Background: an optimization exercise with open tools, aiming at small area and a short achievable clock period. Do not read the settings as production practice. Where RTL was checked, it was by simulation tests only, not by an equivalence proof against the original. Some runs may be left out. An edit can pass the tests and still lose a function that they never use. The RTL of runs 2 to 6, 9 and 10 was laid out without a check of its function.

**design/flow/run.sh**
```bash
#!/bin/bash
# synth_recipe.tcl (not shown) runs the flow's synth.tcl, then flattens the netlist and writes it again
# the make line also repeats each setting of config.mk as NAME=value (left out here)
make -C /OpenROAD-flow-scripts/flow DESIGN_CONFIG=/design/flow/config.mk WORK_HOME=/design/flow/orfs CLKGATE_MAP_FILE= SYNTH_SCRIPT=/design/flow/synth_recipe.tcl finish
```
**design/flow/config.mk**
```make
export PLATFORM = sky130hd
export DESIGN_NAME = top_module
export DESIGN_NICKNAME = top_module
export VERILOG_FILES = /design/flow/design.v
export SDC_FILE = /design/flow/constraint.sdc
export NUM_CORES = 4
export LEC_CHECK = 0
export CAP_MARGIN = 20
export CORE_MARGIN = 2
export CORE_UTILIZATION = 40
export SLEW_MARGIN = 20
```
**design/flow/constraint.sdc**
```tcl
create_clock -name core_clock -period 12.5 [get_ports {clk}]
set_input_delay 2.5000 -clock core_clock [delete_from_list [all_inputs] [get_ports {clk}]]
set_output_delay 2.5000 -clock core_clock [all_outputs]
set_load 0.01 [all_outputs]
```
**design/flow/design.v**
```verilog
`timescale 1ns / 1ps
module top_module(
    input clk,
    input rst,
    input [15:0] sw,
    input btnC,
    output reg [6:0]seg,
    output reg[3:0] an,
    output reg bitti,
    output reg [1:0]p
    );
    localparam ZERO  = 7'b000_0001;   
    localparam ONE   = 7'b100_1111;   
    localparam TWO   = 7'b001_0010;   
    localparam THREE = 7'b000_0110;   
    localparam FOUR  = 7'b100_1100;   
    localparam FIVE  = 7'b010_0100;   
    localparam SIX   = 7'b010_0000;   
    localparam SEVEN = 7'b000_1111;   
    localparam EIGHT = 7'b000_0000;   
    localparam NINE  = 7'b000_0100;   
    localparam A= 7'b000_1000;
    localparam b= 7'b110_0000;
    localparam C= 7'b011_0001;
    localparam d= 7'b100_0010;
    localparam E= 7'b011_0000;
    localparam F= 7'b011_1000;
    reg [3:0] bull;
    reg [3:0] cow;
    reg[15:0] sayi0;
    reg[15:0] sayi1;
    reg[15:0] tahmin;
    reg s0 ,s1;
    reg btnC_prev;
    reg sira;
    integer i;
    integer j;
    wire gir = (btnC == 1'b1 && btnC_prev == 1'b0);
    always@(posedge clk) begin
        if(rst)
            btnC_prev <= 1'b0;
        else
            btnC_prev <= btnC;
    end
    reg [3:0] bull_n, cow_n;
    reg [15:0] sayi0_n, sayi1_n, tahmin_n;
    reg s0_n, s1_n, sira_n, bitti_n;
    reg [1:0] p_n;
    always@(*) begin
        bull_n = bull;
        cow_n = cow;
        sayi0_n = sayi0;
        sayi1_n = sayi1;
        tahmin_n = tahmin;
        s0_n = s0;
        s1_n = s1;
        sira_n = sira;
        bitti_n = bitti;
        p_n = p;
        if(gir == 1'b1) begin
             if(s0_n == 1'b0) begin
                sayi0_n = sw;
                s0_n = 1'b1;
             end
             else if(s1_n == 1'b0) begin
                sayi1_n = sw;
                s1_n = 1'b1;
             end
             else begin
                tahmin_n = sw;
             end
            if(bitti_n == 1'b0 && s1_n == 1'b1 && s0_n == 1'b1) begin
                bull_n = 0;
                cow_n = 0;
                if(sira_n == 1'b0) begin
                    bull_n = bull_n + &(sayi1_n[15:12]~^tahmin_n[15:12]);
                    bull_n = bull_n + &(sayi1_n[11:8]~^tahmin_n[11:8]);
                    bull_n = bull_n + &(sayi1_n[7:4]~^tahmin_n[7:4]);
                    bull_n = bull_n + &(sayi1_n[3:0]~^tahmin_n[3:0]);
                    for(i = 0; i<4; i = i+1) begin
                        for(j = 0; j<4; j = j+1) begin
                             if(i != j) begin
                                cow_n = cow_n + &(tahmin_n[(i*4)+3 -:4]~^sayi1_n[4*j+3 -:4]);
                            end
                        end
                    end
                end
             if(sira_n == 1'b1) begin
                bull_n = bull_n + &(sayi0_n[15:12]~^tahmin_n[15:12]);
                bull_n = bull_n + &(sayi0_n[11:8]~^tahmin_n[11:8]);
                bull_n = bull_n + &(sayi0_n[7:4]~^tahmin_n[7:4]);
                bull_n = bull_n + &(sayi0_n[3:0]~^tahmin_n[3:0]);
                for(i = 0; i<4; i =i+1) begin
                    for(j = 0; j<4; j = j+1) begin
                        if(i != j) begin
                        cow_n = cow_n + &(tahmin_n[(i*4)+3 -:4]~^sayi0_n[4*j+3 -:4]);
                        end
                    end
                end
              end
             if(bull_n == 3'd4) begin
                bitti_n = 1'b1;
             end
                if(sira_n == 0) begin
                    p_n = 2'b10;
                end
                else begin
                    p_n = 2'b00;
                end
            end
            sira_n = ~sira_n;
        end
    end
    always@(posedge clk) begin
        if(rst) begin
            bull <= 4'd0;
            cow <= 4'd0;
            sayi0 <= 16'd0;
            sayi1 <= 16'd0;
            tahmin <= 16'd0;
            s0 <= 1'b0;
            s1 <= 1'b0;
            sira <= 1'b0;
            bitti <= 1'b0;
            p <= 2'b11;
        end
        else begin
            bull <= bull_n;
            cow <= cow_n;
            sayi0 <= sayi0_n;
            sayi1 <= sayi1_n;
            tahmin <= tahmin_n;
            s0 <= s0_n;
            s1 <= s1_n;
            sira <= sira_n;
            bitti <= bitti_n;
            p <= p_n;
        end
    end
    reg[1:0] k;
    always@(posedge clk) begin
      if(rst) begin
         k <= 2'b00;
         an <= 4'b1111;
         seg <= 7'b000_0000;
      end
      else begin
      if(k == 2'b00) begin
         an <= 4'b1110;
        case(cow)
            4'h0:seg <= ZERO;
            4'h1:seg <= ONE;
            4'h2:seg <= TWO;
            4'h3:seg <= THREE;
            4'h4:seg <= FOUR;
            4'h5:seg <= FIVE;
            4'h6:seg <= SIX;
            4'h7:seg <= SEVEN;
            4'h8:seg <= EIGHT;
            4'h9:seg <= NINE;
            4'hA:seg <= A;
            4'hB:seg <= b;
            4'hC:seg <= C;
            4'hD:seg <= d;
            4'hE:seg <= E;
            4'hF:seg <= F;
        endcase
        end
        if(k == 2'b01) begin
            an <= 4'b1101;
            seg <= C;
        end
        if(k == 2'b10) begin
        an <= 4'b1011;
        case(bull)
            4'h0:seg <= ZERO;
            4'h1:seg <= ONE;
            4'h2:seg <= TWO;
            4'h3:seg <= THREE;
            4'h4:seg <= FOUR;
            4'h5:seg <= FIVE;
            4'h6:seg <= SIX;
            4'h7:seg <= SEVEN;
            4'h8:seg <= EIGHT;
            4'h9:seg <= NINE;
            4'hA:seg <= A;
            4'hB:seg <= b;
            4'hC:seg <= C;
            4'hD:seg <= d;
            4'hE:seg <= E;
            4'hF:seg <= F;
        endcase
        end
        if(k == 2'b11) begin
            an <= 4'b0111;
            seg <= b;
        end
        k <= k+1;
      end
    end
endmodule
```
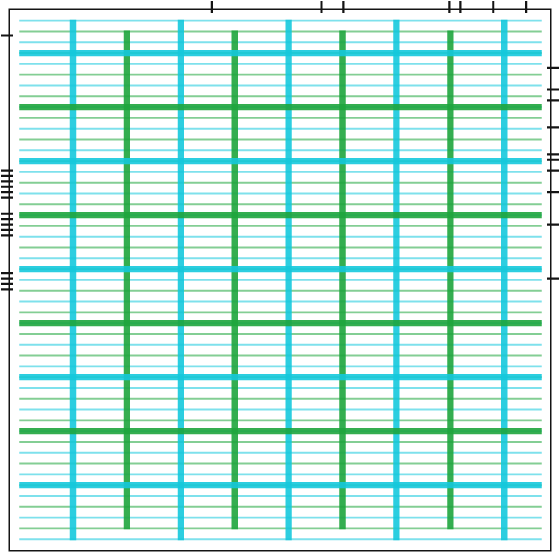
Fig. 1. Supply network (run 1).
Pins as bars on the die edge.
legend:
  cyan:
    net: VSS
  green:
    net: VDD
met4 straps: 9
met1 rails: 49

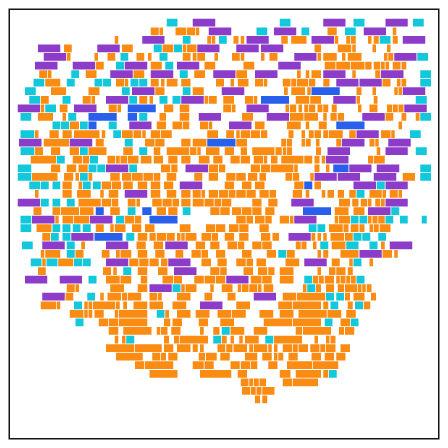
Fig. 2. Cell classes on the final placement (run 1).
legend:
  purple:
    class: sequential cells
    cells: 90
  orange:
    class: combinational and other logic
    cells: 657
  blue:
    class: clock drivers and dummy loads
    cells: 15
  cyan:
    class: remaining buffers and delay cells
    cells: 129
FP Rows: 48
final core occ: 50.7%
CORE AREA: 17,200 sq um
fraction of area in registers: 20.7%
Final Cell Area: 8710 sq um

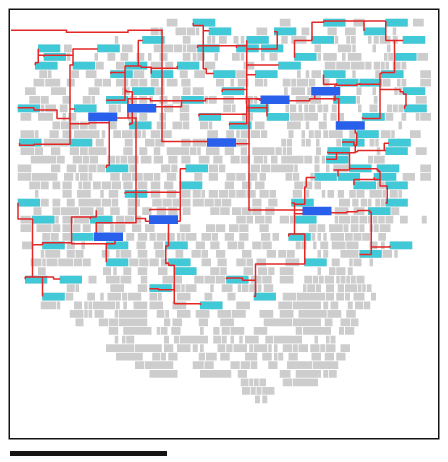
Fig. 3. Routed clock nets over the placement (run 1).
Scale bar: 50 um.
legend:
  red:
    item: clock wires
    length: 1,210 um
  blue:
    item: clock drivers
    count: 9
  cyan:
    item: flip-flops
    count: 90
routed clock nets: 10
Clock Skew: 0.00783 ns

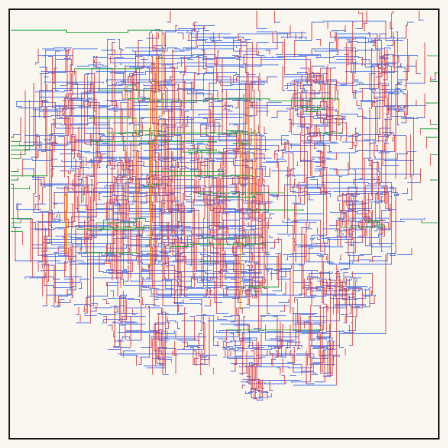
Fig. 4. Routed metal, one colour a layer (run 1).
legend:
  blue:
    layer: metal 1
    wire_length: 8,290 um
  red:
    layer: metal 2
    wire_length: 8,790 um
  orange:
    layer: metal 4
    wire_length: 304 um
  green:
    layer: metal 3
    wire_length: 722 um
Avg WL per Cell: 16.2 um
drt total wl: 18.1 mm
via count: 5,863
GRT Total Usage: 19.9%

==> results.yml, run 1 <==
setup_path:
  worstSetupPathType: "input pin to register"
  cpMostUsedCell: "ha_4"
  crit_slowest_cell: "fa_1"
  critPathLaunchType: "input pin"
  end_kind: "register"
  crit_arrival_ns: 12.29
  crit_buf_inv: 6
  cpPeakStageDelay_ns: 0.53
  cp.required_ns: 12.79
  critPathMaxFanout: 7
  crit_family: "adder cells"
global_route:
  grt_pass1_wl_mm: 28.9
  grt_use_met1_pct: 25.5
  grt_use_met3_pct: 3.54
  gr-max-usage-layer: "met2"
  grt_max_degree: 103
  grt_pass1_vias: 5649
  grtUsageMet2_pct: 34.7
  antenna_found_initial: 0
  overflow: 0
clock_network:
  clk_pin_slew_ns: 0.07
  clk_path_buf_depth: 2
  clock_sinks: 90
  cts_buffers: 9
  cts_hold_buf: 0
  root_buffer: "clkbuf_16"
  cts_tree: "built"
  clkLatencyLatePin_ns: 0.35
  cts_max_level: 3
timing:
  rsz0062_at_grt: "no"
  worst_slew_pin_slew_ns: 0.999
  min_period_over_period_pct: 96.0
  hold_viol_final: 0
  fmax_mhz: 83.3
  finalSetupTns_ns: 0
  min_period_ns: 12.01
  relSlewSlack_pct: 33.4
  fin_hold_ws_ns: 0.459
  setup_violations: 0
  slew_violations: 0
finish:
  final_common_cell: "xor2_1"
  diodes: 0
  layout.cells.non_filler: 1116
  drive_above_1_share_pct: 17.3
  final_cell_mix: "110 x xor2_1, 100 x nor2_1, 96 x buf_4, 90 x dfxtp_1, 54 x a211oi_1"
  nNetsFinal: 973
  syn_to_final_growth_pct: 25.1
detailed_routing:
  final_antenna_net_count: 0
  firstDrtPassIters: 5
  drc: 0
  drt_iter0_markers: 341
  drt-vias-per-instance: 5.25
placement:
  port_buffers: 32
  place_area_sq_um: 8180
  place_congestion: 0.828
die:
  fp.dieArea_sq_um: 18500
  start_util_pct: 40.6
  pin_count: 33
  dieWidth_um: 136
synthesis:
  synth_edf_count: 0
  ys_ff_latch: 90
  syn_inst: 781
  yosysSeqAreaShare_pct: 25.9
  yosys_warnings: 1
  ys_async_sr_fraction_pct: 0
  ys_types: 52
  synth-main-ff-cell: "dfxtp_1"
  ys_top_cells_by_area: "dfxtp_1 26%, xor2_1 14%, ha_1 11%"
  netlist_area_sq_um: 6970
  avgSynthCellArea_sq_um: 8.92
  synth_top_area_share_pct: 25.9
run:
  cap_violations: 0
worst_hold_path:
  hold_path_class: "register to register"
outcome:
  status: "complete, no violations"
[run 1: timing repair]
item                       in CTS  in global routing
pin swaps                       4                  7
gates resized for setup         8                 13
setup endpoints to repair       8                  8
gates cloned                    0                  0
buffers inserted                8                  1
[run 1: per-stage QoR]
| stage | worst slack [ns] |
|---|---|
| 2_1_floorplan | 0.0000808 |
| 3_3_place_gp | -0.630 |
| 3_5_place_dp | -0.776 |
| 4_1_cts | 0.0238 |
| 5_1_grt | 0.0486 |
| 6_report | 0.495 |
[run 1: final cells by class]
class                           count  area (sq um)
Tap cell                          225           282
Multi-Input combinational cell    636          5220
Inverter                           21          78.8
Clock inverter                      5          40.0
Fill cell                        1598          8460
Timing Repair Buffer              129          1060
Clock buffer                       10           239
Sequential cell                    90          1800
[run 1: kinds of logic after synthesis]
logic type,count (synthesis),share of synthesized area (%)
xor gates and xnor gates,167,22.7
AOI/OAI and AO/OA,123,11.9
and+or+nand+nor,216,14.6
adders and majority gates,67,12.7
muxes,63,9.13
buffers and inverters,55,3.09
DFF,90,25.9
[run 1: worst paths after layout]
path / from / endpoint / slack [ns] / cells after the start
worst max-delay path: sw[4] / register / 0.49 / 44
worst min-delay path: an[3]$_SDFFE_PP1P_ / an[3]$_SDFFE_PP1P_ / 0.46 / 1
worst max register to register: s1$_SDFFE_PP0P_ / register / 2.05 / 44
worst min register to register: an[3]$_SDFFE_PP1P_ / an[3]$_SDFFE_PP1P_ / 0.46 / 1
[run 1: synth_stat cells (all sizes together) (8+ instances only)]
cell type  instances
clkbuf            25
mux2i             59
nand2             27
nor2             101
ha                61
buf                9
nor2b              8
xor2             110
o21ai             12
xnor2             50
a211oi            54
nand3             17
o22ai              9
nor4              27
nor3              10
a21oi             28
dfxtp             90
inv               21
[run 1: metal layers]
metal / vias to the layer above / part of all wire (%)
met5: - / 0
met4: 0 / 1.7
met3: 25 / 4.0
met2: 123 / 49
met1: 2757 / 46
li1: 2958 / -
Fig. 5: run 1, top view of the die
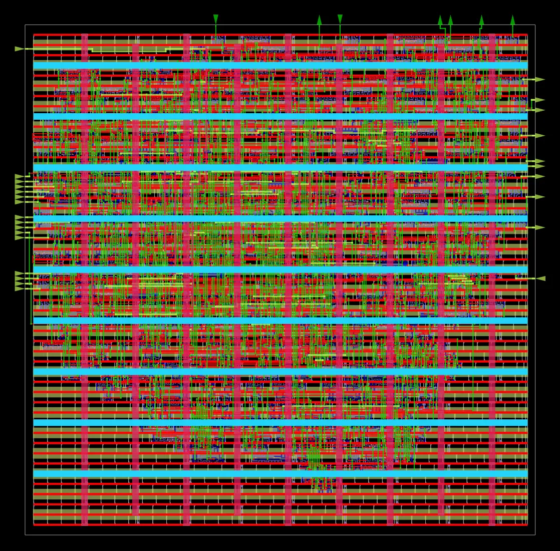

==> run 2, diff against run 1 <==
==> design/flow/design.v (replaced) <==
`timescale 1ns / 1ps
module top_module(
    input clk,
    input rst,
    input [15:0] sw,
    input btnC,
    output reg [6:0] seg,
    output reg [3:0] an,
    output reg bitti,
    output [1:0] p
    );
    reg btnC_prev;
    reg s0, s1, sira, p1;
    reg [15:0] sayi0, sayi1, g;
    wire gir = btnC & ~btnC_prev;
    wire cmp = gir & s0 & ~bitti;
    wire [15:0] tah = s1 ? sw : 16'd0;
    wire [15:0] sa = sira ? sayi0 : sayi1;
    assign p = {p1, ~s1};
    always @(posedge clk) begin
        if (rst) begin
            btnC_prev <= 1'b0;
            s0 <= 1'b0;
            s1 <= 1'b0;
            sira <= 1'b0;
            p1 <= 1'b1;
            bitti <= 1'b0;
        end else begin
            btnC_prev <= btnC;
            if (gir) begin
                s0 <= 1'b1;
                if (s0) s1 <= 1'b1;
                sira <= ~sira;
            end
            if (cmp) begin
                p1 <= ~sira;
                if (tah == sa) bitti <= 1'b1;
            end
        end
    end
    always @(posedge clk) begin
        if (!s0) sayi0 <= sw;
        if (!s1) sayi1 <= sw;
        if (cmp) g <= tah;
    end
    wire [15:0] sd = p1 ? sayi1 : sayi0;
    reg [2:0] bull;
    reg [3:0] cow;
    integer i, j;
    always @(*) begin
        bull = 3'd0;
        cow = 4'd0;
        for (i = 0; i < 4; i = i + 1)
            for (j = 0; j < 4; j = j + 1)
                if (i == j) bull = bull + (g[4*i +: 4] == sd[4*j +: 4]);
                else cow = cow + (g[4*i +: 4] == sd[4*j +: 4]);
        if (!s1) begin
            bull = 3'd0;
            cow = 4'd0;
        end
    end
    function [6:0] hex(input [3:0] v);
        case (v)
            4'h0: hex = 7'b000_0001;
            4'h1: hex = 7'b100_1111;
            4'h2: hex = 7'b001_0010;
            4'h3: hex = 7'b000_0110;
            4'h4: hex = 7'b100_1100;
            4'h5: hex = 7'b010_0100;
            4'h6: hex = 7'b010_0000;
            4'h7: hex = 7'b000_1111;
            4'h8: hex = 7'b000_0000;
            4'h9: hex = 7'b000_0100;
            4'hA: hex = 7'b000_1000;
            4'hB: hex = 7'b110_0000;
            4'hC: hex = 7'b011_0001;
            4'hD: hex = 7'b100_0010;
            4'hE: hex = 7'b011_0000;
            default: hex = 7'b011_1000;
        endcase
    endfunction
    always @(posedge clk) begin
        if (rst) begin
            an <= 4'b1111;
            seg <= 7'b000_0000;
        end else if (!an[0]) begin
            an <= 4'b1101;
            seg <= 7'b011_0001;
        end else if (!an[1]) begin
            an <= 4'b1011;
            seg <= hex({1'b0, bull});
        end else if (!an[2]) begin
            an <= 4'b0111;
            seg <= 7'b110_0000;
        end else begin
            an <= 4'b1110;
            seg <= hex(cow);
        end
    end
endmodule
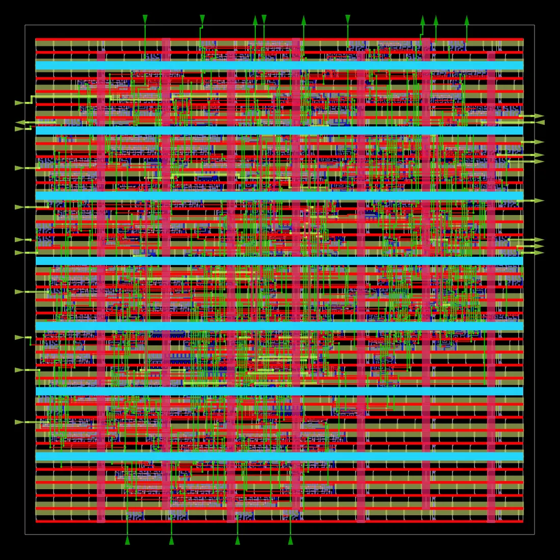
Fig. 6. Top view of the die (run 2).
die area: 11,300 sq um
Die Span X: 106 um
non-filler instance count after layout: 533

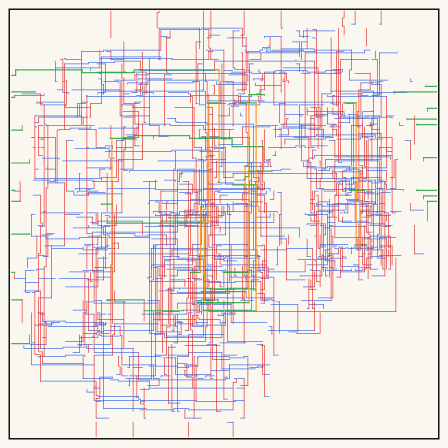
Fig. 7. Routed metal, one colour a layer (run 2).
legend:
  red:
    layer: metal 2
    wire_length: 4,230 um
  blue:
    layer: metal 1
    wire_length: 4,060 um
  green:
    layer: metal 3
    wire_length: 320 um
  orange:
    layer: metal 4
    wire_length: 299 um
drt total wl: 8.91 mm
Avg WL per Cell: 16.7 um
via count: 2,726
GRT Total Usage: 16.9%

==> run 2 against run 1 <==
Compared with the run above: routed wire length down 51%; global-route usage decreased by 3.0 points; design area is 44% lower; sequential cell count fell by 25.
==> results.yml, run 2 <==
outcome:
  status: "complete, no violations"
clock_network:
  cts_buffers: 9
  clock_sinks: 65
  post-cts-setup-buffers: 0
  post_cts_resized: 0
  clk_pin_slew_ns: 0.08
  cts_hold_buf: 0
  root_buffer: "clkbuf_8"
  cts_max_level: 3
global_route:
  antenna_found_initial: 0
  grt_use_met3_pct: 3.99
  grtUsageMet2_pct: 28.3
  grt_use_met1_pct: 21.0
  gr-max-usage-layer: "met2"
  grt_max_degree: 33
finish:
  syn_to_final_growth_pct: 16.0
  drive_above_1_share_pct: 8.82
  stdcell_area_sq_um: 4860
  final_common_cell: "xor2_1"
  nNetsFinal: 436
timing:
  relSlewSlack_pct: 45.6
  slew_violations: 0
  hold_viol_final: 0
  min_period_ns: 5.88
  setup_slack_ns: 6.62
  fmax_mhz: 170
  worst_slew_pin_slew_ns: 0.793
  min_period_over_period_pct: 47.0
  skew_ns: 0.0129
synthesis:
  ys_ff_latch: 65
  yosys-top-cells-count: "50 x xor2_1, 48 x edfxtp_1, 32 x xnor2_1"
  ys_async_sr_fraction_pct: 0
  ys_types: 49
  ys_top_cells_by_area: "edfxtp_1 34%, xor2_1 10%, dfxtp_1 8.1%"
  synth-main-ff-cell: "edfxtp_1"
  yosys_warnings: 1
  yosysMostFrequentCell: "xor2_1"
  syn_inst: 357
setup_path:
  end_kind: "register"
  crit_arrival_ns: 6.15
  critPathMaxFanout: 18
  worstSetupPathType: "register to register"
  ff2ff_setup_slack_ns: 6.62
  reg2reg_depth: 18
detailed_routing:
  final_antenna_net_count: 0
  firstDrtPassIters: 4
  drt_iter0_markers: 116
placement:
  place_congestion: 0.875
  port_buffers: 32
  dpl_worst_slack_ns: 6.63
die:
  row_count: 37
  core_region_area_sq_um: 10200
worst_hold_path:
  hold_depth: 1
## run 2: cell count changes after synthesis, sizes merged, moves of 18 or more
cell    change
a211oi     -53
nor4       -19
clkbuf     -23
nor2       -88
ha         -44
dfxtp      -73
a21oi      -20
xor2       -59
mux2i      -25
xnor2      -18
edfxtp     +48
## run 2: worst max path at each step
stage / endpoint / slack, ns / cells after the start
4_1_cts: seg[0]$_SDFF_PP0_ / 6.65 / 18
3_3_place_gp: seg[0]$_SDFF_PP0_ / 6.72 / 18
3_5_place_dp: seg[0]$_SDFF_PP0_ / 6.63 / 18
6_report: seg[0]$_SDFF_PP0_ / 6.62 / 18
2_1_floorplan: seg[0]$_SDFF_PP0_ / 7.13 / 19
5_1_grt: seg[0]$_SDFF_PP0_ / 6.23 / 18
## run 2: per-layer routing
metal | part of all wire (%) | routed length (um)
met1 | 46 | 4060
met2 | 47 | 4230
met3 | 3.6 | 319
met4 | 3.4 | 299
met5 | 0 | 0
## run 2: area by class of cell
| type | instances | area, sq um |
|---|---|---|
| clock buffer | 9 | 124 |
| clock inverter | 7 | 133 |
| multi-input combinational | 264 | 2240 |
| fill | 963 | 5370 |
| sequential | 65 | 1780 |
| tap | 136 | 170 |
| inverter | 16 | 60.1 |
| timing repair buffer | 36 | 350 |
## run 2: critical path, stage by stage (launching register included)
cell and delay [ns]:
dfxtp_1 0.31, buf_4 0.34, mux2i_1 0.73, xor2_1 0.19, nand4_1 0.12, fa_1 0.51
fa_1 0.52, inv_1 0.05, fa_1 0.50, fa_1 0.49, ha_1 0.23, fa_1 0.54
nand2_1 0.11, inv_1 0.13, ha_1 0.24, or3b_1 0.37, a21oi_1 0.15, o311ai_1 0.10
a31oi_1 0.17
## run 2: kinds of logic (layout without fill, tap and decap cells)
group / after synthesis / after routing / synth area share, %
simple gates: 87 / 87 / 12.1
xor+xnor: 83 / 83 / 17.5
flops: 65 / 65 / 42.5
compound gates: 35 / 35 / 5.79
mux: 34 / 34 / 9.22
buf+inv: 28 / 68 / 4.00
fa+ha+maj: 25 / 25 / 8.90
Fig. 8: run 2, routed clock nets over the placement
Scale bar: 20 um.
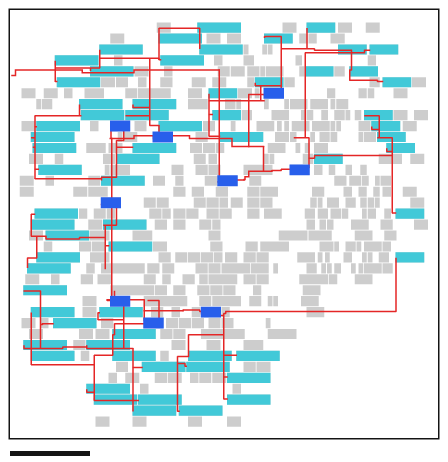

==> run 3, diff against run 2 <==
--- a/design/flow/design.v
+++ b/design/flow/design.v
@@ -8,3 +8,3 @@
     output reg [3:0] an,
-    output reg bitti,
+    output bitti,
     output [1:0] p
@@ -12,6 +12,8 @@
     reg btnC_prev;
+    reg [2:0] bull;
+    reg [3:0] cow;
     reg s0, s1, sira, p1;
-    reg [15:0] sayi0, sayi1, g;
+    reg [15:0] sayi0, sayi1;
     wire gir = btnC & ~btnC_prev;
-    wire cmp = gir & s0 & ~bitti;
+    wire cmp = gir & s0 & ~bull[2];
     wire [15:0] tah = s1 ? sw : 16'd0;
@@ -19,2 +21,3 @@
     assign p = {p1, ~s1};
+    assign bitti = bull[2];
     always @(posedge clk) begin
@@ -26,3 +29,2 @@
             p1 <= 1'b1;
-            bitti <= 1'b0;
         end else begin
@@ -36,3 +38,2 @@
                 p1 <= ~sira;
-                if (tah == sa) bitti <= 1'b1;
             end
@@ -43,18 +44,21 @@
         if (!s1) sayi1 <= sw;
-        if (cmp) g <= tah;
     end
-    wire [15:0] sd = p1 ? sayi1 : sayi0;
-    reg [2:0] bull;
-    reg [3:0] cow;
+    reg [2:0] bull_n;
+    reg [3:0] cow_n;
     integer i, j;
     always @(*) begin
-        bull = 3'd0;
-        cow = 4'd0;
+        bull_n = 3'd0;
+        cow_n = 4'd0;
         for (i = 0; i < 4; i = i + 1)
             for (j = 0; j < 4; j = j + 1)
-                if (i == j) bull = bull + (g[4*i +: 4] == sd[4*j +: 4]);
-                else cow = cow + (g[4*i +: 4] == sd[4*j +: 4]);
-        if (!s1) begin
-            bull = 3'd0;
-            cow = 4'd0;
+                if (i == j) bull_n = bull_n + (tah[4*i +: 4] == sa[4*j +: 4]);
+                else cow_n = cow_n + (tah[4*i +: 4] == sa[4*j +: 4]);
+    end
+    always @(posedge clk) begin
+        if (rst) begin
+            bull <= 3'd0;
+            cow <= 4'd0;
+        end else if (cmp) begin
+            bull <= bull_n;
+            cow <= cow_n;
         end
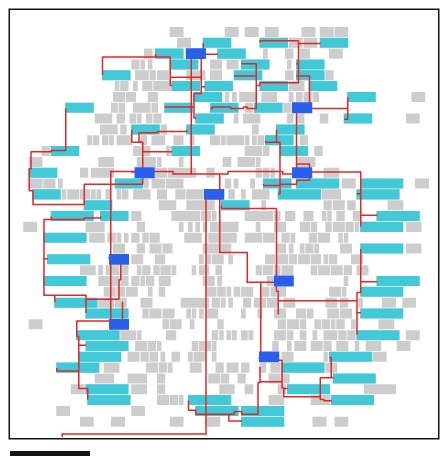
Fig. 9. Routed clock nets over the placement (run 3).
Scale bar: 20 um.
legend:
  blue:
    item: clock drivers
    count: 9
  cyan:
    item: flip-flops
    count: 69
  red:
    item: clock wires
    length: 949 um
flops lie: all over the die
Clock Skew: 0.0119 ns
Clk Latency, worst-skew pair: 0.36 ns

==> run 3 against run 2 <==
Compared with the run above: still clean on timing, DRC and antenna; setup slack worse by 1.8 ns; first-iteration DRC count rose by 61%; die area increased by 2.2%; non-clock buffer count is 2 lower; sequential cell count grew 4.
==> results.yml, run 3 <==
finish:
  syn_to_final_growth_pct: 13.2
  nNetsFinal: 505
  drive_above_1_share_pct: 10.5
  final_common_cell: "nand2_1"
  final_cell_mix: "52 x nand2_1, 37 x dfxtp_1, 32 x clkdlybuf4s50_1, 32 x edfxtp_1, 26 x o22ai_1"
  diodes: 0
timing:
  slew_violations: 0
  relSlewSlack_pct: 34.4
  rsz0062_at_grt: "no"
  finalSetupTns_ns: 0
  setup_violations: 0
  hold_viol_final: 0
  min_period_over_period_pct: 61.6
  worst_slew_pin_slew_ns: 0.980
  fmax_mhz: 130
  min_period_ns: 7.70
setup_path:
  r2r-start: "sira$_SDFFE_PP0P_"
  cp_cell_sequence: "clkdlybuf4s50_1 -> xnor2_1 -> o32ai_1 -> a22o_1 -> nand2_1 -> fa_1 -> fa_1 -> fa_1 -> inv_1 -> fa_1 -> ha_1 -> fa_1 -> xor2_1 -> mux2i_2 -> nor2_2 -> mux2_2 -> a22o_1"
  crit_family: "adder cells"
  critPathLaunchType: "input pin"
  cp.required_ns: 12.74
  crit_slowest_cell: "clkdlybuf4s50_1"
  cpMostUsedCell: "fa_1"
  cpPeakStageDelay_ns: 0.72
  crit_buf_inv: 2
  reg2reg_depth: 18
  end_kind: "register"
  critPathMaxFanout: 11
  ff2ff_setup_slack_ns: 6.46
  startpoint: "sw[2]"
  worstSetupPathType: "input pin to register"
  crit_arrival_ns: 7.94
synthesis:
  yosysSeqAreaShare_pct: 39.7
  yosysMostFrequentCell: "nand2_1"
  syn_inst: 442
  ys_types: 50
  yosys-top-cells-count: "52 x nand2_1, 37 x dfxtp_1, 32 x edfxtp_1"
  synth_top_area_share_pct: 22.4
  netlist_area_sq_um: 4290
  avgSynthCellArea_sq_um: 9.70
  ys_async_sr_fraction_pct: 0
  netlist.top_cell.by_area: "edfxtp_1"
  ys_ff_latch: 69
  yosys_warnings: 1
  synth-main-ff-cell: "dfxtp_1"
  ys_top_cells_by_area: "edfxtp_1 22%, dfxtp_1 17%, xnor2_1 4.9%"
placement:
  hpwl_mm: 6.92
  place_congestion: 0.872
  port_buffers: 32
detailed_routing:
  drc: 0
  drt-wirelength-per-cell_um: 16.1
  num_vias: 3257
  firstDrtPassIters: 4
  drt_iter0_markers: 187
  final_antenna_net_count: 0
  drt-vias-per-instance: 5.40
global_route:
  grt_max_degree: 47
  grt_pass1_wl_mm: 16.4
  grt_use_total_pct: 18.6
  antenna_found_initial: 0
  overflow: 0
worst_hold_path:
  hold_depth: 1
  hold_path_class: "register to register"
die:
  start_util_pct: 41.3
  pin_count: 33
  dieWidth_um: 108
  die_h_um: 108
  fp.dieArea_sq_um: 11600
  core_region_area_sq_um: 10400
clock_network:
  clk_path_buf_depth: 2
  cts_max_level: 3
  clock_sinks: 69
  cts_tree: "built"
  cts_buffers: 9
  post-cts-setup-buffers: 0
  post_cts_resized: 0
  cts_hold_buf: 0
  clk_pin_slew_ns: 0.07
  root_buffer: "clkbuf_8"
outcome:
  status: "complete, no violations"
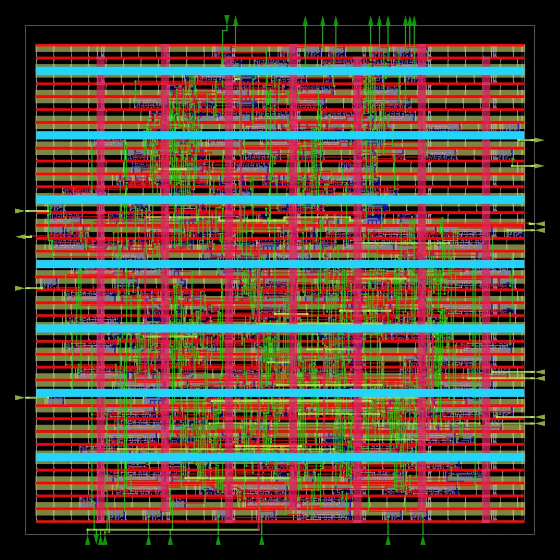
Fig. 10. Top view of the die (run 3).
Final Cell Area: 4850 sq um
non-filler instance count after layout: 603
drt total wl: 9.68 mm
final core occ: 46.8%
FP Rows: 37

-- run 3: logic make-up after synthesis --
kind of cell	after synthesis	synth area share [%]
and+or+nand+nor	130	15.2
buffers and inverters	45	4.64
muxes	26	7.36
DFF	69	39.7
AOI/OAI and AO/OA	113	17.6
adders and majority gates	24	8.41
xor gates and xnor gates	35	7.15
-- run 3: worst max-delay path by stage --
stage                to  depth (start not counted)
6_report       register                         17
5_1_grt        register                         19
4_1_cts        register                         17
3_5_place_dp   register                         18
3_3_place_gp   register                         18
2_1_floorplan  register                         19
-- run 3: cell type report --
type,instances,area (sq um)
Timing Repair Buffer,34,335
Sequential cell,69,1700
Multi-Input combinational cell,328,2390
Fill cell,973,5520
Clock inverter,5,33.8
Tap cell,136,170
Inverter,20,75.1
Clock buffer,11,151
-- run 3: stage by stage --
step | utilization (%) | std cells | cell area (sq um) | setup slack [ns] | hold WS [ns]
2_1_floorplan | - | 442 | 4290 | 5.39 | 0.420
3_3_place_gp | 45.0 | 587 | 4670 | 4.65 | 0.433
3_5_place_dp | 45.0 | 587 | 4670 | 4.56 | 0.435
4_1_cts | 46.8 | 603 | 4850 | 4.89 | 0.458
5_1_grt | 46.8 | 603 | 4850 | 4.56 | 0.461
6_report | 46.8 | 603 | 4850 | 4.80 | 0.452
-- run 3: metal layers --
layer	GRT usage [%]	up-vias	routed length (um)
met2	26.5	63	4200
met4	8.79	0	187
met3	3.09	13	499
li1	-	1624	-
met5	0	-	0
met1	27.2	1557	4800
Fig. 11: run 3, routed metal, one colour a layer
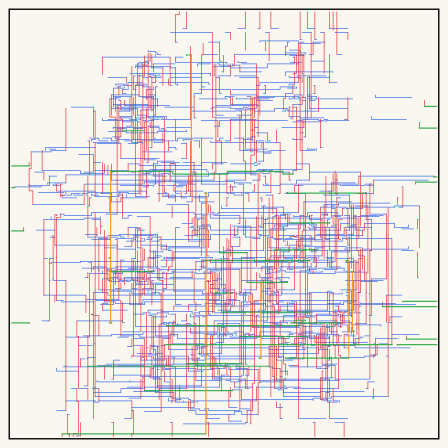

==> run 4, diff against run 3 <==
--- a/design/flow/design.v
+++ b/design/flow/design.v
@@ -8,3 +8,3 @@
     output reg [3:0] an,
-    output bitti,
+    output reg bitti,
     output [1:0] p
@@ -12,12 +12,16 @@
     reg btnC_prev;
-    reg [2:0] bull;
-    reg [3:0] cow;
-    reg s0, s1, sira, p1;
+    reg s0, p0, sira, p1;
     reg [15:0] sayi0, sayi1;
+    reg [15:0] m;
+    assign p = {p1, p0};
     wire gir = btnC & ~btnC_prev;
-    wire cmp = gir & s0 & ~bull[2];
-    wire [15:0] tah = s1 ? sw : 16'd0;
+    wire cmp = gir & s0 & ~bitti;
+    wire [15:0] tah = p0 ? 16'd0 : sw;
     wire [15:0] sa = sira ? sayi0 : sayi1;
-    assign p = {p1, ~s1};
-    assign bitti = bull[2];
+    reg [15:0] m_n;
+    integer i, j;
+    always @(*)
+        for (i = 0; i < 4; i = i + 1)
+            for (j = 0; j < 4; j = j + 1)
+                m_n[4*i+j] = tah[4*i +: 4] == sa[4*j +: 4];
     always @(posedge clk) begin
@@ -26,5 +30,6 @@
             s0 <= 1'b0;
-            s1 <= 1'b0;
+            p0 <= 1'b1;
             sira <= 1'b0;
             p1 <= 1'b1;
+            bitti <= 1'b0;
         end else begin
@@ -33,3 +38,3 @@
                 s0 <= 1'b1;
-                if (s0) s1 <= 1'b1;
+                if (s0) p0 <= 1'b0;
                 sira <= ~sira;
@@ -38,2 +43,3 @@
                 p1 <= ~sira;
+                if (m_n[0] & m_n[5] & m_n[10] & m_n[15]) bitti <= 1'b1;
             end
@@ -43,24 +49,9 @@
         if (!s0) sayi0 <= sw;
-        if (!s1) sayi1 <= sw;
+        if (p0) sayi1 <= sw;
+        if (cmp) m <= m_n;
     end
-    reg [2:0] bull_n;
-    reg [3:0] cow_n;
-    integer i, j;
-    always @(*) begin
-        bull_n = 3'd0;
-        cow_n = 4'd0;
-        for (i = 0; i < 4; i = i + 1)
-            for (j = 0; j < 4; j = j + 1)
-                if (i == j) bull_n = bull_n + (tah[4*i +: 4] == sa[4*j +: 4]);
-                else cow_n = cow_n + (tah[4*i +: 4] == sa[4*j +: 4]);
-    end
-    always @(posedge clk) begin
-        if (rst) begin
-            bull <= 3'd0;
-            cow <= 4'd0;
-        end else if (cmp) begin
-            bull <= bull_n;
-            cow <= cow_n;
-        end
-    end
+    wire [2:0] bull = p0 ? 3'd0 : m[0] + m[5] + m[10] + m[15];
+    wire [3:0] cow = p0 ? 4'd0 :
+        m[1] + m[2] + m[3] + m[4] + m[6] + m[7] +
+        m[8] + m[9] + m[11] + m[12] + m[13] + m[14];
     function [6:0] hex(input [3:0] v);
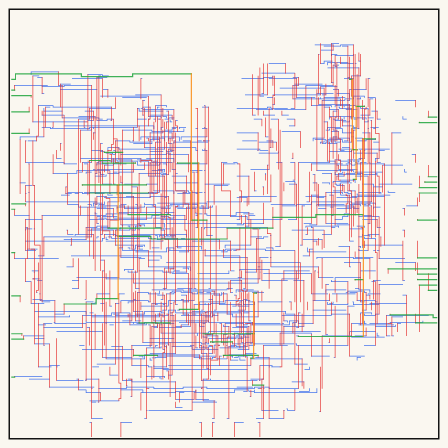
Fig. 12. Routed metal, one colour a layer (run 4).
legend:
  red:
    layer: metal 2
    wire_length: 4,230 um
  orange:
    layer: metal 4
    wire_length: 204 um
  blue:
    layer: metal 1
    wire_length: 3,840 um
  green:
    layer: metal 3
    wire_length: 387 um

==> run 4 against run 3 <==
Compared with the run above: first-iteration DRC count fell by 26%; sequential cell count fell by 4; synthesized cell count shrank 11%; global-route usage decreased by 2.4 points; highest routed layer unchanged; routed wire length down 11%; area after synthesis hardly changed.
==> results.yml, run 4 <==
synthesis:
  netlist.top_cell.by_area: "edfxtp_1"
  yosysSeqAreaShare_pct: 41.6
  yosysMostFrequentCell: "edfxtp_1"
  synth-main-ff-cell: "edfxtp_1"
  syn_inst: 395
  yosys-top-cells-count: "48 x edfxtp_1, 30 x nor2_1, 23 x a31oi_1, 23 x inv_1, 23 x nand2_1"
  avgSynthCellArea_sq_um: 10.8
  synth_top_area_share_pct: 33.6
  ys_async_sr_fraction_pct: 0
  netlist_area_sq_um: 4290
  yosys_warnings: 1
  ys_ff_latch: 65
setup_path:
  crit_buf_inv: 3
  cpPeakStageDelay_ns: 0.55
  crit_arrival_ns: 4.70
  cp.depth: 13
  startpoint: "m[1]$_DFFE_PP_"
  crit_family: "adder cells"
  critPathLaunchType: "register"
  cpMostUsedCell: "fa_1"
  cp.required_ns: 12.74
  ff2ff_setup_slack_ns: 8.04
  reg2reg_depth: 13
  endpoint: "seg[3]$_SDFF_PP0_"
  cp_cell_sequence: "fa_1 -> fa_1 -> inv_1 -> fa_1 -> fa_1 -> inv_1 -> ha_1 -> fa_1 -> nand2_1 -> ha_1 -> inv_1 -> mux4_2 -> a22o_1"
detailed_routing:
  drt_iter0_markers: 138
  drc: 0
  drt-wirelength-per-cell_um: 15.4
  firstDrtPassIters: 4
  final_antenna_net_count: 0
  num_vias: 3000
  drt-vias-per-instance: 5.34
outcome:
  status: "complete, no violations"
timing:
  skew_ns: 0.00958
  finalSetupTns_ns: 0
  slew_violations: 0
  hold_viol_final: 0
  relSlewSlack_pct: 55.0
  setup_violations: 0
  worst_slew_pin_slew_ns: 0.674
  min_period_ns: 4.46
  fin_hold_ws_ns: 0.503
  fmax_mhz: 224
  min_period_over_period_pct: 35.7
  rsz0062_at_grt: "no"
clock_network:
  post_cts_resized: 0
  clock_sinks: 65
  cts_hold_buf: 0
  cts_max_level: 3
  clk_path_buf_depth: 2
  post-cts-setup-buffers: 0
  clk_pin_slew_ns: 0.07
  root_buffer: "clkbuf_8"
  cts_buffers: 9
placement:
  place_area_sq_um: 4680
  dp.cells: 546
  hpwl_mm: 6.35
  port_buffers: 32
die:
  pin_count: 33
  start_util_pct: 41.3
  core_region_area_sq_um: 10400
  row_count: 37
  fp.dieArea_sq_um: 11600
global_route:
  grtUsageMet2_pct: 27.2
  grt_use_met1_pct: 19.7
  grt_use_met3_pct: 4.30
  overflow: 0
  antenna_found_initial: 0
  grt_pass1_wl_mm: 14.5
finish:
  drive_above_1_share_pct: 10.3
  final_common_cell: "edfxtp_1"
  nNetsFinal: 465
  nFillCells: 989
  stdcell_area_sq_um: 4860
  diodes: 0
  syn_to_final_growth_pct: 13.5
worst_hold_path:
  hold_path_class: "register to register"
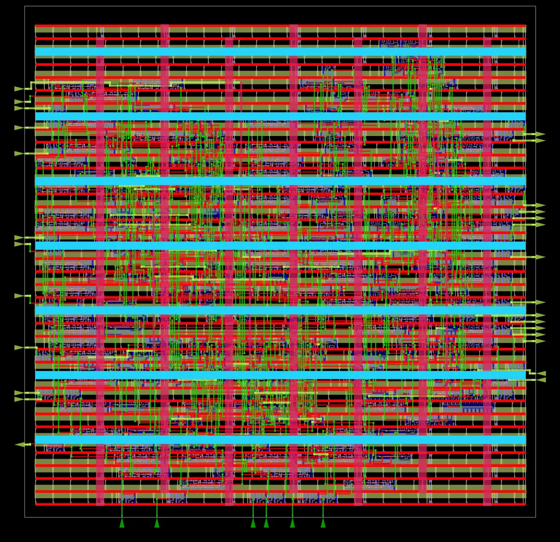
Fig. 13. Top view of the die (run 4).
drt total wl: 8.66 mm
non-filler instance count after layout: 562
Die Span X: 108 um

run 4: cell count changes in the layout (fill, tap and decap cells not counted), sizes merged, moves of 8 or more:
cell / delta
a2bb2oi: +21
xor2: +11
nor3: +16
edfxtp: +16
dfxtp: -20
o21ai: -13
nand2: -29
a31oi: +16
o22ai: -26
a22o: -18
a22oi: -8
run 4: through the flow:
step / util (%) / setup WS (ns)
after floorplan: - / 8.22
after global placement: 45.1 / 7.82
after detailed placement: 45.2 / 8.03
after CTS: 46.9 / 8.01
after global routing: 46.9 / 7.87
final: 46.9 / 8.04
run 4: worst min path at each step:
stage | startpoint | endpoint | cells after the start
6_report | p1$_SDFFE_PP1P_ | p1$_SDFFE_PP1P_ | 2
5_1_grt | s0$_SDFFE_PP0P_ | s0$_SDFFE_PP0P_ | 2
4_1_cts | p1$_SDFFE_PP1P_ | p1$_SDFFE_PP1P_ | 2
3_5_place_dp | p1$_SDFFE_PP1P_ | p1$_SDFFE_PP1P_ | 2
3_3_place_gp | p1$_SDFFE_PP1P_ | p1$_SDFFE_PP1P_ | 2
2_1_floorplan | p1$_SDFFE_PP1P_ | p1$_SDFFE_PP1P_ | 2
run 4: cell type report:
type	instances	area [sq um]	area share, %
multi-input cells	284	2290	47.1
repair buffers	35	343	7.05
clock buffers	12	135	2.78
flip-flops and latches	65	1780	36.7
inverters	26	97.6	2.01
clock inverters	4	43.8	0.901
well taps	136	170	3.50
run 4: logic make-up (layout without fill, tap and decap cells):
family                   Yosys count  in the layout  synth area share, %
AO/OA/AOI/OAI                     81             81                 13.7
XOR/XNOR                          44             44                 9.17
adder cells (fa/ha/maj)           25             25                 8.70
buffers and inverters             46             77                 4.99
flip-flops                        65             65                 41.6
multiplexers                      22             22                 8.20
AND/OR/NAND/NOR                  112            112                 13.6
run 4: layer usage:
metal / wire length [um] / share of wire (%) / vias to the layer above
li1: - / - / 1486
met1: 3840 / 44 / 1425
met2: 4230 / 49 / 72
met3: 386 / 4.5 / 17
met4: 204 / 2.4 / 0
met5: 0 / 0 / -
run 4: worst min-delay path: cells and delay by family, from the launching register on:
kind	cells	cell delay, ns
flip-flops	1	0.33
AO/OA/AOI/OAI	2	0.13
Fig. 14: run 4, cell classes on the final placement
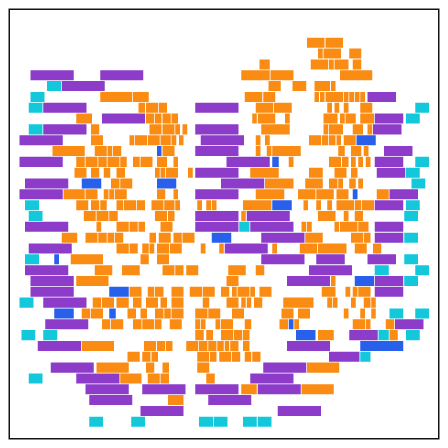

==> run 5, diff against run 4 <==
==> design/flow/flow/run.sh (new file) <==
#!/bin/bash
# Standard ORFS layout, with plain buffers (not delay cells) on the ports.
set -euo pipefail
bash standard.sh synth > synth.log 2>&1
bash standard.sh "BUFFER_PORTS_ARGS=-buffer_cell sky130_fd_sc_hd__buf_1" finish > layout.log 2>&1
==> design/flow/standard.sh (new file) <==
#!/bin/bash
# synth_recipe.tcl (not shown) runs the flow's synth.tcl, then flattens the netlist and writes it again
# the make line also repeats each setting of config.mk as NAME=value (left out here)
make -C /OpenROAD-flow-scripts/flow DESIGN_CONFIG=/design/flow/config.mk WORK_HOME=/design/flow/orfs CLKGATE_MAP_FILE= SYNTH_SCRIPT=/design/flow/synth_recipe.tcl "${@:-finish}"
removed: design/flow/run.sh
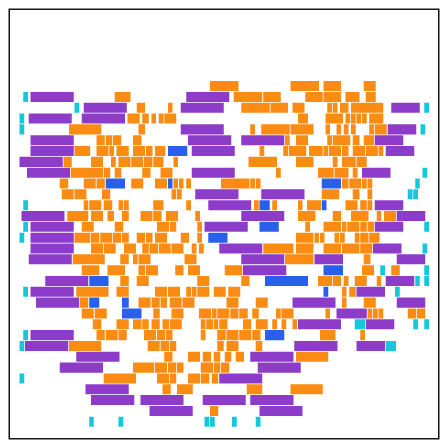
Fig. 15. Cell classes on the final placement (run 5).
legend:
  orange:
    class: combinational and other logic
    cells: 310
  blue:
    class: clock drivers and dummy loads
    cells: 16
  purple:
    class: sequential cells
    cells: 65
  cyan:
    class: remaining buffers and delay cells
    cells: 34

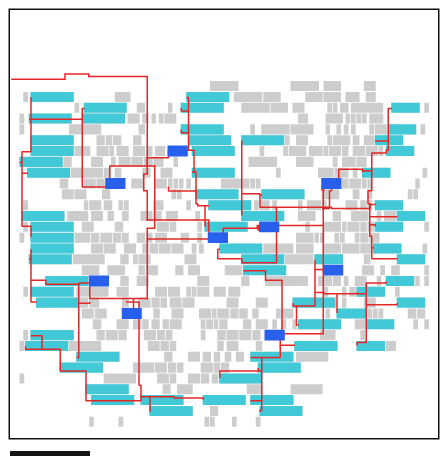
Fig. 16. Routed clock nets over the placement (run 5).
Scale bar: 20 um.
legend:
  blue:
    item: clock drivers
    count: 9
  red:
    item: clock wires
    length: 904 um
  cyan:
    item: flip-flops
    count: 65
routed clock nets: 10

==> run 5 against run 4 <==
Compared with the run above: critical path type unchanged; setup slack lost 0.0075 ns; register-to-register slack about the same; count of clock-buffer cells in the layout is 3 lower; first-iteration DRC count fell by 22%; still clean.
==> results.yml, run 5 <==
outcome:
  status: "complete, no violations"
global_route:
  grt_max_degree: 61
  grt_use_met3_pct: 3.87
  grt_pass1_wl_mm: 14.3
  gr-max-usage-layer: "met2"
  grt_use_total_pct: 16.1
  grtUsageMet2_pct: 26.5
  antenna_found_initial: 0
  grt_pass1_vias: 2878
  grt_use_met1_pct: 19.8
  overflow: 0
die:
  row_count: 37
  fp.dieArea_sq_um: 11600
  start_util_pct: 41.3
  die_h_um: 108
  pin_count: 33
  core_region_area_sq_um: 10400
  dieWidth_um: 108
timing:
  hold_viol_final: 0
  min_period_over_period_pct: 35.7
  fin_hold_ws_ns: 0.503
  slew_violations: 0
  worst_slew_pin_slew_ns: 0.797
  fmax_mhz: 224
  finalSetupTns_ns: 0
  setup_violations: 0
  skew_ns: 0.00830
  rsz0062_at_grt: "no"
  relSlewSlack_pct: 46.8
  min_period_ns: 4.47
setup_path:
  crit_arrival_ns: 4.71
  crit_slowest_cell: "fa_1"
  ff2ff_setup_slack_ns: 8.03
  cp.required_ns: 12.74
  cp_cell_sequence: "fa_1 -> fa_1 -> inv_1 -> fa_1 -> fa_1 -> inv_1 -> ha_1 -> fa_1 -> nand2_1 -> ha_1 -> inv_1 -> mux4_2 -> a22o_1"
  critPathLaunchType: "register"
  crit_buf_inv: 3
  cpPeakStageDelay_ns: 0.54
  crit_family: "adder cells"
  cpMostUsedCell: "fa_1"
synthesis:
  yosys-top-cells-count: "48 x edfxtp_1, 30 x nor2_1, 23 x a31oi_1, 23 x inv_1, 23 x nand2_1"
  ys_top_cells_by_area: "edfxtp_1 34%, dfxtp_1 7.9%, ha_1 5.0%"
  yosys_warnings: 1
  synth-main-ff-cell: "edfxtp_1"
  avgSynthCellArea_sq_um: 10.8
  netlist_area_sq_um: 4290
  ys_async_sr_fraction_pct: 0
  synthSimpleGateAreaFrac_pct: 13.6
  ys_ff_latch: 65
  synth_top_area_share_pct: 33.6
  yosysMostFrequentCell: "edfxtp_1"
  synth_top_family_by_area: "compound AO/OA/AOI/OAI gates"
  netlist.top_cell.by_area: "edfxtp_1"
  synthXorXnorAreaFrac_pct: 9.17
  syn_inst: 395
  synthMuxAreaShare_pct: 8.20
  synthAdderAreaFrac_pct: 8.70
  yosysSeqAreaShare_pct: 41.6
  synth-compound-area-share_pct: 13.7
detailed_routing:
  num_vias: 3009
  wirelength_mm: 8.86
  drc: 0
  drt-vias-per-instance: 5.36
  drt_iter0_markers: 108
  drt-wirelength-per-cell_um: 15.8
  final_antenna_net_count: 0
  firstDrtPassIters: 4
clock_network:
  clk_pin_slew_ns: 0.07
  cts_hold_buf: 0
  cts_tree: "built"
  post_cts_resized: 0
  post-cts-setup-buffers: 0
  cts_buffers: 9
  clk_path_buf_depth: 2
  clock_sinks: 65
  root_buffer: "clkbuf_8"
  cts_max_level: 3
finish:
  nNetsFinal: 464
  post-route-util_pct: 45.0
  top_regs: "m: 16 flops, sayi0: 16 flops, sayi1: 16 flops"
  syn_to_final_growth_pct: 8.82
  final_cell_mix: "48 x edfxtp_1, 32 x buf_1, 29 x nor2_1"
  diodes: 0
  final_common_cell: "edfxtp_1"
  drive_above_1_share_pct: 10.6
run:
  cap_violations: 0
placement:
  port_buffers: 32
  hpwl_mm: 6.42
worst_hold_path:
  hold_path_class: "register to register"
run 5: layout make-up:
cell class | instances | area, sq um
fill | 999 | 5710
inverter | 26 | 97.6
tap | 136 | 170
sequential | 65 | 1780
clock buffer | 9 | 124
multi-input combinational | 284 | 2290
clock inverter | 7 | 61.3
timing repair buffer | 34 | 135
run 5: cells by family after synthesis:
group | after synthesis
simple gates | 112
mux | 22
fa+ha+maj | 25
flops | 65
xor+xnor | 44
compound gates | 81
buf+inv | 46
run 5: stage by stage:
step | cell area [sq um] | instances | setup WS [ns]
after floorplan | 4290 | 395 | 8.22
after global placement | 4480 | 545 | 8.14
after detailed placement | 4480 | 545 | 8.00
after CTS | 4660 | 561 | 8.00
after global routing | 4660 | 561 | 7.86
final | 4660 | 561 | 8.03
run 5: worst paths after layout:
path,startpoint,endpoint,cells past startpoint
worst max-delay path,m[1]$_DFFE_PP_,seg[3]$_SDFF_PP0_,13
worst min-delay path,p1$_SDFFE_PP1P_,p1$_SDFFE_PP1P_,2
worst max register to register,m[1]$_DFFE_PP_,seg[3]$_SDFF_PP0_,13
worst min register to register,p1$_SDFFE_PP1P_,p1$_SDFFE_PP1P_,2
run 5: metal layers:
metal  vias up  wire length [um]
li1       1480                 -
met1      1431              4000
met2        79              4250
met3        19               353
met4         0               257
met5         -                 0
run 5: worst reg2reg max path, delay by kind of cell, from the launching register on:
kind | cells | cell delay [ns]
mux | 1 | 0.44
compound gates | 1 | 0.23
flops | 1 | 0.40
simple gates | 1 | 0.11
buf+inv | 3 | 0.13
fa+ha+maj | 7 | 3.07
Fig. 17: run 5, supply network
Pins as bars on the die edge.
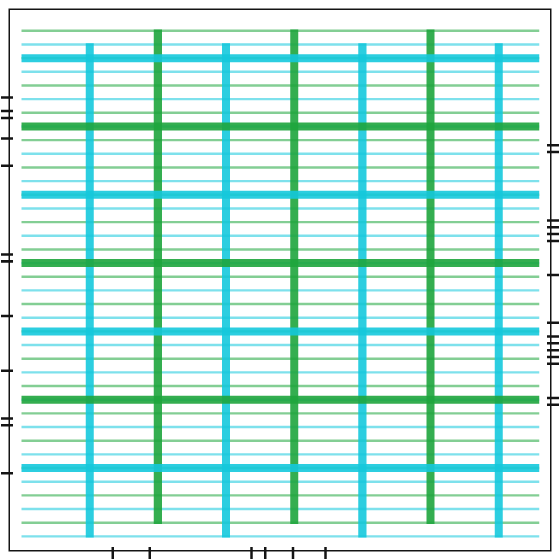

==> run 6, diff against run 5 <==
--- a/design/flow/design.v
+++ b/design/flow/design.v
@@ -12,3 +12,5 @@
     reg btnC_prev;
-    reg s0, p0, sira, p1;
+    reg s0, sira, p0, p1;
+    reg s1n;             
+    reg arm;             
     reg [15:0] sayi0, sayi1;
@@ -17,4 +19,4 @@
     wire gir = btnC & ~btnC_prev;
-    wire cmp = gir & s0 & ~bitti;
-    wire [15:0] tah = p0 ? 16'd0 : sw;
+    wire cmp = btnC & arm;
+    wire [15:0] tah = s1n ? 16'd0 : sw;
     wire [15:0] sa = sira ? sayi0 : sayi1;
@@ -31,2 +33,3 @@
             p0 <= 1'b1;
+            s1n <= 1'b1;
             sira <= 1'b0;
@@ -34,7 +37,12 @@
             bitti <= 1'b0;
+            arm <= 1'b0;
         end else begin
             btnC_prev <= btnC;
+            arm <= ~btnC & s0 & ~bitti;
             if (gir) begin
                 s0 <= 1'b1;
-                if (s0) p0 <= 1'b0;
+                if (s0) begin
+                    p0 <= 1'b0;
+                    s1n <= 1'b0;
+                end
                 sira <= ~sira;
@@ -49,9 +57,20 @@
         if (!s0) sayi0 <= sw;
-        if (p0) sayi1 <= sw;
+        if (s1n) sayi1 <= sw;
         if (cmp) m <= m_n;
     end
-    wire [2:0] bull = p0 ? 3'd0 : m[0] + m[5] + m[10] + m[15];
-    wire [3:0] cow = p0 ? 4'd0 :
-        m[1] + m[2] + m[3] + m[4] + m[6] + m[7] +
-        m[8] + m[9] + m[11] + m[12] + m[13] + m[14];
+    wire [2:0] bull = s1n ? 3'd0 : m[0] + m[5] + m[10] + m[15];
+    wire [3:0] rs, rc;
+    genvar r;
+    generate
+        for (r = 0; r < 4; r = r + 1) begin : row
+            wire a = m[4*r + (r+1)%4];
+            wire b = m[4*r + (r+2)%4];
+            wire c = m[4*r + (r+3)%4];
+            assign rs[r] = a ^ b ^ c;
+            assign rc[r] = (a & b) | (a & c) | (b & c);
+        end
+    endgenerate
+    wire [2:0] ss = (rs[0] + rs[1]) + (rs[2] + rs[3]);
+    wire [2:0] sc = (rc[0] + rc[1]) + (rc[2] + rc[3]);
+    wire [3:0] cow = s1n ? 4'd0 : ss + {sc, 1'b0};
     function [6:0] hex(input [3:0] v);
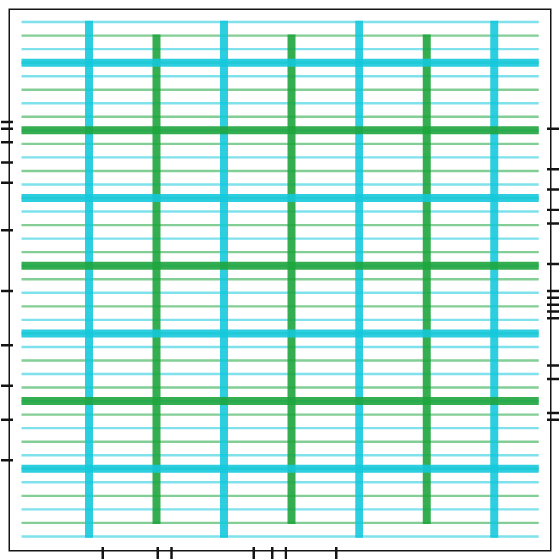
Fig. 18. Supply network (run 6).
Pins as bars on the die edge.
legend:
  green:
    net: VDD
  cyan:
    net: VSS
signal pins: 33
met4 straps: 7
met1 rails: 39
rows: 38
met5 straps: 7
die height: 109 um
CORE AREA: 10,700 sq um

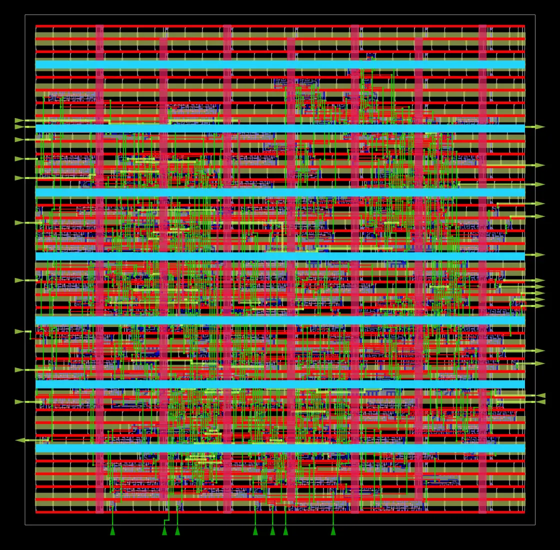
Fig. 19. Top view of the die (run 6).
FP Rows: 38
I/O pin total: 33

==> run 6 against run 5 <==
Compared with the run above: count of clock-buffer cells in the layout unchanged; synthesized cell count rose by 4.6%; setup slack improved by 0.53 ns; non-clock buffer count unchanged; die area grew 1.9%; final cell count up 3.9%; design area grew 2.5%; maximum frequency grew 13%; critical path type is now register to output port.
==> results.yml, run 6 <==
setup_path:
  critPathLaunchType: "register"
  cp.required_ns: 10.00
  r2r-start: "m[1]$_DFFE_PP_"
  reg2reg_depth: 11
  crit_arrival_ns: 1.44
  endpoint: "p[0]"
  ff2ff_setup_slack_ns: 8.91
  timing.rr.end: "seg[3]$_SDFF_PP0_"
timing:
  skew_ns: 0.0128
  setup_violations: 0
  finalSetupTns_ns: 0
  min_period_ns: 3.94
  setup_slack_ns: 8.56
  relSlewSlack_pct: 50.2
  hold_viol_final: 0
  min_period_over_period_pct: 31.5
  fmax_mhz: 254
finish:
  nNetsFinal: 482
  drive_above_1_share_pct: 9.03
  final_cell_mix: "48 x edfxtp_1, 32 x buf_1, 31 x nor2_1, 27 x inv_1, 26 x nor3_1"
  stdcell_area_sq_um: 4780
  final_common_cell: "edfxtp_1"
  top_regs: "m: 16 flops, sayi0: 16 flops, sayi1: 16 flops"
  syn_to_final_growth_pct: 9.42
  layout.cells.non_filler: 583
  nFillCells: 1057
worst_hold_path:
  hold_path_class: "register to register"
clock_network:
  post_cts_resized: 0
  post-cts-setup-buffers: 0
  cts_tree: "built"
  clock_sinks: 66
  cts_hold_buf: 0
  clk_path_buf_depth: 2
global_route:
  grt_use_total_pct: 17.7
  antenna_found_initial: 0
  grt_pass1_vias: 3031
  grt_pass1_wl_mm: 15.8
placement:
  place_area_sq_um: 4560
  dpl_worst_slack_ns: 8.59
  dp.cells: 567
  hpwl_mm: 6.93
  port_buffers: 32
run:
  cap_violations: 0
detailed_routing:
  num_vias: 3171
  wirelength_mm: 9.56
  drt_iter0_markers: 166
  firstDrtPassIters: 5
outcome:
  status: "complete, no violations"
die:
  start_util_pct: 40.6
synthesis:
  yosysMostFrequentCell: "edfxtp_1"
  netlist_area_sq_um: 4370
  ys_ff_latch: 66
  yosys-top-cells-count: "48 x edfxtp_1, 31 x nor2_1, 27 x inv_1"
  yosys_warnings: 1
  synth-main-ff-cell: "edfxtp_1"
  netlist.top_cell.by_area: "edfxtp_1"
  synth_top_area_share_pct: 33.0
  ys_async_sr_fraction_pct: 0
[run 6: layout make-up]
type / instances / area (sq um) / area share (%)
multi-input cells: 300 / 2350 / 49.1
flip-flops and latches: 66 / 1800 / 37.7
well taps: 140 / 175 / 3.66
repair buffers: 34 / 135 / 2.83
clock buffers: 9 / 124 / 2.59
inverters: 27 / 101 / 2.12
clock inverters: 7 / 92.6 / 1.94
[run 6: critical path: stages, from the launching register on]
cell and delay [ns]:
dfxtp_2 0.32, buf_4 0.53, buf_1 0.21
[run 6: logic make-up (layout without fill, tap and decap cells)]
| family | count (synthesis) | after routing | synth area share, % |
|---|---|---|---|
| AND/OR/NAND/NOR | 118 | 118 | 13.9 |
| buffers and inverters | 47 | 77 | 4.98 |
| XOR/XNOR | 44 | 44 | 8.82 |
| AO/OA/AOI/OAI | 92 | 92 | 15.1 |
| flip-flops | 66 | 66 | 41.2 |
| adder cells (fa/ha/maj) | 25 | 25 | 8.54 |
| multiplexers | 21 | 21 | 7.45 |
[run 6: worst min path at each step]
stage                      start              end  cells after the start
5_1_grt        sira$_SDFFE_PP0P_  p1$_SDFFE_PP1P_                      1
6_report       sira$_SDFFE_PP0P_  p1$_SDFFE_PP1P_                      1
3_3_place_gp   sira$_SDFFE_PP0P_  p1$_SDFFE_PP1P_                      1
2_1_floorplan    p1$_SDFFE_PP1P_  p1$_SDFFE_PP1P_                      2
3_5_place_dp   sira$_SDFFE_PP0P_  p1$_SDFFE_PP1P_                      1
4_1_cts        sira$_SDFFE_PP0P_  p1$_SDFFE_PP1P_                      1
[run 6: metal layers]
metal | routed length, um | GRT usage (%)
met1 | 4240 | 23.0
met4 | 204 | 5.86
met2 | 4620 | 29.0
met3 | 496 | 4.40
met5 | 0 | 0
[run 6: per-stage QoR]
| step | util [%] |
|---|---|
| floorplan | - |
| global placement | 42.5 |
| detailed placement | 42.5 |
| CTS | 44.5 |
| global route | 44.5 |
| finish | 44.5 |
Fig. 20: run 6, cell classes on the final placement
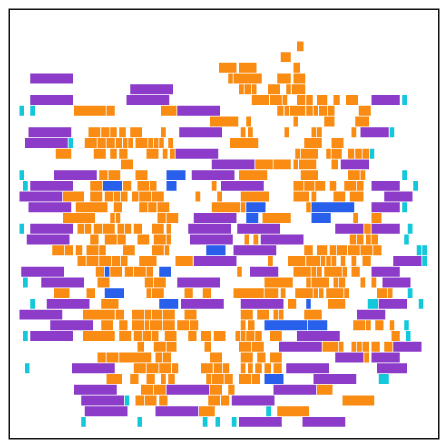

==> run 7, diff against run 6 <==
--- a/design/flow/design.v
+++ b/design/flow/design.v
@@ -13,3 +13,3 @@
     reg s0, sira, p0, p1;
-    reg s1n;             
+    reg s1;              
     reg arm;             
@@ -20,3 +20,3 @@
     wire cmp = btnC & arm;
-    wire [15:0] tah = s1n ? 16'd0 : sw;
+    wire [15:0] tah = s1 ? sw : 16'd0;
     wire [15:0] sa = sira ? sayi0 : sayi1;
@@ -33,3 +33,3 @@
             p0 <= 1'b1;
-            s1n <= 1'b1;
+            s1 <= 1'b0;
             sira <= 1'b0;
@@ -45,3 +45,3 @@
                     p0 <= 1'b0;
-                    s1n <= 1'b0;
+                    s1 <= 1'b1;
                 end
@@ -57,6 +57,6 @@
         if (!s0) sayi0 <= sw;
-        if (s1n) sayi1 <= sw;
+        if (!s1) sayi1 <= sw;
         if (cmp) m <= m_n;
     end
-    wire [2:0] bull = s1n ? 3'd0 : m[0] + m[5] + m[10] + m[15];
+    wire [2:0] bull = !s1 ? 3'd0 : m[0] + m[5] + m[10] + m[15];
     wire [3:0] rs, rc;
@@ -74,3 +74,3 @@
     wire [2:0] sc = (rc[0] + rc[1]) + (rc[2] + rc[3]);
-    wire [3:0] cow = s1n ? 4'd0 : ss + {sc, 1'b0};
+    wire [3:0] cow = !s1 ? 4'd0 : ss + {sc, 1'b0};
     function [6:0] hex(input [3:0] v);
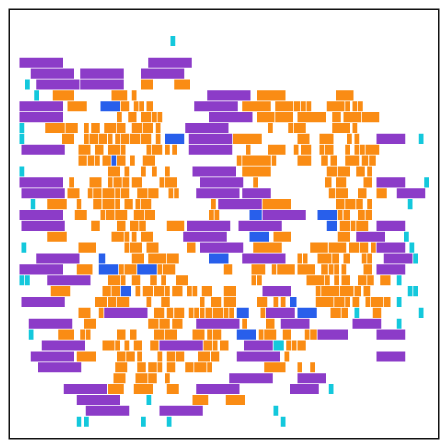
Fig. 21. Cell classes on the final placement (run 7).
legend:
  blue:
    class: clock drivers and dummy loads
    cells: 16
  cyan:
    class: remaining buffers and delay cells
    cells: 33
  purple:
    class: sequential cells
    cells: 67
  orange:
    class: combinational and other logic
    cells: 336

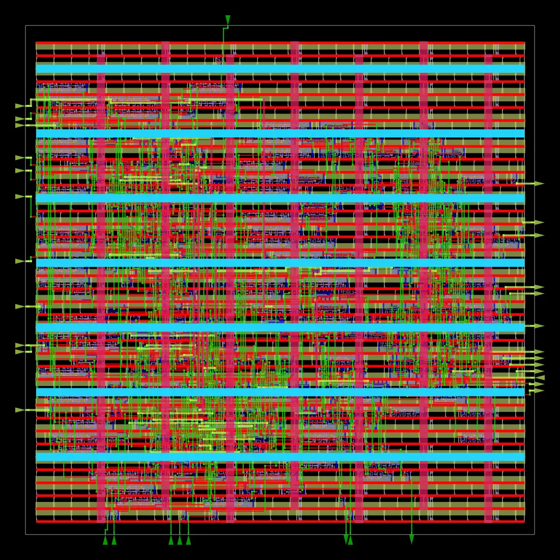
Fig. 22. Top view of the die (run 7).
FP Rows: 37
Final Cell Area: 4600 sq um
non-filler instance count after layout: 588

==> run 7 against run 6 <==
Compared with the run above: still clean on timing, DRC and antenna; global-route usage shrank 0.39 points; worst hold slack got worse by 0.033 ns; design area fell by 3.8%; synthesized cell count grew 2.7%; area after synthesis down 2.8%.
==> results.yml, run 7 <==
clock_network:
  post-cts-setup-buffers: 0
  clock_sinks: 67
  cts_tree: "built"
  clk_path_buf_depth: 2
  clkLatencyLatePin_ns: 0.35
  cts_hold_buf: 0
synthesis:
  synthAdderAreaFrac_pct: 8.78
  synthMuxAreaShare_pct: 5.84
  yosys-top-cells-count: "61 x nand2_1, 48 x edfxtp_1, 34 x xnor2_1"
  ys_ff_latch: 67
  synthXorXnorAreaFrac_pct: 8.87
  synth_top_area_share_pct: 34.0
  ys_async_sr_fraction_pct: 0
  synth-compound-area-share_pct: 13.4
  netlist_area_sq_um: 4250
  yosysMostFrequentCell: "nand2_1"
  netlist.top_cell.by_area: "edfxtp_1"
  synth_top_family_by_area: "simple AND/OR/NAND/NOR gates"
  yosys_warnings: 1
  avgSynthCellArea_sq_um: 10.0
placement:
  dpl_worst_slack_ns: 8.55
  place_area_sq_um: 4430
  dp.cells: 572
  port_buffers: 32
  hpwl_mm: 6.84
setup_path:
  r2r-start: "m[1]$_DFFE_PP_"
  cp_cell_sequence: "fa_1 -> fa_1 -> ha_1 -> inv_1 -> fa_1 -> nand2b_1 -> ha_1 -> or4_1 -> a211o_1 -> nand3_1"
  reg2reg_depth: 10
  cpMostUsedCell: "fa_1"
  timing.rr.end: "seg[3]$_SDFF_PP0_"
  crit_arrival_ns: 3.99
  cpPeakStageDelay_ns: 0.55
  crit_slowest_cell: "fa_1"
  critPathLaunchType: "register"
  ff2ff_setup_slack_ns: 8.80
  cp.required_ns: 12.79
run:
  cap_violations: 0
finish:
  drive_above_1_share_pct: 9.51
  nNetsFinal: 491
  syn_to_final_growth_pct: 8.34
  nFillCells: 1009
  final_cell_mix: "61 x nand2_1, 48 x edfxtp_1, 34 x xnor2_1, 32 x buf_1, 28 x nor2_1"
  multi_input_area_sq_um: 2210
  top_regs: "m: 16 flops, sayi0: 16 flops, sayi1: 16 flops"
  regArea_sq_um: 1820
  final_common_cell: "nand2_1"
  post-route-util_pct: 44.6
worst_hold_path:
  min_to: "p0$_SDFFE_PP1P_"
  hold_depth: 2
  min_from: "p0$_SDFFE_PP1P_"
  hold_path_class: "register to register"
timing:
  setup_violations: 0
  min_period_ns: 3.70
  finalSetupTns_ns: 0
  skew_ns: 0.0126
  hold_viol_final: 0
  fmax_mhz: 270
  setup_slack_ns: 8.80
  rsz0062_at_grt: "no"
  min_period_over_period_pct: 29.6
detailed_routing:
  drt_iter0_markers: 178
  firstDrtPassIters: 5
  drt-vias-per-instance: 5.35
  wirelength_mm: 9.20
die:
  fp.dieArea_sq_um: 11500
  die_h_um: 107
  start_util_pct: 41.1
  pin_count: 33
global_route:
  grt_pass1_vias: 3041
  grt_pass1_wl_mm: 15.2
  antenna_found_initial: 0
  grt_use_total_pct: 17.3
outcome:
  status: "complete, no violations"
run 7: cell types whose count changed after synthesis, sizes merged, moves of 8 or more:
cell	before	now
a22oi	4	24
a2bb2oi	21	0
a31oi	22	2
nand2	21	61
nor2b	13	5
nor3	26	4
o22ai	1	24
or2	1	10
xnor2	22	34
xor2	22	9
run 7: worst max-delay path, delay by kind of cell, from the launching register on:
kind	cells	cell delay, ns
fa+ha+maj	5	2.06
compound gates	1	0.32
buf+inv	1	0.05
flops	1	0.40
simple gates	3	0.81
run 7: kinds of logic after synthesis:
| family | after synthesis |
|---|---|
| AOI/OAI and AO/OA | 85 |
| DFF | 67 |
| buffers and inverters | 48 |
| adders and majority gates | 25 |
| and+or+nand+nor | 136 |
| xor gates and xnor gates | 43 |
| muxes | 20 |
run 7: worst max-delay path by stage:
| stage | startpoint | endpoint | slack [ns] | cells past startpoint |
|---|---|---|---|---|
| finish | m[1]$_DFFE_PP_ | seg[3]$_SDFF_PP0_ | 8.80 | 10 |
| detailed placement | sw[11] | bitti$_SDFFE_PP0P_ | 8.55 | 6 |
| floorplan | sw[7] | bitti$_SDFFE_PP0P_ | 8.89 | 6 |
| global route | m[12]$_DFFE_PP_ | seg[3]$_SDFF_PP0_ | 8.62 | 12 |
| global placement | rst | seg[2]$_SDFF_PP0_ | 8.62 | 7 |
| CTS | m[1]$_DFFE_PP_ | seg[3]$_SDFF_PP0_ | 8.79 | 10 |
run 7: per-layer routing:
layer | global-route usage (%) | wire length [um] | vias to the layer above
met4 | 7.79 | 261 | 0
met1 | 21.7 | 4000 | 1482
li1 | - | - | 1547
met3 | 3.53 | 423 | 19
met2 | 28.8 | 4520 | 97
met5 | 0 | 0 | -
run 7: layout make-up:
| cell class | count | area share (%) |
|---|---|---|
| multi-input combinational | 309 | 48.0 |
| sequential | 67 | 39.6 |
| tap | 136 | 3.70 |
| clock buffer | 10 | 2.77 |
| timing repair buffer | 33 | 2.77 |
| inverter | 27 | 2.20 |
| clock inverter | 6 | 0.925 |
Fig. 23: run 7, routed metal, one colour a layer
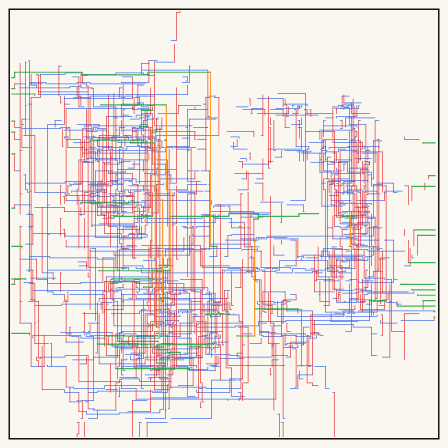

==> run 8, diff against run 7 <==
--- a/design/flow/config.mk
+++ b/design/flow/config.mk
@@ -7,2 +7,3 @@
 export LEC_CHECK = 0
+export ABC_AREA = 1
 export CAP_MARGIN = 20
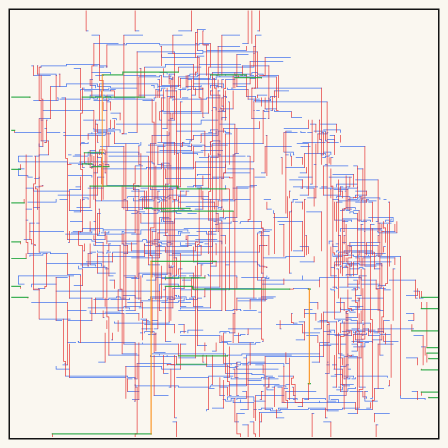
Fig. 24. Routed metal, one colour a layer (run 8).
legend:
  green:
    layer: metal 3
    wire_length: 276 um
  blue:
    layer: metal 1
    wire_length: 3,510 um
  red:
    layer: metal 2
    wire_length: 4,130 um
  orange:
    layer: metal 4
    wire_length: 92.5 um
Avg WL per Cell: 13.0 um
drt total wl: 8.01 mm
GRT Total Usage: 15.5%
via count: 2,865

==> run 8 against run 7 <==
Compared with the run above: still clean on timing, DRC and antenna; critical path depth shrank 9; register-to-register slack better by 0.26 ns; routed wire length down 13%; design area fell by 3.5%; global-route usage fell by 1.8 points; critical endpoint is now an[1]; largest cell class unchanged; highest routed layer unchanged.
==> results.yml, run 8 <==
outcome:
  status: "complete, no violations"
detailed_routing:
  drc: 0
  drt_iter0_markers: 102
  wl_met2_mm: 4.13
  routed.top_layer: "met4"
  drt-vias-per-instance: 4.67
  wl_met3_um: 276
  wl_met1_mm: 3.51
  firstDrtPassIters: 4
synthesis:
  synth-compound-area-share_pct: 4.55
  avgSynthCellArea_sq_um: 9.18
  synth_top_family_by_area: "simple AND/OR/NAND/NOR gates"
  ys_ff_latch: 67
  ys_async_sr_fraction_pct: 0
  synthXorXnorAreaFrac_pct: 10.8
  yosysMostFrequentCell: "nand2_1"
  yosys_warnings: 1
  synth_top_area_share_pct: 35.6
  yosys-top-cells-count: "117 x nand2_1, 64 x inv_1, 48 x edfxtp_1"
  synthMuxAreaShare_pct: 0
  netlist.top_cell.by_area: "edfxtp_1"
  netlist_area_sq_um: 4050
  synthAdderAreaFrac_pct: 9.21
die:
  row_count: 36
  start_util_pct: 41.2
  die_h_um: 105
  fp.dieArea_sq_um: 10900
  pin_count: 33
setup_path:
  r2r-start: "m[6]$_DFFE_PP_"
  reg2reg_depth: 16
  crit_slowest_cell: "dfxtp_1"
  end_kind: "output port"
  startpoint: "an[1]$_SDFF_PP1_"
  crit_buf_inv: 1
  cp.required_ns: 10.00
  cp_cell_sequence: "buf_1"
  critPathLaunchType: "register"
  crit_family: "flip-flops"
  endpoint: "an[1]"
  cpPeakStageDelay_ns: 0.42
  ff2ff_setup_slack_ns: 9.06
  cp.depth: 1
  crit_arrival_ns: 0.95
  timing.rr.end: "seg[3]$_SDFF_PP0_"
  worstSetupPathType: "register to output port"
finish:
  stdcell_area_sq_um: 4440
  nFillCells: 1029
  top_regs: "m: 16 flops, sayi0: 16 flops, sayi1: 16 flops"
  syn_to_final_growth_pct: 9.65
  nNetsFinal: 520
  drive_above_1_share_pct: 8.73
  final_common_cell: "nand2_1"
  final_cell_mix: "117 x nand2_1, 64 x inv_1, 48 x edfxtp_1, 47 x xor2_1, 32 x buf_1"
  post-route-util_pct: 45.2
worst_hold_path:
  min_from: "bitti$_SDFFE_PP0P_"
  hold_depth: 1
  hold_path_class: "register to register"
timing:
  finalSetupTns_ns: 0
  worst_slew_pin_slew_ns: 0.904
  min_period_ns: 3.45
  rsz0062_at_grt: "no"
  fmax_mhz: 290
  min_period_over_period_pct: 27.6
  hold_viol_final: 0
  setup_violations: 0
clock_network:
  root_buffer: "clkbuf_8"
  post-cts-setup-buffers: 0
  cts_buffers: 9
  cts_hold_buf: 0
  clkLatencyLatePin_ns: 0.36
  clock_sinks: 67
  cts_tree: "built"
global_route:
  overflow: 0
  grt_pass1_vias: 2717
  antenna_found_initial: 0
  grt_pass1_wl_mm: 13.2
placement:
  hpwl_mm: 6.23
  place_area_sq_um: 4260
  port_buffers: 32
run:
  cap_violations: 0
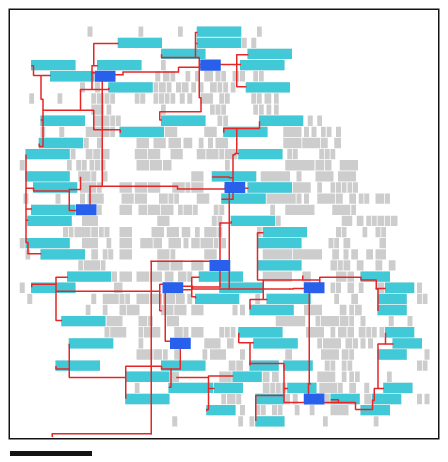
Fig. 25. Routed clock nets over the placement (run 8).
Scale bar: 20 um.
legend:
  cyan:
    item: flip-flops
    count: 67
  blue:
    item: clock drivers
    count: 9
  red:
    item: clock wires
    length: 885 um
flops lie: all over the die
routed clock nets: 10
Clock Skew: 0.0126 ns

run 8: cell count changes in the layout (fill, tap and decap cells not counted), sizes merged, moves of 17 or more:
cell	before	now
nand3	6	23
o22ai	24	0
nand2	61	135
xor2	9	47
a22oi	24	0
xnor2	34	3
inv	27	74
run 8: worst min path at each step:
stage	endpoint
floorplan	p0$_SDFFE_PP1P_
global placement	arm$_SDFF_PP0_
detailed placement	p0$_SDFFE_PP1P_
CTS	arm$_SDFF_PP0_
global route	p0$_SDFFE_PP1P_
finish	arm$_SDFF_PP0_
run 8: cell type report:
class | count | area [sq um] | area share, %
Multi-Input combinational cell | 298 | 1890 | 42.5
Inverter | 68 | 263 | 5.92
Sequential cell | 67 | 1820 | 41.1
Timing Repair Buffer | 32 | 120 | 2.71
Tap cell | 133 | 166 | 3.75
Clock inverter | 7 | 56.3 | 1.27
Clock buffer | 9 | 124 | 2.79
run 8: routing by layer:
metal  vias up  GRT usage, %
met3         6          3.56
met4         0          5.71
met2        51          27.5
li1       1474             -
met1      1334          18.4
met5         -             0
run 8: metrics by stage:
stage	cells	setup slack [ns]
6_report	614	9.05
5_1_grt	614	8.80
4_1_cts	614	9.01
3_5_place_dp	598	8.79
3_3_place_gp	598	8.86
2_1_floorplan	441	9.23
run 8: kinds of logic (layout without fill, tap and decap cells):
logic type                 count (synthesis)  count (layout)
and+or+nand+nor                          189             189
buffers and inverters                     76             116
DFF                                       67              67
xor gates and xnor gates                  50              50
AOI/OAI and AO/OA                         34              34
adders and majority gates                 25              25
Fig. 26: run 8, supply network
Pins as bars on the die edge.
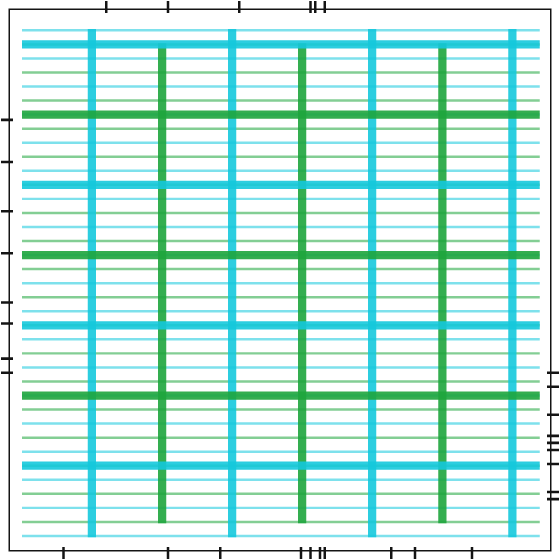

==> run 9, diff against run 8 <==
==> design/flow/design.v (replaced) <==
`timescale 1ns / 1ps
module top_module(
    input clk,
    input rst,
    input [15:0] sw,
    input btnC,
    output reg [6:0] seg,
    output reg [3:0] an,
    output reg bitti,
    output [1:0] p
    );
    reg btnC_prev;
    reg s0, sira, p0, p1;
    reg s1;              
    reg arm;             
    reg [15:0] sayi0, sayi1;
    reg [15:0] m;
    assign p = {p1, p0};
    wire gir = btnC & ~btnC_prev;
    wire cmp = btnC & arm;
    wire [15:0] tah = s1 ? sw : 16'd0;
    wire [15:0] sa = sira ? sayi0 : sayi1;
    reg [15:0] m_n;
    integer i, j;
    always @(*)
        for (i = 0; i < 4; i = i + 1)
            for (j = 0; j < 4; j = j + 1)
                m_n[4*i+j] = tah[4*i +: 4] == sa[4*j +: 4];
    always @(posedge clk) begin
        if (rst) begin
            btnC_prev <= 1'b0;
            s0 <= 1'b0;
            p0 <= 1'b1;
            s1 <= 1'b0;
            sira <= 1'b0;
            p1 <= 1'b1;
            bitti <= 1'b0;
            arm <= 1'b0;
        end else begin
            btnC_prev <= btnC;
            arm <= ~btnC & s0 & ~bitti;
            if (gir) begin
                s0 <= 1'b1;
                if (s0) begin
                    p0 <= 1'b0;
                    s1 <= 1'b1;
                end
                sira <= ~sira;
            end
            if (cmp) begin
                p1 <= ~sira;
                if (m_n[0] & m_n[5] & m_n[10] & m_n[15]) bitti <= 1'b1;
            end
        end
    end
    always @(posedge clk) begin
        if (!s0) sayi0 <= sw;
        if (!s1) sayi1 <= sw;
        if (cmp) m <= m_n;
    end
    wire [2:0] bull = m[0] + m[5] + m[10] + m[15];
    function [1:0] fa(input x, input y, input z);
        fa = {(x & y) | (x & z) | (y & z), x ^ y ^ z};
    endfunction
    wire [1:0] f0 = fa(m[1], m[2], m[3]);
    wire [1:0] f1 = fa(m[4], m[6], m[7]);
    wire [1:0] f2 = fa(m[8], m[9], m[11]);
    wire [1:0] f3 = fa(m[12], m[13], m[14]);
    wire [1:0] f4 = fa(f0[0], f1[0], f2[0]);
    wire c0 = f4[0] ^ f3[0];
    wire h0 = f4[0] & f3[0];
    wire [1:0] f5 = fa(f0[1], f1[1], f2[1]);
    wire [1:0] f6 = fa(f3[1], f4[1], h0);
    wire c1 = f5[0] ^ f6[0];
    wire h1 = f5[0] & f6[0];
    wire [1:0] f7 = fa(f5[1], f6[1], h1);
    wire [3:0] cow = {f7[1], f7[0], c1, c0};
    reg [3:0] v;
    always @(*)
        if (!an[0]) v = 4'hC;
        else if (!an[1]) v = s1 ? {1'b0, bull} : 4'h0;
        else if (!an[2]) v = 4'hB;
        else v = s1 ? cow : 4'h0;
    always @(posedge clk) begin
        if (rst) begin
            an <= 4'b1111;
            seg <= 7'b000_0000;
        end else begin
            an <= {an[2:0], an[3] & ~&an[2:0]};
            case (v)
                4'h0: seg <= 7'b000_0001;
                4'h1: seg <= 7'b100_1111;
                4'h2: seg <= 7'b001_0010;
                4'h3: seg <= 7'b000_0110;
                4'h4: seg <= 7'b100_1100;
                4'h5: seg <= 7'b010_0100;
                4'h6: seg <= 7'b010_0000;
                4'h7: seg <= 7'b000_1111;
                4'h8: seg <= 7'b000_0000;
                4'h9: seg <= 7'b000_0100;
                4'hA: seg <= 7'b000_1000;
                4'hB: seg <= 7'b110_0000;
                4'hC: seg <= 7'b011_0001;
                4'hD: seg <= 7'b100_0010;
                4'hE: seg <= 7'b011_0000;
                default: seg <= 7'b011_1000;
            endcase
        end
    end
endmodule
--- a/design/flow/config.mk
+++ b/design/flow/config.mk
@@ -11,2 +11,4 @@
 export CORE_UTILIZATION = 40
+export CTS_CLUSTER_DIAMETER = 200
+export CTS_CLUSTER_SIZE = 40
 export SLEW_MARGIN = 20
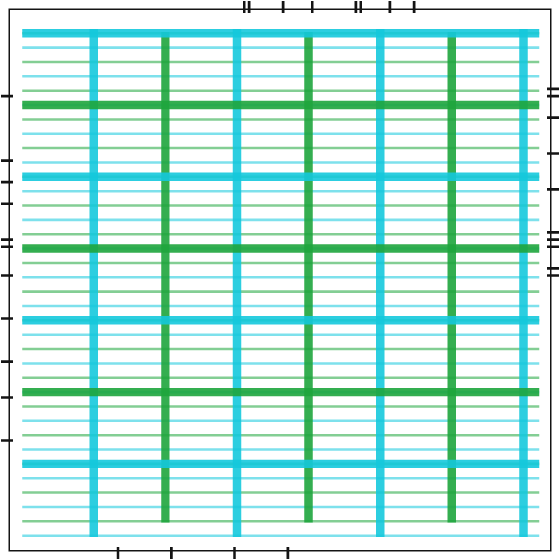
Fig. 27. Supply network (run 9).
Pins as bars on the die edge.
legend:
  green:
    net: VDD
  cyan:
    net: VSS
met5 straps: 7
met4 straps: 7
signal pins: 33
rows: 35

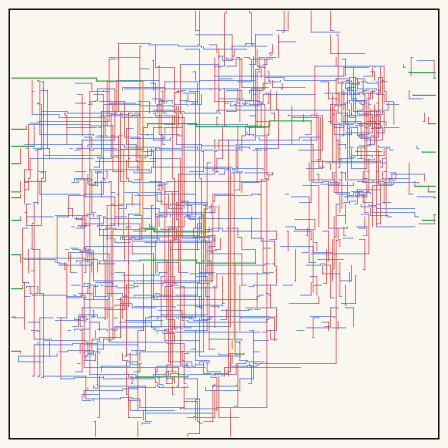
Fig. 28. Routed metal, one colour a layer (run 9).
legend:
  red:
    layer: metal 2
    wire_length: 3,770 um
  orange:
    layer: metal 4
    wire_length: 85.7 um
  green:
    layer: metal 3
    wire_length: 202 um
  blue:
    layer: metal 1
    wire_length: 3,560 um
Avg WL per Cell: 13.3 um
GRT Total Usage: 16.4%
via count: 2,591
drt total wl: 7.62 mm

==> run 9 against run 8 <==
Compared with the run above: still clean; sequential share of layout area increased by 1.6 points; die area is 4.3% lower; critical path type is now register to register; highest routed layer unchanged.
==> results.yml, run 9 <==
outcome:
  status: "complete, no violations"
clock_network:
  post_cts_resized: 0
  cts_tree: "built"
  cts_buffers: 9
  cts_hold_buf: 0
  root_buffer: "clkbuf_8"
  post-cts-setup-buffers: 0
  clkLatencyLatePin_ns: 0.35
  clock_sinks: 67
synthesis:
  yosys-top-cells-count: "101 x nand2_1, 56 x inv_1, 48 x edfxtp_1"
  netlist_area_sq_um: 3870
  yosysMostFrequentCell: "nand2_1"
  yosys_warnings: 1
  ys_top_cells_by_area: "edfxtp_1 37%, xor2_1 11%, dfxtp_1 9.8%"
  ys_async_sr_fraction_pct: 0
  synth_top_area_share_pct: 37.3
  netlist.top_cell.by_area: "edfxtp_1"
  ys_ff_latch: 67
  avgSynthCellArea_sq_um: 9.57
timing:
  worst_slew_pin_slew_ns: 0.949
  setup_violations: 0
  fmax_mhz: 254
  skew_ns: 0.0226
  finalSetupTns_ns: 0
  min_period_ns: 3.94
  rsz0062_at_grt: "no"
  min_period_over_period_pct: 31.5
  hold_viol_final: 0
  slew_violations: 0
setup_path:
  cp.required_ns: 12.73
  end_kind: "register"
  critPathMaxFanout: 9
  crit_arrival_ns: 4.17
  worstSetupPathType: "register to register"
  critPathLaunchType: "register"
die:
  fp.dieArea_sq_um: 10500
  start_util_pct: 41.5
  row_count: 35
  pin_count: 33
  die_h_um: 102
detailed_routing:
  drc: 0
  drt-vias-per-instance: 4.52
  firstDrtPassIters: 4
  drt_iter0_markers: 72
global_route:
  grt_pass1_wl_mm: 12.7
  antenna_found_initial: 0
  overflow: 0
  grt_pass1_vias: 2624
finish:
  post-route-util_pct: 45.8
  diodes: 0
  syn_to_final_growth_pct: 10.5
  nFillCells: 902
  top_regs: "m: 16 flops, sayi0: 16 flops, sayi1: 16 flops"
  drive_above_1_share_pct: 11.0
  final_cell_mix: "101 x nand2_1, 56 x inv_1, 48 x edfxtp_1, 47 x xor2_1, 32 x buf_1"
  nNetsFinal: 476
  final_common_cell: "nand2_1"
placement:
  hpwl_mm: 5.69
  port_buffers: 32
worst_hold_path:
  hold_path_class: "register to register"
[run 9: layout make-up]
cell class | count | area [sq um] | area share (%)
Inverter | 62 | 240 | 5.62
Clock inverter | 6 | 50.0 | 1.17
Clock buffer | 10 | 149 | 3.48
Sequential cell | 67 | 1820 | 42.6
Tap cell | 129 | 161 | 3.78
Multi-Input combinational cell | 267 | 1730 | 40.5
Timing Repair Buffer | 32 | 120 | 2.81
[run 9: cells by family (layout without fill, tap and decap cells)]
group / count (synthesis) / after routing / synth area share, %
flops: 67 / 67 / 47.1
buf+inv: 70 / 110 / 8.12
compound gates: 22 / 22 / 3.17
fa+ha+maj: 18 / 18 / 7.57
xor+xnor: 50 / 50 / 11.3
simple gates: 177 / 177 / 22.7
[run 9: through the flow]
step | std cells | worst slack (ns) | cell area [sq um]
3_5_place_dp | 557 | 8.59 | 4080
5_1_grt | 573 | 8.34 | 4270
3_3_place_gp | 557 | 8.68 | 4080
4_1_cts | 573 | 8.58 | 4270
2_1_floorplan | 404 | 8.81 | 3870
6_report | 573 | 8.56 | 4270
[run 9: worst max-delay path, stage by stage, from the launching register on]
cell      delay [ns]
edfxtp_1        0.41
fa_1            0.58
fa_1            0.43
ha_1            0.21
fa_1            0.54
ha_1            0.14
inv_1           0.05
fa_1            0.53
o21ai_1         0.08
a21oi_2         0.34
inv_2           0.12
nand2_1         0.11
o21ai_1         0.08
a21oi_1         0.13
nor2_1          0.05
[run 9: worst paths after layout]
path                         from           endpoint  slack, ns  cells past startpoint
setup / recovery   m[4]$_DFFE_PP_  seg[0]$_SDFF_PP0_       8.56                     14
hold / removal    p0$_SDFFE_PP1P_    p0$_SDFFE_PP1P_       0.46                      2
setup reg to reg   m[4]$_DFFE_PP_  seg[0]$_SDFF_PP0_       8.56                     14
hold reg to reg   p0$_SDFFE_PP1P_    p0$_SDFFE_PP1P_       0.46                      2
[run 9: metal layers]
layer | routed length [um] | vias up | track usage [%]
li1 | - | 1353 | -
met2 | 3770 | 42 | 28.9
met4 | 85 | 0 | 4.82
met5 | 0 | - | 0
met1 | 3560 | 1188 | 19.8
met3 | 201 | 8 | 3.90
==> run 10, diff against run 9 <==
--- a/design/flow/config.mk
+++ b/design/flow/config.mk
@@ -11,4 +11,2 @@
 export CORE_UTILIZATION = 40
-export CTS_CLUSTER_DIAMETER = 200
-export CTS_CLUSTER_SIZE = 40
 export SLEW_MARGIN = 20
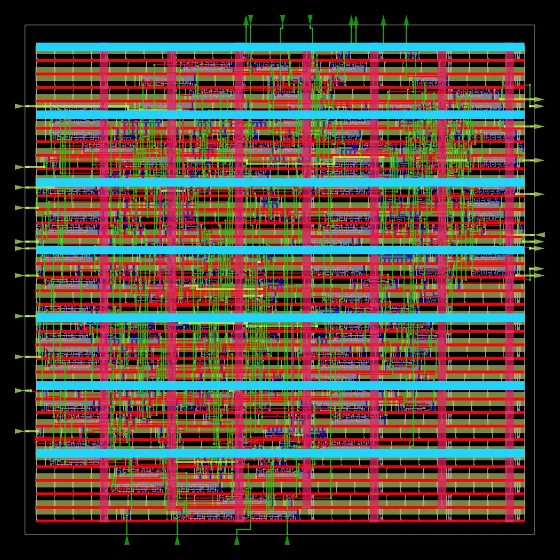
Fig. 29. Top view of the die (run 10).
die area: 10,500 sq um
final core occ: 45.8%
non-filler instance count after layout: 573
Final Cell Area: 4270 sq um

==> run 10 against run 9 <==
Compared with the run above: still clean on timing, DRC and antenna; synthesized cell count is the same; final cell count is the same; setup slack is the same; sequential share of layout area is the same; maximum frequency is the same; critical path depth is the same; die area is the same; critical endpoint unchanged; largest cell class unchanged.
==> results.yml, run 10 <==
outcome:
  status: "complete, no violations"
detailed_routing:
  drc: 0
  drt-wirelength-per-cell_um: 13.3
  drt_iter0_markers: 72
  firstDrtPassIters: 4
  routed.top_layer: "met4"
  wl_met2_mm: 3.77
  drt-vias-per-instance: 4.52
  wirelength_mm: 7.62
  wl_met3_um: 201
  wl_met1_mm: 3.56
  num_vias: 2591
synthesis:
  ys_ff_latch: 67
  ys_async_sr_fraction_pct: 0
  yosysSeqAreaShare_pct: 47.1
  yosys-top-cells-count: "101 x nand2_1, 56 x inv_1, 48 x edfxtp_1"
  yosysMostFrequentCell: "nand2_1"
  yosys_warnings: 1
  ys_top_cells_by_area: "edfxtp_1 37%, xor2_1 11%, dfxtp_1 9.8%"
  netlist_area_sq_um: 3870
  avgSynthCellArea_sq_um: 9.57
  synth_nets: 441
  synth_top_area_share_pct: 37.3
placement:
  place_area_sq_um: 4080
  port_buffers: 32
  dpl_worst_slack_ns: 8.59
  hpwl_mm: 5.69
setup_path:
  critPathMaxFanout: 9
  crit_buf_inv: 2
  timing.rr.end: "seg[0]$_SDFF_PP0_"
  reg2reg_depth: 14
  worstSetupPathType: "register to register"
  ff2ff_setup_slack_ns: 8.56
  cp_cell_sequence: "fa_1 -> fa_1 -> ha_1 -> fa_1 -> ha_1 -> inv_1 -> fa_1 -> o21ai_1 -> a21oi_2 -> inv_2 -> nand2_1 -> o21ai_1 -> a21oi_1 -> nor2_1"
  cpPeakStageDelay_ns: 0.58
  cp.required_ns: 12.73
  cp.depth: 14
  crit_arrival_ns: 4.17
  crit_family: "adder cells"
  cpMostUsedCell: "fa_1"
  r2r-start: "m[4]$_DFFE_PP_"
  crit_slowest_cell: "fa_1"
  critPathLaunchType: "register"
clock_network:
  post-cts-setup-buffers: 0
  root_buffer: "clkbuf_8"
  cts_tree: "built"
  post_cts_resized: 0
  cts_hold_buf: 0
  clock_sinks: 67
die:
  row_count: 35
  die_h_um: 102
  pin_count: 33
  start_util_pct: 41.5
global_route:
  grt_pass1_wl_mm: 12.7
  overflow: 0
  antenna_found_initial: 0
  grt_use_total_pct: 16.4
  grt_pass1_vias: 2624
finish:
  final_cell_mix: "101 x nand2_1, 56 x inv_1, 48 x edfxtp_1, 47 x xor2_1, 32 x buf_1"
  diodes: 0
  multi_input_area_sq_um: 1730
  regArea_sq_um: 1820
  final_common_cell: "nand2_1"
  nNetsFinal: 476
  syn_to_final_growth_pct: 10.5
  top_regs: "m: 16 flops, sayi0: 16 flops, sayi1: 16 flops"
  nFillCells: 902
timing:
  min_period_over_period_pct: 31.5
  min_period_ns: 3.94
  hold_viol_final: 0
  worst_slew_pin_slew_ns: 0.949
  setup_slack_ns: 8.56
  rsz0062_at_grt: "no"
  slew_violations: 0
  fmax_mhz: 254
worst_hold_path:
  hold_depth: 2
  min_to: "p0$_SDFFE_PP1P_"
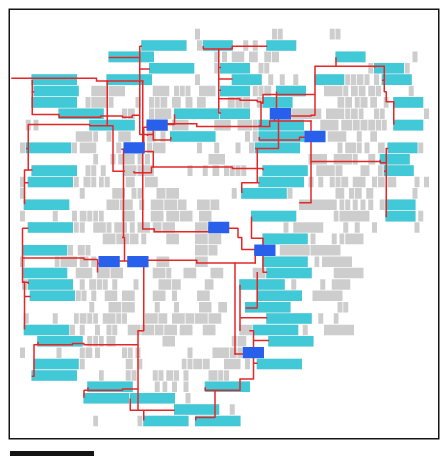
Fig. 30. Routed clock nets over the placement (run 10).
Scale bar: 20 um.
legend:
  blue:
    item: clock drivers
    count: 9
  red:
    item: clock wires
    length: 921 um
  cyan:
    item: flip-flops
    count: 67
routed clock nets: 10
Clock Skew: 0.0226 ns
Clk Latency, worst-skew pair: 0.35 ns

==> run 10: cell counts in the layout (fill, tap and decap cells not counted) <==
Identical to the previous run, type by type.
==> run 10: logic make-up after synthesis <==
logic type | after synthesis | share of synthesized area, %
AO/OA/AOI/OAI | 22 | 3.17
flip-flops | 67 | 47.1
adder cells (fa/ha/maj) | 18 | 7.57
XOR/XNOR | 50 | 11.3
AND/OR/NAND/NOR | 177 | 22.7
buffers and inverters | 70 | 8.12
==> run 10: how the worst max path moves through the flow <==
stage,slack (ns),start,endpoint
2_1_floorplan,8.81,m[8]$_DFFE_PP_,seg[0]$_SDFF_PP0_
3_3_place_gp,8.68,m[8]$_DFFE_PP_,seg[0]$_SDFF_PP0_
3_5_place_dp,8.59,m[8]$_DFFE_PP_,seg[0]$_SDFF_PP0_
4_1_cts,8.58,m[4]$_DFFE_PP_,seg[0]$_SDFF_PP0_
5_1_grt,8.34,m[4]$_DFFE_PP_,seg[0]$_SDFF_PP0_
6_report,8.56,m[4]$_DFFE_PP_,seg[0]$_SDFF_PP0_
==> run 10: through the flow <==
| step | hold WS (ns) | util (%) | instances |
|---|---|---|---|
| finish | 0.456 | 45.8 | 573 |
| global route | 0.487 | 45.8 | 573 |
| CTS | 0.460 | 45.8 | 573 |
| detailed placement | 0.443 | 43.7 | 557 |
| global placement | 0.439 | 43.7 | 557 |
| floorplan | 0.420 | - | 404 |
==> run 10: cell type report <==
cell class / instances / share of cell area, %
Inverter: 62 / 5.62
Tap cell: 129 / 3.78
Sequential cell: 67 / 42.6
Clock buffer: 10 / 3.48
Multi-Input combinational cell: 267 / 40.5
Clock inverter: 6 / 1.17
Timing Repair Buffer: 32 / 2.81
==> run 10: worst min-delay path: cells and delay by family (launching register included) <==
kind          cells  cell delay, ns
flops             1            0.32
simple gates      2            0.10
==> run 10: per-layer routing <==
| layer | vias to the layer above | global-route usage [%] |
|---|---|---|
| li1 | 1353 | - |
| met5 | - | 0 |
| met2 | 42 | 28.9 |
| met1 | 1188 | 19.8 |
| met4 | 0 | 4.82 |
| met3 | 8 | 3.90 |
Fig. 31: run 10, cell classes on the final placement
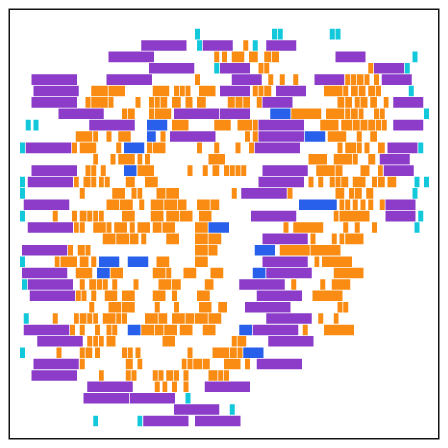

==> run 11, diff against run 10 <==
==> design/flow/design.v (replaced) <==
`timescale 1ns / 1ps
module top_module(
    input clk,
    input rst,
    input [15:0] sw,
    input btnC,
    output reg [6:0] seg,
    output reg [3:0] an,
    output reg bitti,
    output [1:0] p
    );
    reg btnC_prev;
    reg s0, sira, p0, p1;
    reg s1;              
    reg arm;             
    reg [15:0] sayi0, sayi1;
    reg [15:0] m;
    assign p = {p1, p0};
    wire gir = btnC & ~btnC_prev;
    wire cmp = btnC & arm;
    wire [15:0] tah = sw & {16{s1}};
    wire [15:0] sa;
    mux16 smux(.sel(sira), .a(sayi0), .b(sayi1), .y(sa));
    wire [15:0] m_n;
    match_matrix mm(.g(tah), .s(sa), .m(m_n));
    always @(posedge clk) begin
        if (rst) begin
            btnC_prev <= 1'b0;
            s0 <= 1'b0;
            p0 <= 1'b1;
            s1 <= 1'b0;
            sira <= 1'b0;
            p1 <= 1'b1;
            bitti <= 1'b0;
            arm <= 1'b0;
        end else begin
            btnC_prev <= btnC;
            arm <= ~btnC & s0 & ~bitti;
            if (gir) begin
                s0 <= 1'b1;
                if (s0) begin
                    p0 <= 1'b0;
                    s1 <= 1'b1;
                end
                sira <= ~sira;
            end
            if (cmp) begin
                p1 <= ~sira;
                if (m_n[0] & m_n[5] & m_n[10] & m_n[15]) bitti <= 1'b1;
            end
        end
    end
    always @(posedge clk) begin
        if (!s0) sayi0 <= sw;
        if (!s1) sayi1 <= sw;
        if (cmp) m <= m_n;
    end
    wire [3:0] v;
    digit_sel ds(.m(m), .s1(s1), .an(an), .v(v));
    wire [6:0] seg_n;
    hex7 hx(.v(v), .seg(seg_n));
    always @(posedge clk) begin
        if (rst) begin
            an <= 4'b1111;
            seg <= 7'b000_0000;
        end else begin
            an <= {an[2:0], an[3] & ~&an[2:0]};
            seg <= seg_n;
        end
    end
endmodule
module mux16(
    input sel,
    input [15:0] a,
    input [15:0] b,
    output [15:0] y
    );
    assign y = sel ? a : b;
endmodule
module match_matrix(
    input [15:0] g,
    input [15:0] s,
    output [15:0] m
    );
    genvar i, j;
    generate
        for (i = 0; i < 4; i = i + 1) begin : gi
            for (j = 0; j < 4; j = j + 1) begin : gj
                eq4 e(.a(g[4*i +: 4]), .b(s[4*j +: 4]), .y(m[4*i+j]));
            end
        end
    endgenerate
endmodule
module eq4(
    input [3:0] a,
    input [3:0] b,
    output y
    );
    assign y = a == b;
endmodule
module digit_sel(
    input [15:0] m,
    input s1,
    input [3:0] an,
    output reg [3:0] v
    );
    function [1:0] fa(input x, input y, input z);
        fa = {(x & y) | (x & z) | (y & z), x ^ y ^ z};
    endfunction
    wire [2:0] bull = m[0] + m[5] + m[10] + m[15];
    wire [1:0] r0 = fa(m[1], m[2], m[3]);
    wire [1:0] r1 = fa(m[4], m[6], m[7]);
    wire [1:0] r2 = fa(m[8], m[9], m[11]);
    wire [1:0] r3 = fa(m[12], m[13], m[14]);
    wire [2:0] ss = (r0[0] + r1[0]) + (r2[0] + r3[0]);
    wire [2:0] sc = (r0[1] + r1[1]) + (r2[1] + r3[1]);
    wire [3:0] cow = ss + {sc, 1'b0};
    always @(*)
        if (!an[0]) v = 4'hC;
        else if (!an[1]) v = s1 ? {1'b0, bull} : 4'h0;
        else if (!an[2]) v = 4'hB;
        else v = s1 ? cow : 4'h0;
endmodule
module hex7(
    input [3:0] v,
    output [6:0] seg
    );
    assign seg[0] = (~v[3] & ~v[2] & ~v[1]) | (v[3] & v[2]) | (v[2] & v[1] & v[0]);
    assign seg[1] = (~v[3] & ~v[2] & v[0]) | (~v[3] & ~v[2] & v[1]) | (~v[3] & v[1] & v[0]);
    assign seg[2] = (~v[3] & v[0]) | (~v[1] & v[0]) | (~v[3] & v[2] & ~v[1]);
    assign seg[3] = (v[3] & v[1] & ~v[0]) | (v[2] & v[1] & v[0]) | (~v[3] & v[2] & ~v[1] & ~v[0]) | (~v[3] & ~v[2] & ~v[1] & v[0]);
    assign seg[4] = (v[3] & v[2]) | (~v[3] & ~v[2] & v[1] & ~v[0]);
    assign seg[5] = (v[3] & v[2]) | (v[2] & v[1] & ~v[0]) | (v[3] & v[1] & v[0]) | (v[2] & ~v[1] & v[0]);
    assign seg[6] = (v[3] & v[1] & v[0]) | (~v[3] & v[2] & ~v[1] & ~v[0]) | (~v[3] & ~v[2] & ~v[1] & v[0]);
endmodule
--- a/design/flow/config.mk
+++ b/design/flow/config.mk
@@ -7,3 +7,3 @@
 export LEC_CHECK = 0
-export ABC_AREA = 1
+export ABC_AREA = 0
 export CAP_MARGIN = 20
@@ -12 +12,2 @@
 export SLEW_MARGIN = 20
+export SYNTH_HIERARCHICAL = 1
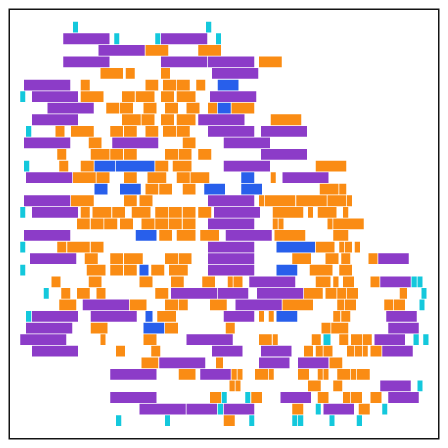
Fig. 32. Cell classes on the final placement (run 11).
legend:
  orange:
    class: combinational and other logic
    cells: 205
  cyan:
    class: remaining buffers and delay cells
    cells: 33
  blue:
    class: clock drivers and dummy loads
    cells: 16
  purple:
    class: sequential cells
    cells: 67
FP Rows: 35
final core occ: 44.7%
CORE AREA: 9150 sq um

==> run 11 against run 10 <==
Compared with the run above: still clean; sequential cell count did not move; sequential share of layout area is 1.9 points higher; worst hold slack worse by 0.0052 ns; via count decreased by 17%; critical endpoint is now seg[5]$_SDFF_PP0_.
==> results.yml, run 11 <==
clock_network:
  cts_max_level: 3
  clkLatencyLatePin_ns: 0.35
  post-cts-setup-buffers: 0
  post_cts_resized: 0
  clk_pin_slew_ns: 0.08
  root_buffer: "clkbuf_8"
  clock_sinks: 67
  cts_tree: "built"
  cts_hold_buf: 0
finish:
  regArea_sq_um: 1820
  nNetsFinal: 349
  top_regs: "m: 16 flops, sayi0: 16 flops, sayi1: 16 flops"
  syn_to_final_growth_pct: 9.69
  nFillCells: 849
  multi_input_area_sq_um: 1740
  final_cell_mix: "65 x xor2_1, 48 x edfxtp_1, 32 x buf_1, 19 x dfxtp_1, 17 x and2_1"
  drive_above_1_share_pct: 18.1
  stdcell_area_sq_um: 4090
  final_common_cell: "xor2_1"
  layout.cells.non_filler: 432
  diodes: 0
synthesis:
  ys_ff_latch: 67
  synth_top_area_share_pct: 38.6
  ys_top_cells_by_area: "edfxtp_1 39%, xor2_1 15%, dfxtp_1 10%"
  yosysMostFrequentCell: "xor2_1"
  yosysSeqAreaShare_pct: 48.8
  synth_edf_count: 48
  synth_nets: 317
  yosys_warnings: 8
  syn_inst: 284
  netlist.top_cell.by_area: "edfxtp_1"
  avgSynthCellArea_sq_um: 13.1
  netlist_area_sq_um: 3730
  yosys-top-cells-count: "65 x xor2_1, 48 x edfxtp_1, 19 x dfxtp_1"
  ys_async_sr_fraction_pct: 0
  synth-main-ff-cell: "edfxtp_1"
  ys_types: 45
timing:
  min_period_ns: 3.84
  relSlewSlack_pct: 27.9
  setup_slack_ns: 8.66
  hold_viol_final: 0
  fmax_mhz: 260
  rsz0062_at_grt: "no"
  min_period_over_period_pct: 30.7
  worst_slew_pin_slew_ns: 1.08
  slew_violations: 0
  skew_ns: 0.0166
  setup_violations: 0
  finalSetupTns_ns: 0
setup_path:
  end_kind: "register"
  worstSetupPathType: "register to register"
  cp.required_ns: 12.75
  ff2ff_setup_slack_ns: 8.66
  timing.rr.end: "seg[5]$_SDFF_PP0_"
  reg2reg_depth: 13
  critPathLaunchType: "register"
  critPathMaxFanout: 5
  r2r-start: "m[1]$_DFFE_PP_"
  crit_arrival_ns: 4.09
global_route:
  grt_pass1_vias: 2115
  overflow: 0
  grt_pass1_wl_mm: 11.2
  grt_use_total_pct: 14.8
  antenna_found_initial: 0
detailed_routing:
  firstDrtPassIters: 4
  routed.top_layer: "met4"
  drt-wirelength-per-cell_um: 15.7
  wl_met1_mm: 3.12
  final_antenna_net_count: 0
  wl_met3_um: 186
  wl_met2_mm: 3.38
  drc: 0
  drt-vias-per-instance: 4.98
  drt_iter0_markers: 56
  wirelength_mm: 6.77
  num_vias: 2152
worst_hold_path:
  min_from: "p0$_SDFFE_PP1P_"
  hold_depth: 1
  min_to: "p0$_SDFFE_PP1P_"
  hold_path_class: "register to register"
placement:
  hpwl_mm: 4.84
  dpl_worst_slack_ns: 8.54
  place_congestion: 0.813
  place_area_sq_um: 3880
  port_buffers: 32
  dp.cells: 416
die:
  dieWidth_um: 101
  start_util_pct: 40.8
  pin_count: 33
outcome:
  status: "complete, no violations"
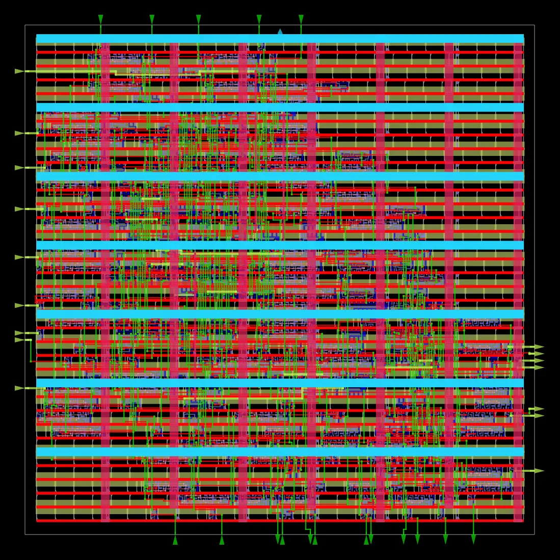
Fig. 33. Top view of the die (run 11).
die area: 10,100 sq um
die height: 101 um

[run 11: how the worst max path moves through the flow]
stage | end | slack, ns | startpoint
floorplan | bitti$_SDFFE_PP0P_ | 8.96 | sw[13]
global placement | seg[5]$_SDFF_PP0_ | 8.45 | m[1]$_DFFE_PP_
detailed placement | seg[1]$_SDFF_PP0_ | 8.54 | m[1]$_DFFE_PP_
CTS | seg[1]$_SDFF_PP0_ | 8.54 | m[1]$_DFFE_PP_
global route | seg[5]$_SDFF_PP0_ | 8.42 | m[1]$_DFFE_PP_
finish | seg[5]$_SDFF_PP0_ | 8.66 | m[1]$_DFFE_PP_
[run 11: critical path: stages, from the launching register on]
cell	delay, ns
edfxtp_1	0.41
fa_1	0.52
fa_1	0.55
ha_1	0.16
inv_1	0.05
fa_1	0.43
nand2_1	0.08
o211ai_1	0.08
a21boi_0	0.61
buf_2	0.29
and2_4	0.19
nor2_1	0.05
o22a_1	0.17
and2b_1	0.16
[run 11: layer usage]
layer  GRT usage, %  vias to the layer above
met5              0                        -
met4           5.48                        0
met3           3.61                        7
met2           24.6                       36
met1           18.7                     1053
li1               -                     1056
[run 11: final cells by class]
class | instances | share of cell area, %
flip-flops and latches | 67 | 44.5
multi-input cells | 191 | 42.5
well taps | 111 | 3.39
clock inverters | 5 | 0.917
clock buffers | 11 | 4.25
inverters | 14 | 1.41
repair buffers | 33 | 3.06
[run 11: Yosys stat by module, one instance, submodules excluded, a selection]
module	flip-flops and latches	cell area, sq um
eq4	0	47.5
digit_sel	0	390
mux16	0	249
hex7	0	181
top_module	67	2150
[run 11: cell families (layout without fill, tap and decap cells)]
group	after synthesis	after routing	share of synthesized area, %
compound gates	21	21	3.76
flops	67	67	48.8
fa+ha+maj	15	15	6.60
xor+xnor	67	67	15.7
mux	17	17	6.10
buf+inv	26	63	4.59
simple gates	71	71	14.4
[run 11: metrics by stage]
stage / hold WS (ns)
CTS: 0.458
global route: 0.482
finish: 0.451
floorplan: 0.427
global placement: 0.431
detailed placement: 0.438
Fig. 34: run 11, routed clock nets over the placement
Scale bar: 20 um.
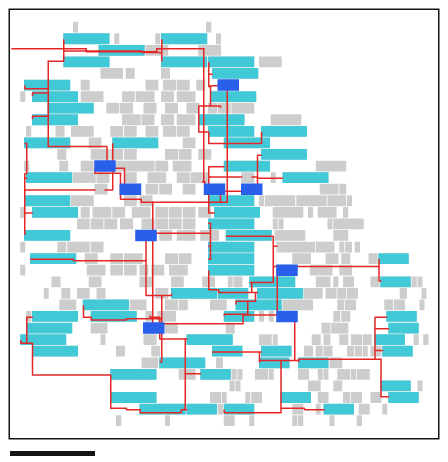

==> run 12, diff against run 11 <==
--- a/design/flow/config.mk
+++ b/design/flow/config.mk
@@ -7,3 +7,3 @@
 export LEC_CHECK = 0
-export ABC_AREA = 0
+export ABC_AREA = 1
 export CAP_MARGIN = 20
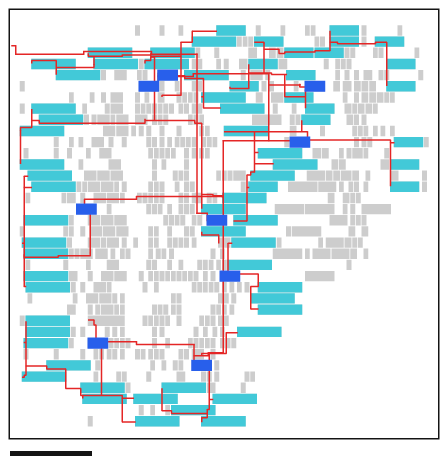
Fig. 35. Routed clock nets over the placement (run 12).
Scale bar: 20 um.
legend:
  cyan:
    item: flip-flops
    count: 67
  blue:
    item: clock drivers
    count: 9
  red:
    item: clock wires
    length: 915 um
routed clock nets: 10
flops lie: all over the die
Clock Skew: 0.0131 ns
Clk Latency, worst-skew pair: 0.36 ns

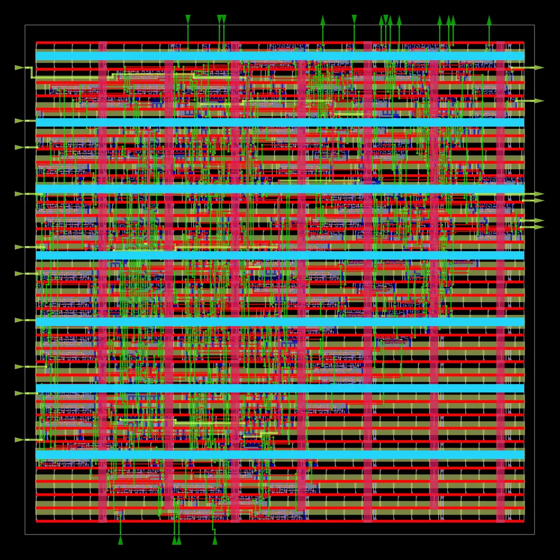
Fig. 36. Top view of the die (run 12).
final core occ: 45.1%
non-filler instance count after layout: 694
Final Cell Area: 4410 sq um

==> run 12 against run 11 <==
Compared with the run above: via count is 41% higher; count of clock-buffer cells in the layout is 1 lower; final cell count is 61% higher; setup slack better by 0.30 ns; sequential share of layout area is 3.2 points lower; design area is 7.8% higher; worst hold slack better by 0.023 ns; first-iteration DRC count is 48% higher; largest cell class unchanged.
==> results.yml, run 12 <==
die:
  start_util_pct: 41.1
  pin_count: 33
  row_count: 36
timing:
  worst_slew_pin_slew_ns: 0.856
  slew_violations: 0
  fin_hold_ws_ns: 0.474
  relSlewSlack_pct: 42.5
  min_period_ns: 3.55
  rsz0062_at_grt: "no"
setup_path:
  end_kind: "register"
  critPathLaunchType: "register"
  crit_arrival_ns: 3.83
  critPathMaxFanout: 7
clock_network:
  cts_max_level: 3
  clk_pin_slew_ns: 0.08
  post-cts-setup-buffers: 0
  post_cts_resized: 0
  clock_sinks: 67
global_route:
  grt_use_total_pct: 15.5
  grt_pass1_wl_mm: 13.3
  overflow: 0
outcome:
  status: "complete, no violations"
synthesis:
  yosys_warnings: 8
  netlist.top_cell.by_area: "edfxtp_1"
  synth_top_area_share_pct: 35.8
  yosysMostFrequentCell: "nand2_1"
  synth_edf_count: 48
  synth-main-ff-cell: "edfxtp_1"
  synth_nets: 555
  ys_types: 27
  ys_ff_latch: 67
detailed_routing:
  drc: 0
  num_vias: 3027
  firstDrtPassIters: 6
placement:
  port_buffers: 32
  dp.cells: 678
  hpwl_mm: 5.87
finish:
  nNetsFinal: 589
  final_cell_mix: "214 x nand2_1, 109 x inv_1, 48 x edfxtp_1, 32 x xnor2_1, 32 x buf_1"
  syn_to_final_growth_pct: 9.71
  diodes: 0
  drive_above_1_share_pct: 6.06
==> run 12: kinds of logic after synthesis <==
logic type | count (synthesis) | synth area share [%]
AO/OA/AOI/OAI | 15 | 2.18
XOR/XNOR | 33 | 7.19
adder cells (fa/ha/maj) | 14 | 5.85
buffers and inverters | 123 | 13.0
flip-flops | 67 | 45.3
AND/OR/NAND/NOR | 270 | 26.5
==> run 12: metrics by stage <==
step | instance area, sq um | utilization, % | setup slack (ns)
finish | 4410 | 45.1 | 8.95
global route | 4410 | 45.1 | 8.65
CTS | 4410 | 45.1 | 8.97
detailed placement | 4220 | 43.2 | 8.67
global placement | 4220 | 43.2 | 8.74
floorplan | 4020 | - | 9.16
==> run 12: per-layer routing <==
layer	global-route usage, %	part of all wire [%]
met5	0	0
met2	27.4	49
met1	17.9	46
met4	5.21	1.7
met3	4.64	2.9
==> run 12: worst max-delay path, cell delays in order (launching register included) <==
cell	delay, ns
edfxtp_1	0.40
fa_1	0.54
fa_1	0.56
ha_1	0.19
inv_1	0.06
fa_1	0.44
inv_1	0.06
a21oi_1	0.06
nor3_1	0.68
nand2_1	0.16
o211ai_1	0.21
inv_1	0.06
nor2_1	0.07
==> run 12: per-module statistics from Yosys, one instance, submodules excluded, excerpt <==
module / copies in the design / cells inside / flops+latches / area (sq um)
eq4: 16 / 15 / 0 / 66.3
mux16: 1 / 52 / 0 / 244
top_module: 1 / 151 / 67 / 2200
hex7: 1 / 29 / 0 / 131
digit_sel: 1 / 50 / 0 / 388
==> run 12: final cells by class <==
class	instances	area (sq um)
fillers	999	5360
flip-flops and latches	67	1820
multi-input cells	332	1680
inverters	114	433
well taps	133	166
clock buffers	10	149
repair buffers	32	120
clock inverters	6	45.0
==> run 12: worst paths after layout <==
kind / from / endpoint / slack (ns) / cells after the start
setup / recovery: m[1]$_DFFE_PP_ / seg[0]$_SDFF_PP0_ / 8.95 / 12
hold / removal: an[3]$_SDFF_PP1_ / an[0]$_SDFF_PP1_ / 0.47 / 2
setup reg to reg: m[1]$_DFFE_PP_ / seg[0]$_SDFF_PP0_ / 8.95 / 12
hold reg to reg: an[3]$_SDFF_PP1_ / an[0]$_SDFF_PP1_ / 0.47 / 2

## Gallery

Routed clock nets over the placement.
Scale bar: 20 um.
image #1
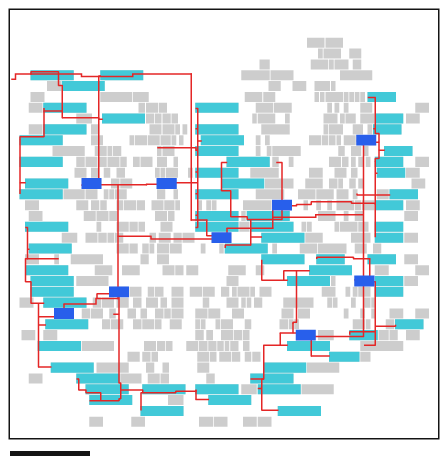
image #2
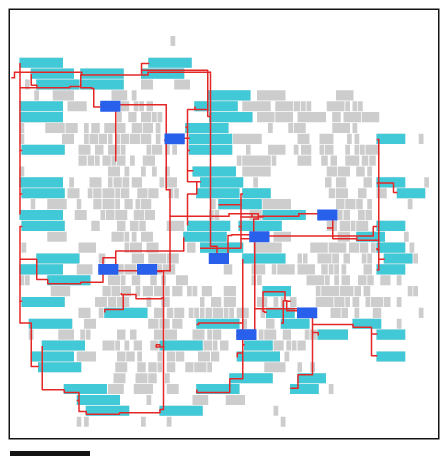
| picture | from |
|---|---|
| image #2 | run 7 |
| image #1 | run 4 |

Key to image #2:
legend:
  blue:
    item: clock drivers
    count: 9
  red:
    item: clock wires
    length: 939 um
  cyan:
    item: flip-flops
    count: 67
routed clock nets: 10


## Gallery

Cell classes on the final placement.
panel A
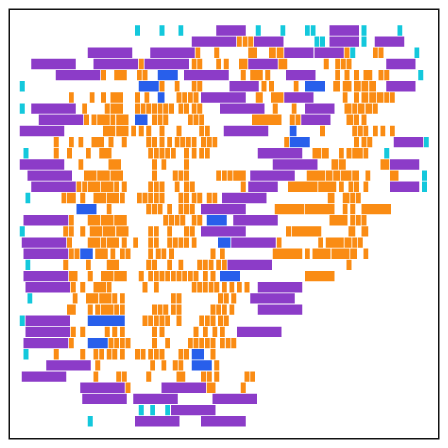
panel B
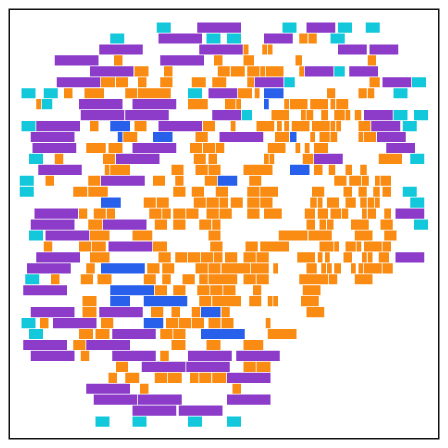
panel C
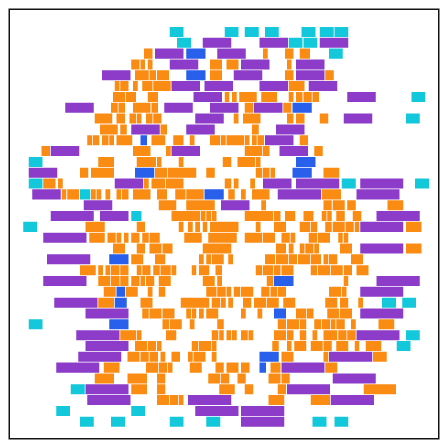
panel D
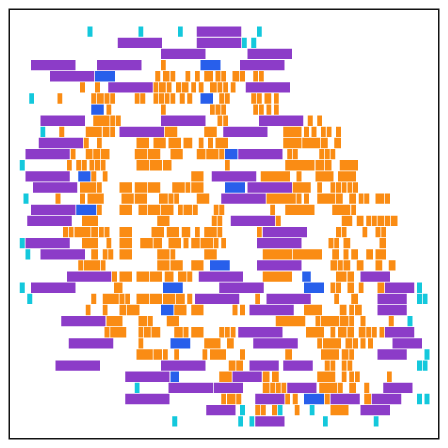
- panel D = run 8
- panel A = run 12
- panel B = run 2
- panel C = run 3

Key to panel B:
legend:
  orange:
    class: combinational and other logic
    cells: 280
  purple:
    class: sequential cells
    cells: 65
  blue:
    class: clock drivers and dummy loads
    cells: 16
  cyan:
    class: remaining buffers and delay cells
    cells: 36

-- static timing again, ports no longer ideal --
The flow's constraints put no driver on any port. The routed layouts listed below were extracted and timed again, unchanged, in two steps.
Step 1 sets driving cells, clkbuf_16 on the clock port and buf_2 on the other inputs (assumed; they add their load-dependent delay and slew).
Step 2 times the ports against the registers' clock, not the clock port: input delays grow and output delays shrink by t, the midpoint of the rising clock arrivals with the driver on.
Slacks: no drivers / after step 1 / after step 2; pairs: no drivers / after step 1.
run	shift t [ns]	setup slack, ns	worst data-port slew with drivers (ns)	pins driven straight from the clock port
run 1	0.382	0.495 / 0.503 / 0.121	0.04	1
run 2	0.365	6.620 / 6.620 / 6.620	0.03	1
run 3	0.384	4.802 / 4.809 / 4.425	0.04	1
run 4	0.380	8.040 / 8.040 / 8.040	0.03	1
run 5	0.374	8.032 / 8.032 / 8.032	0.03	1
run 6	0.373	8.558 / 8.525 / 8.559	0.03	1
run 7	0.379	8.799 / 8.799 / 8.529	0.03	1
run 8	0.379	9.053 / 9.023 / 8.749	0.03	1
run 9	0.372	8.562 / 8.562 / 8.562	0.03	1
run 10	0.372	8.562 / 8.562 / 8.562	0.03	1
run 11	0.368	8.659 / 8.659 / 8.581	0.03	1
run 12	0.387	8.955 / 8.955 / 8.711	0.03	1
After both steps setup and hold are still met in every run listed. The setup slack of run 3, which loses most, moves by +0.007 ns with the drivers and by -0.377 ns with both steps.
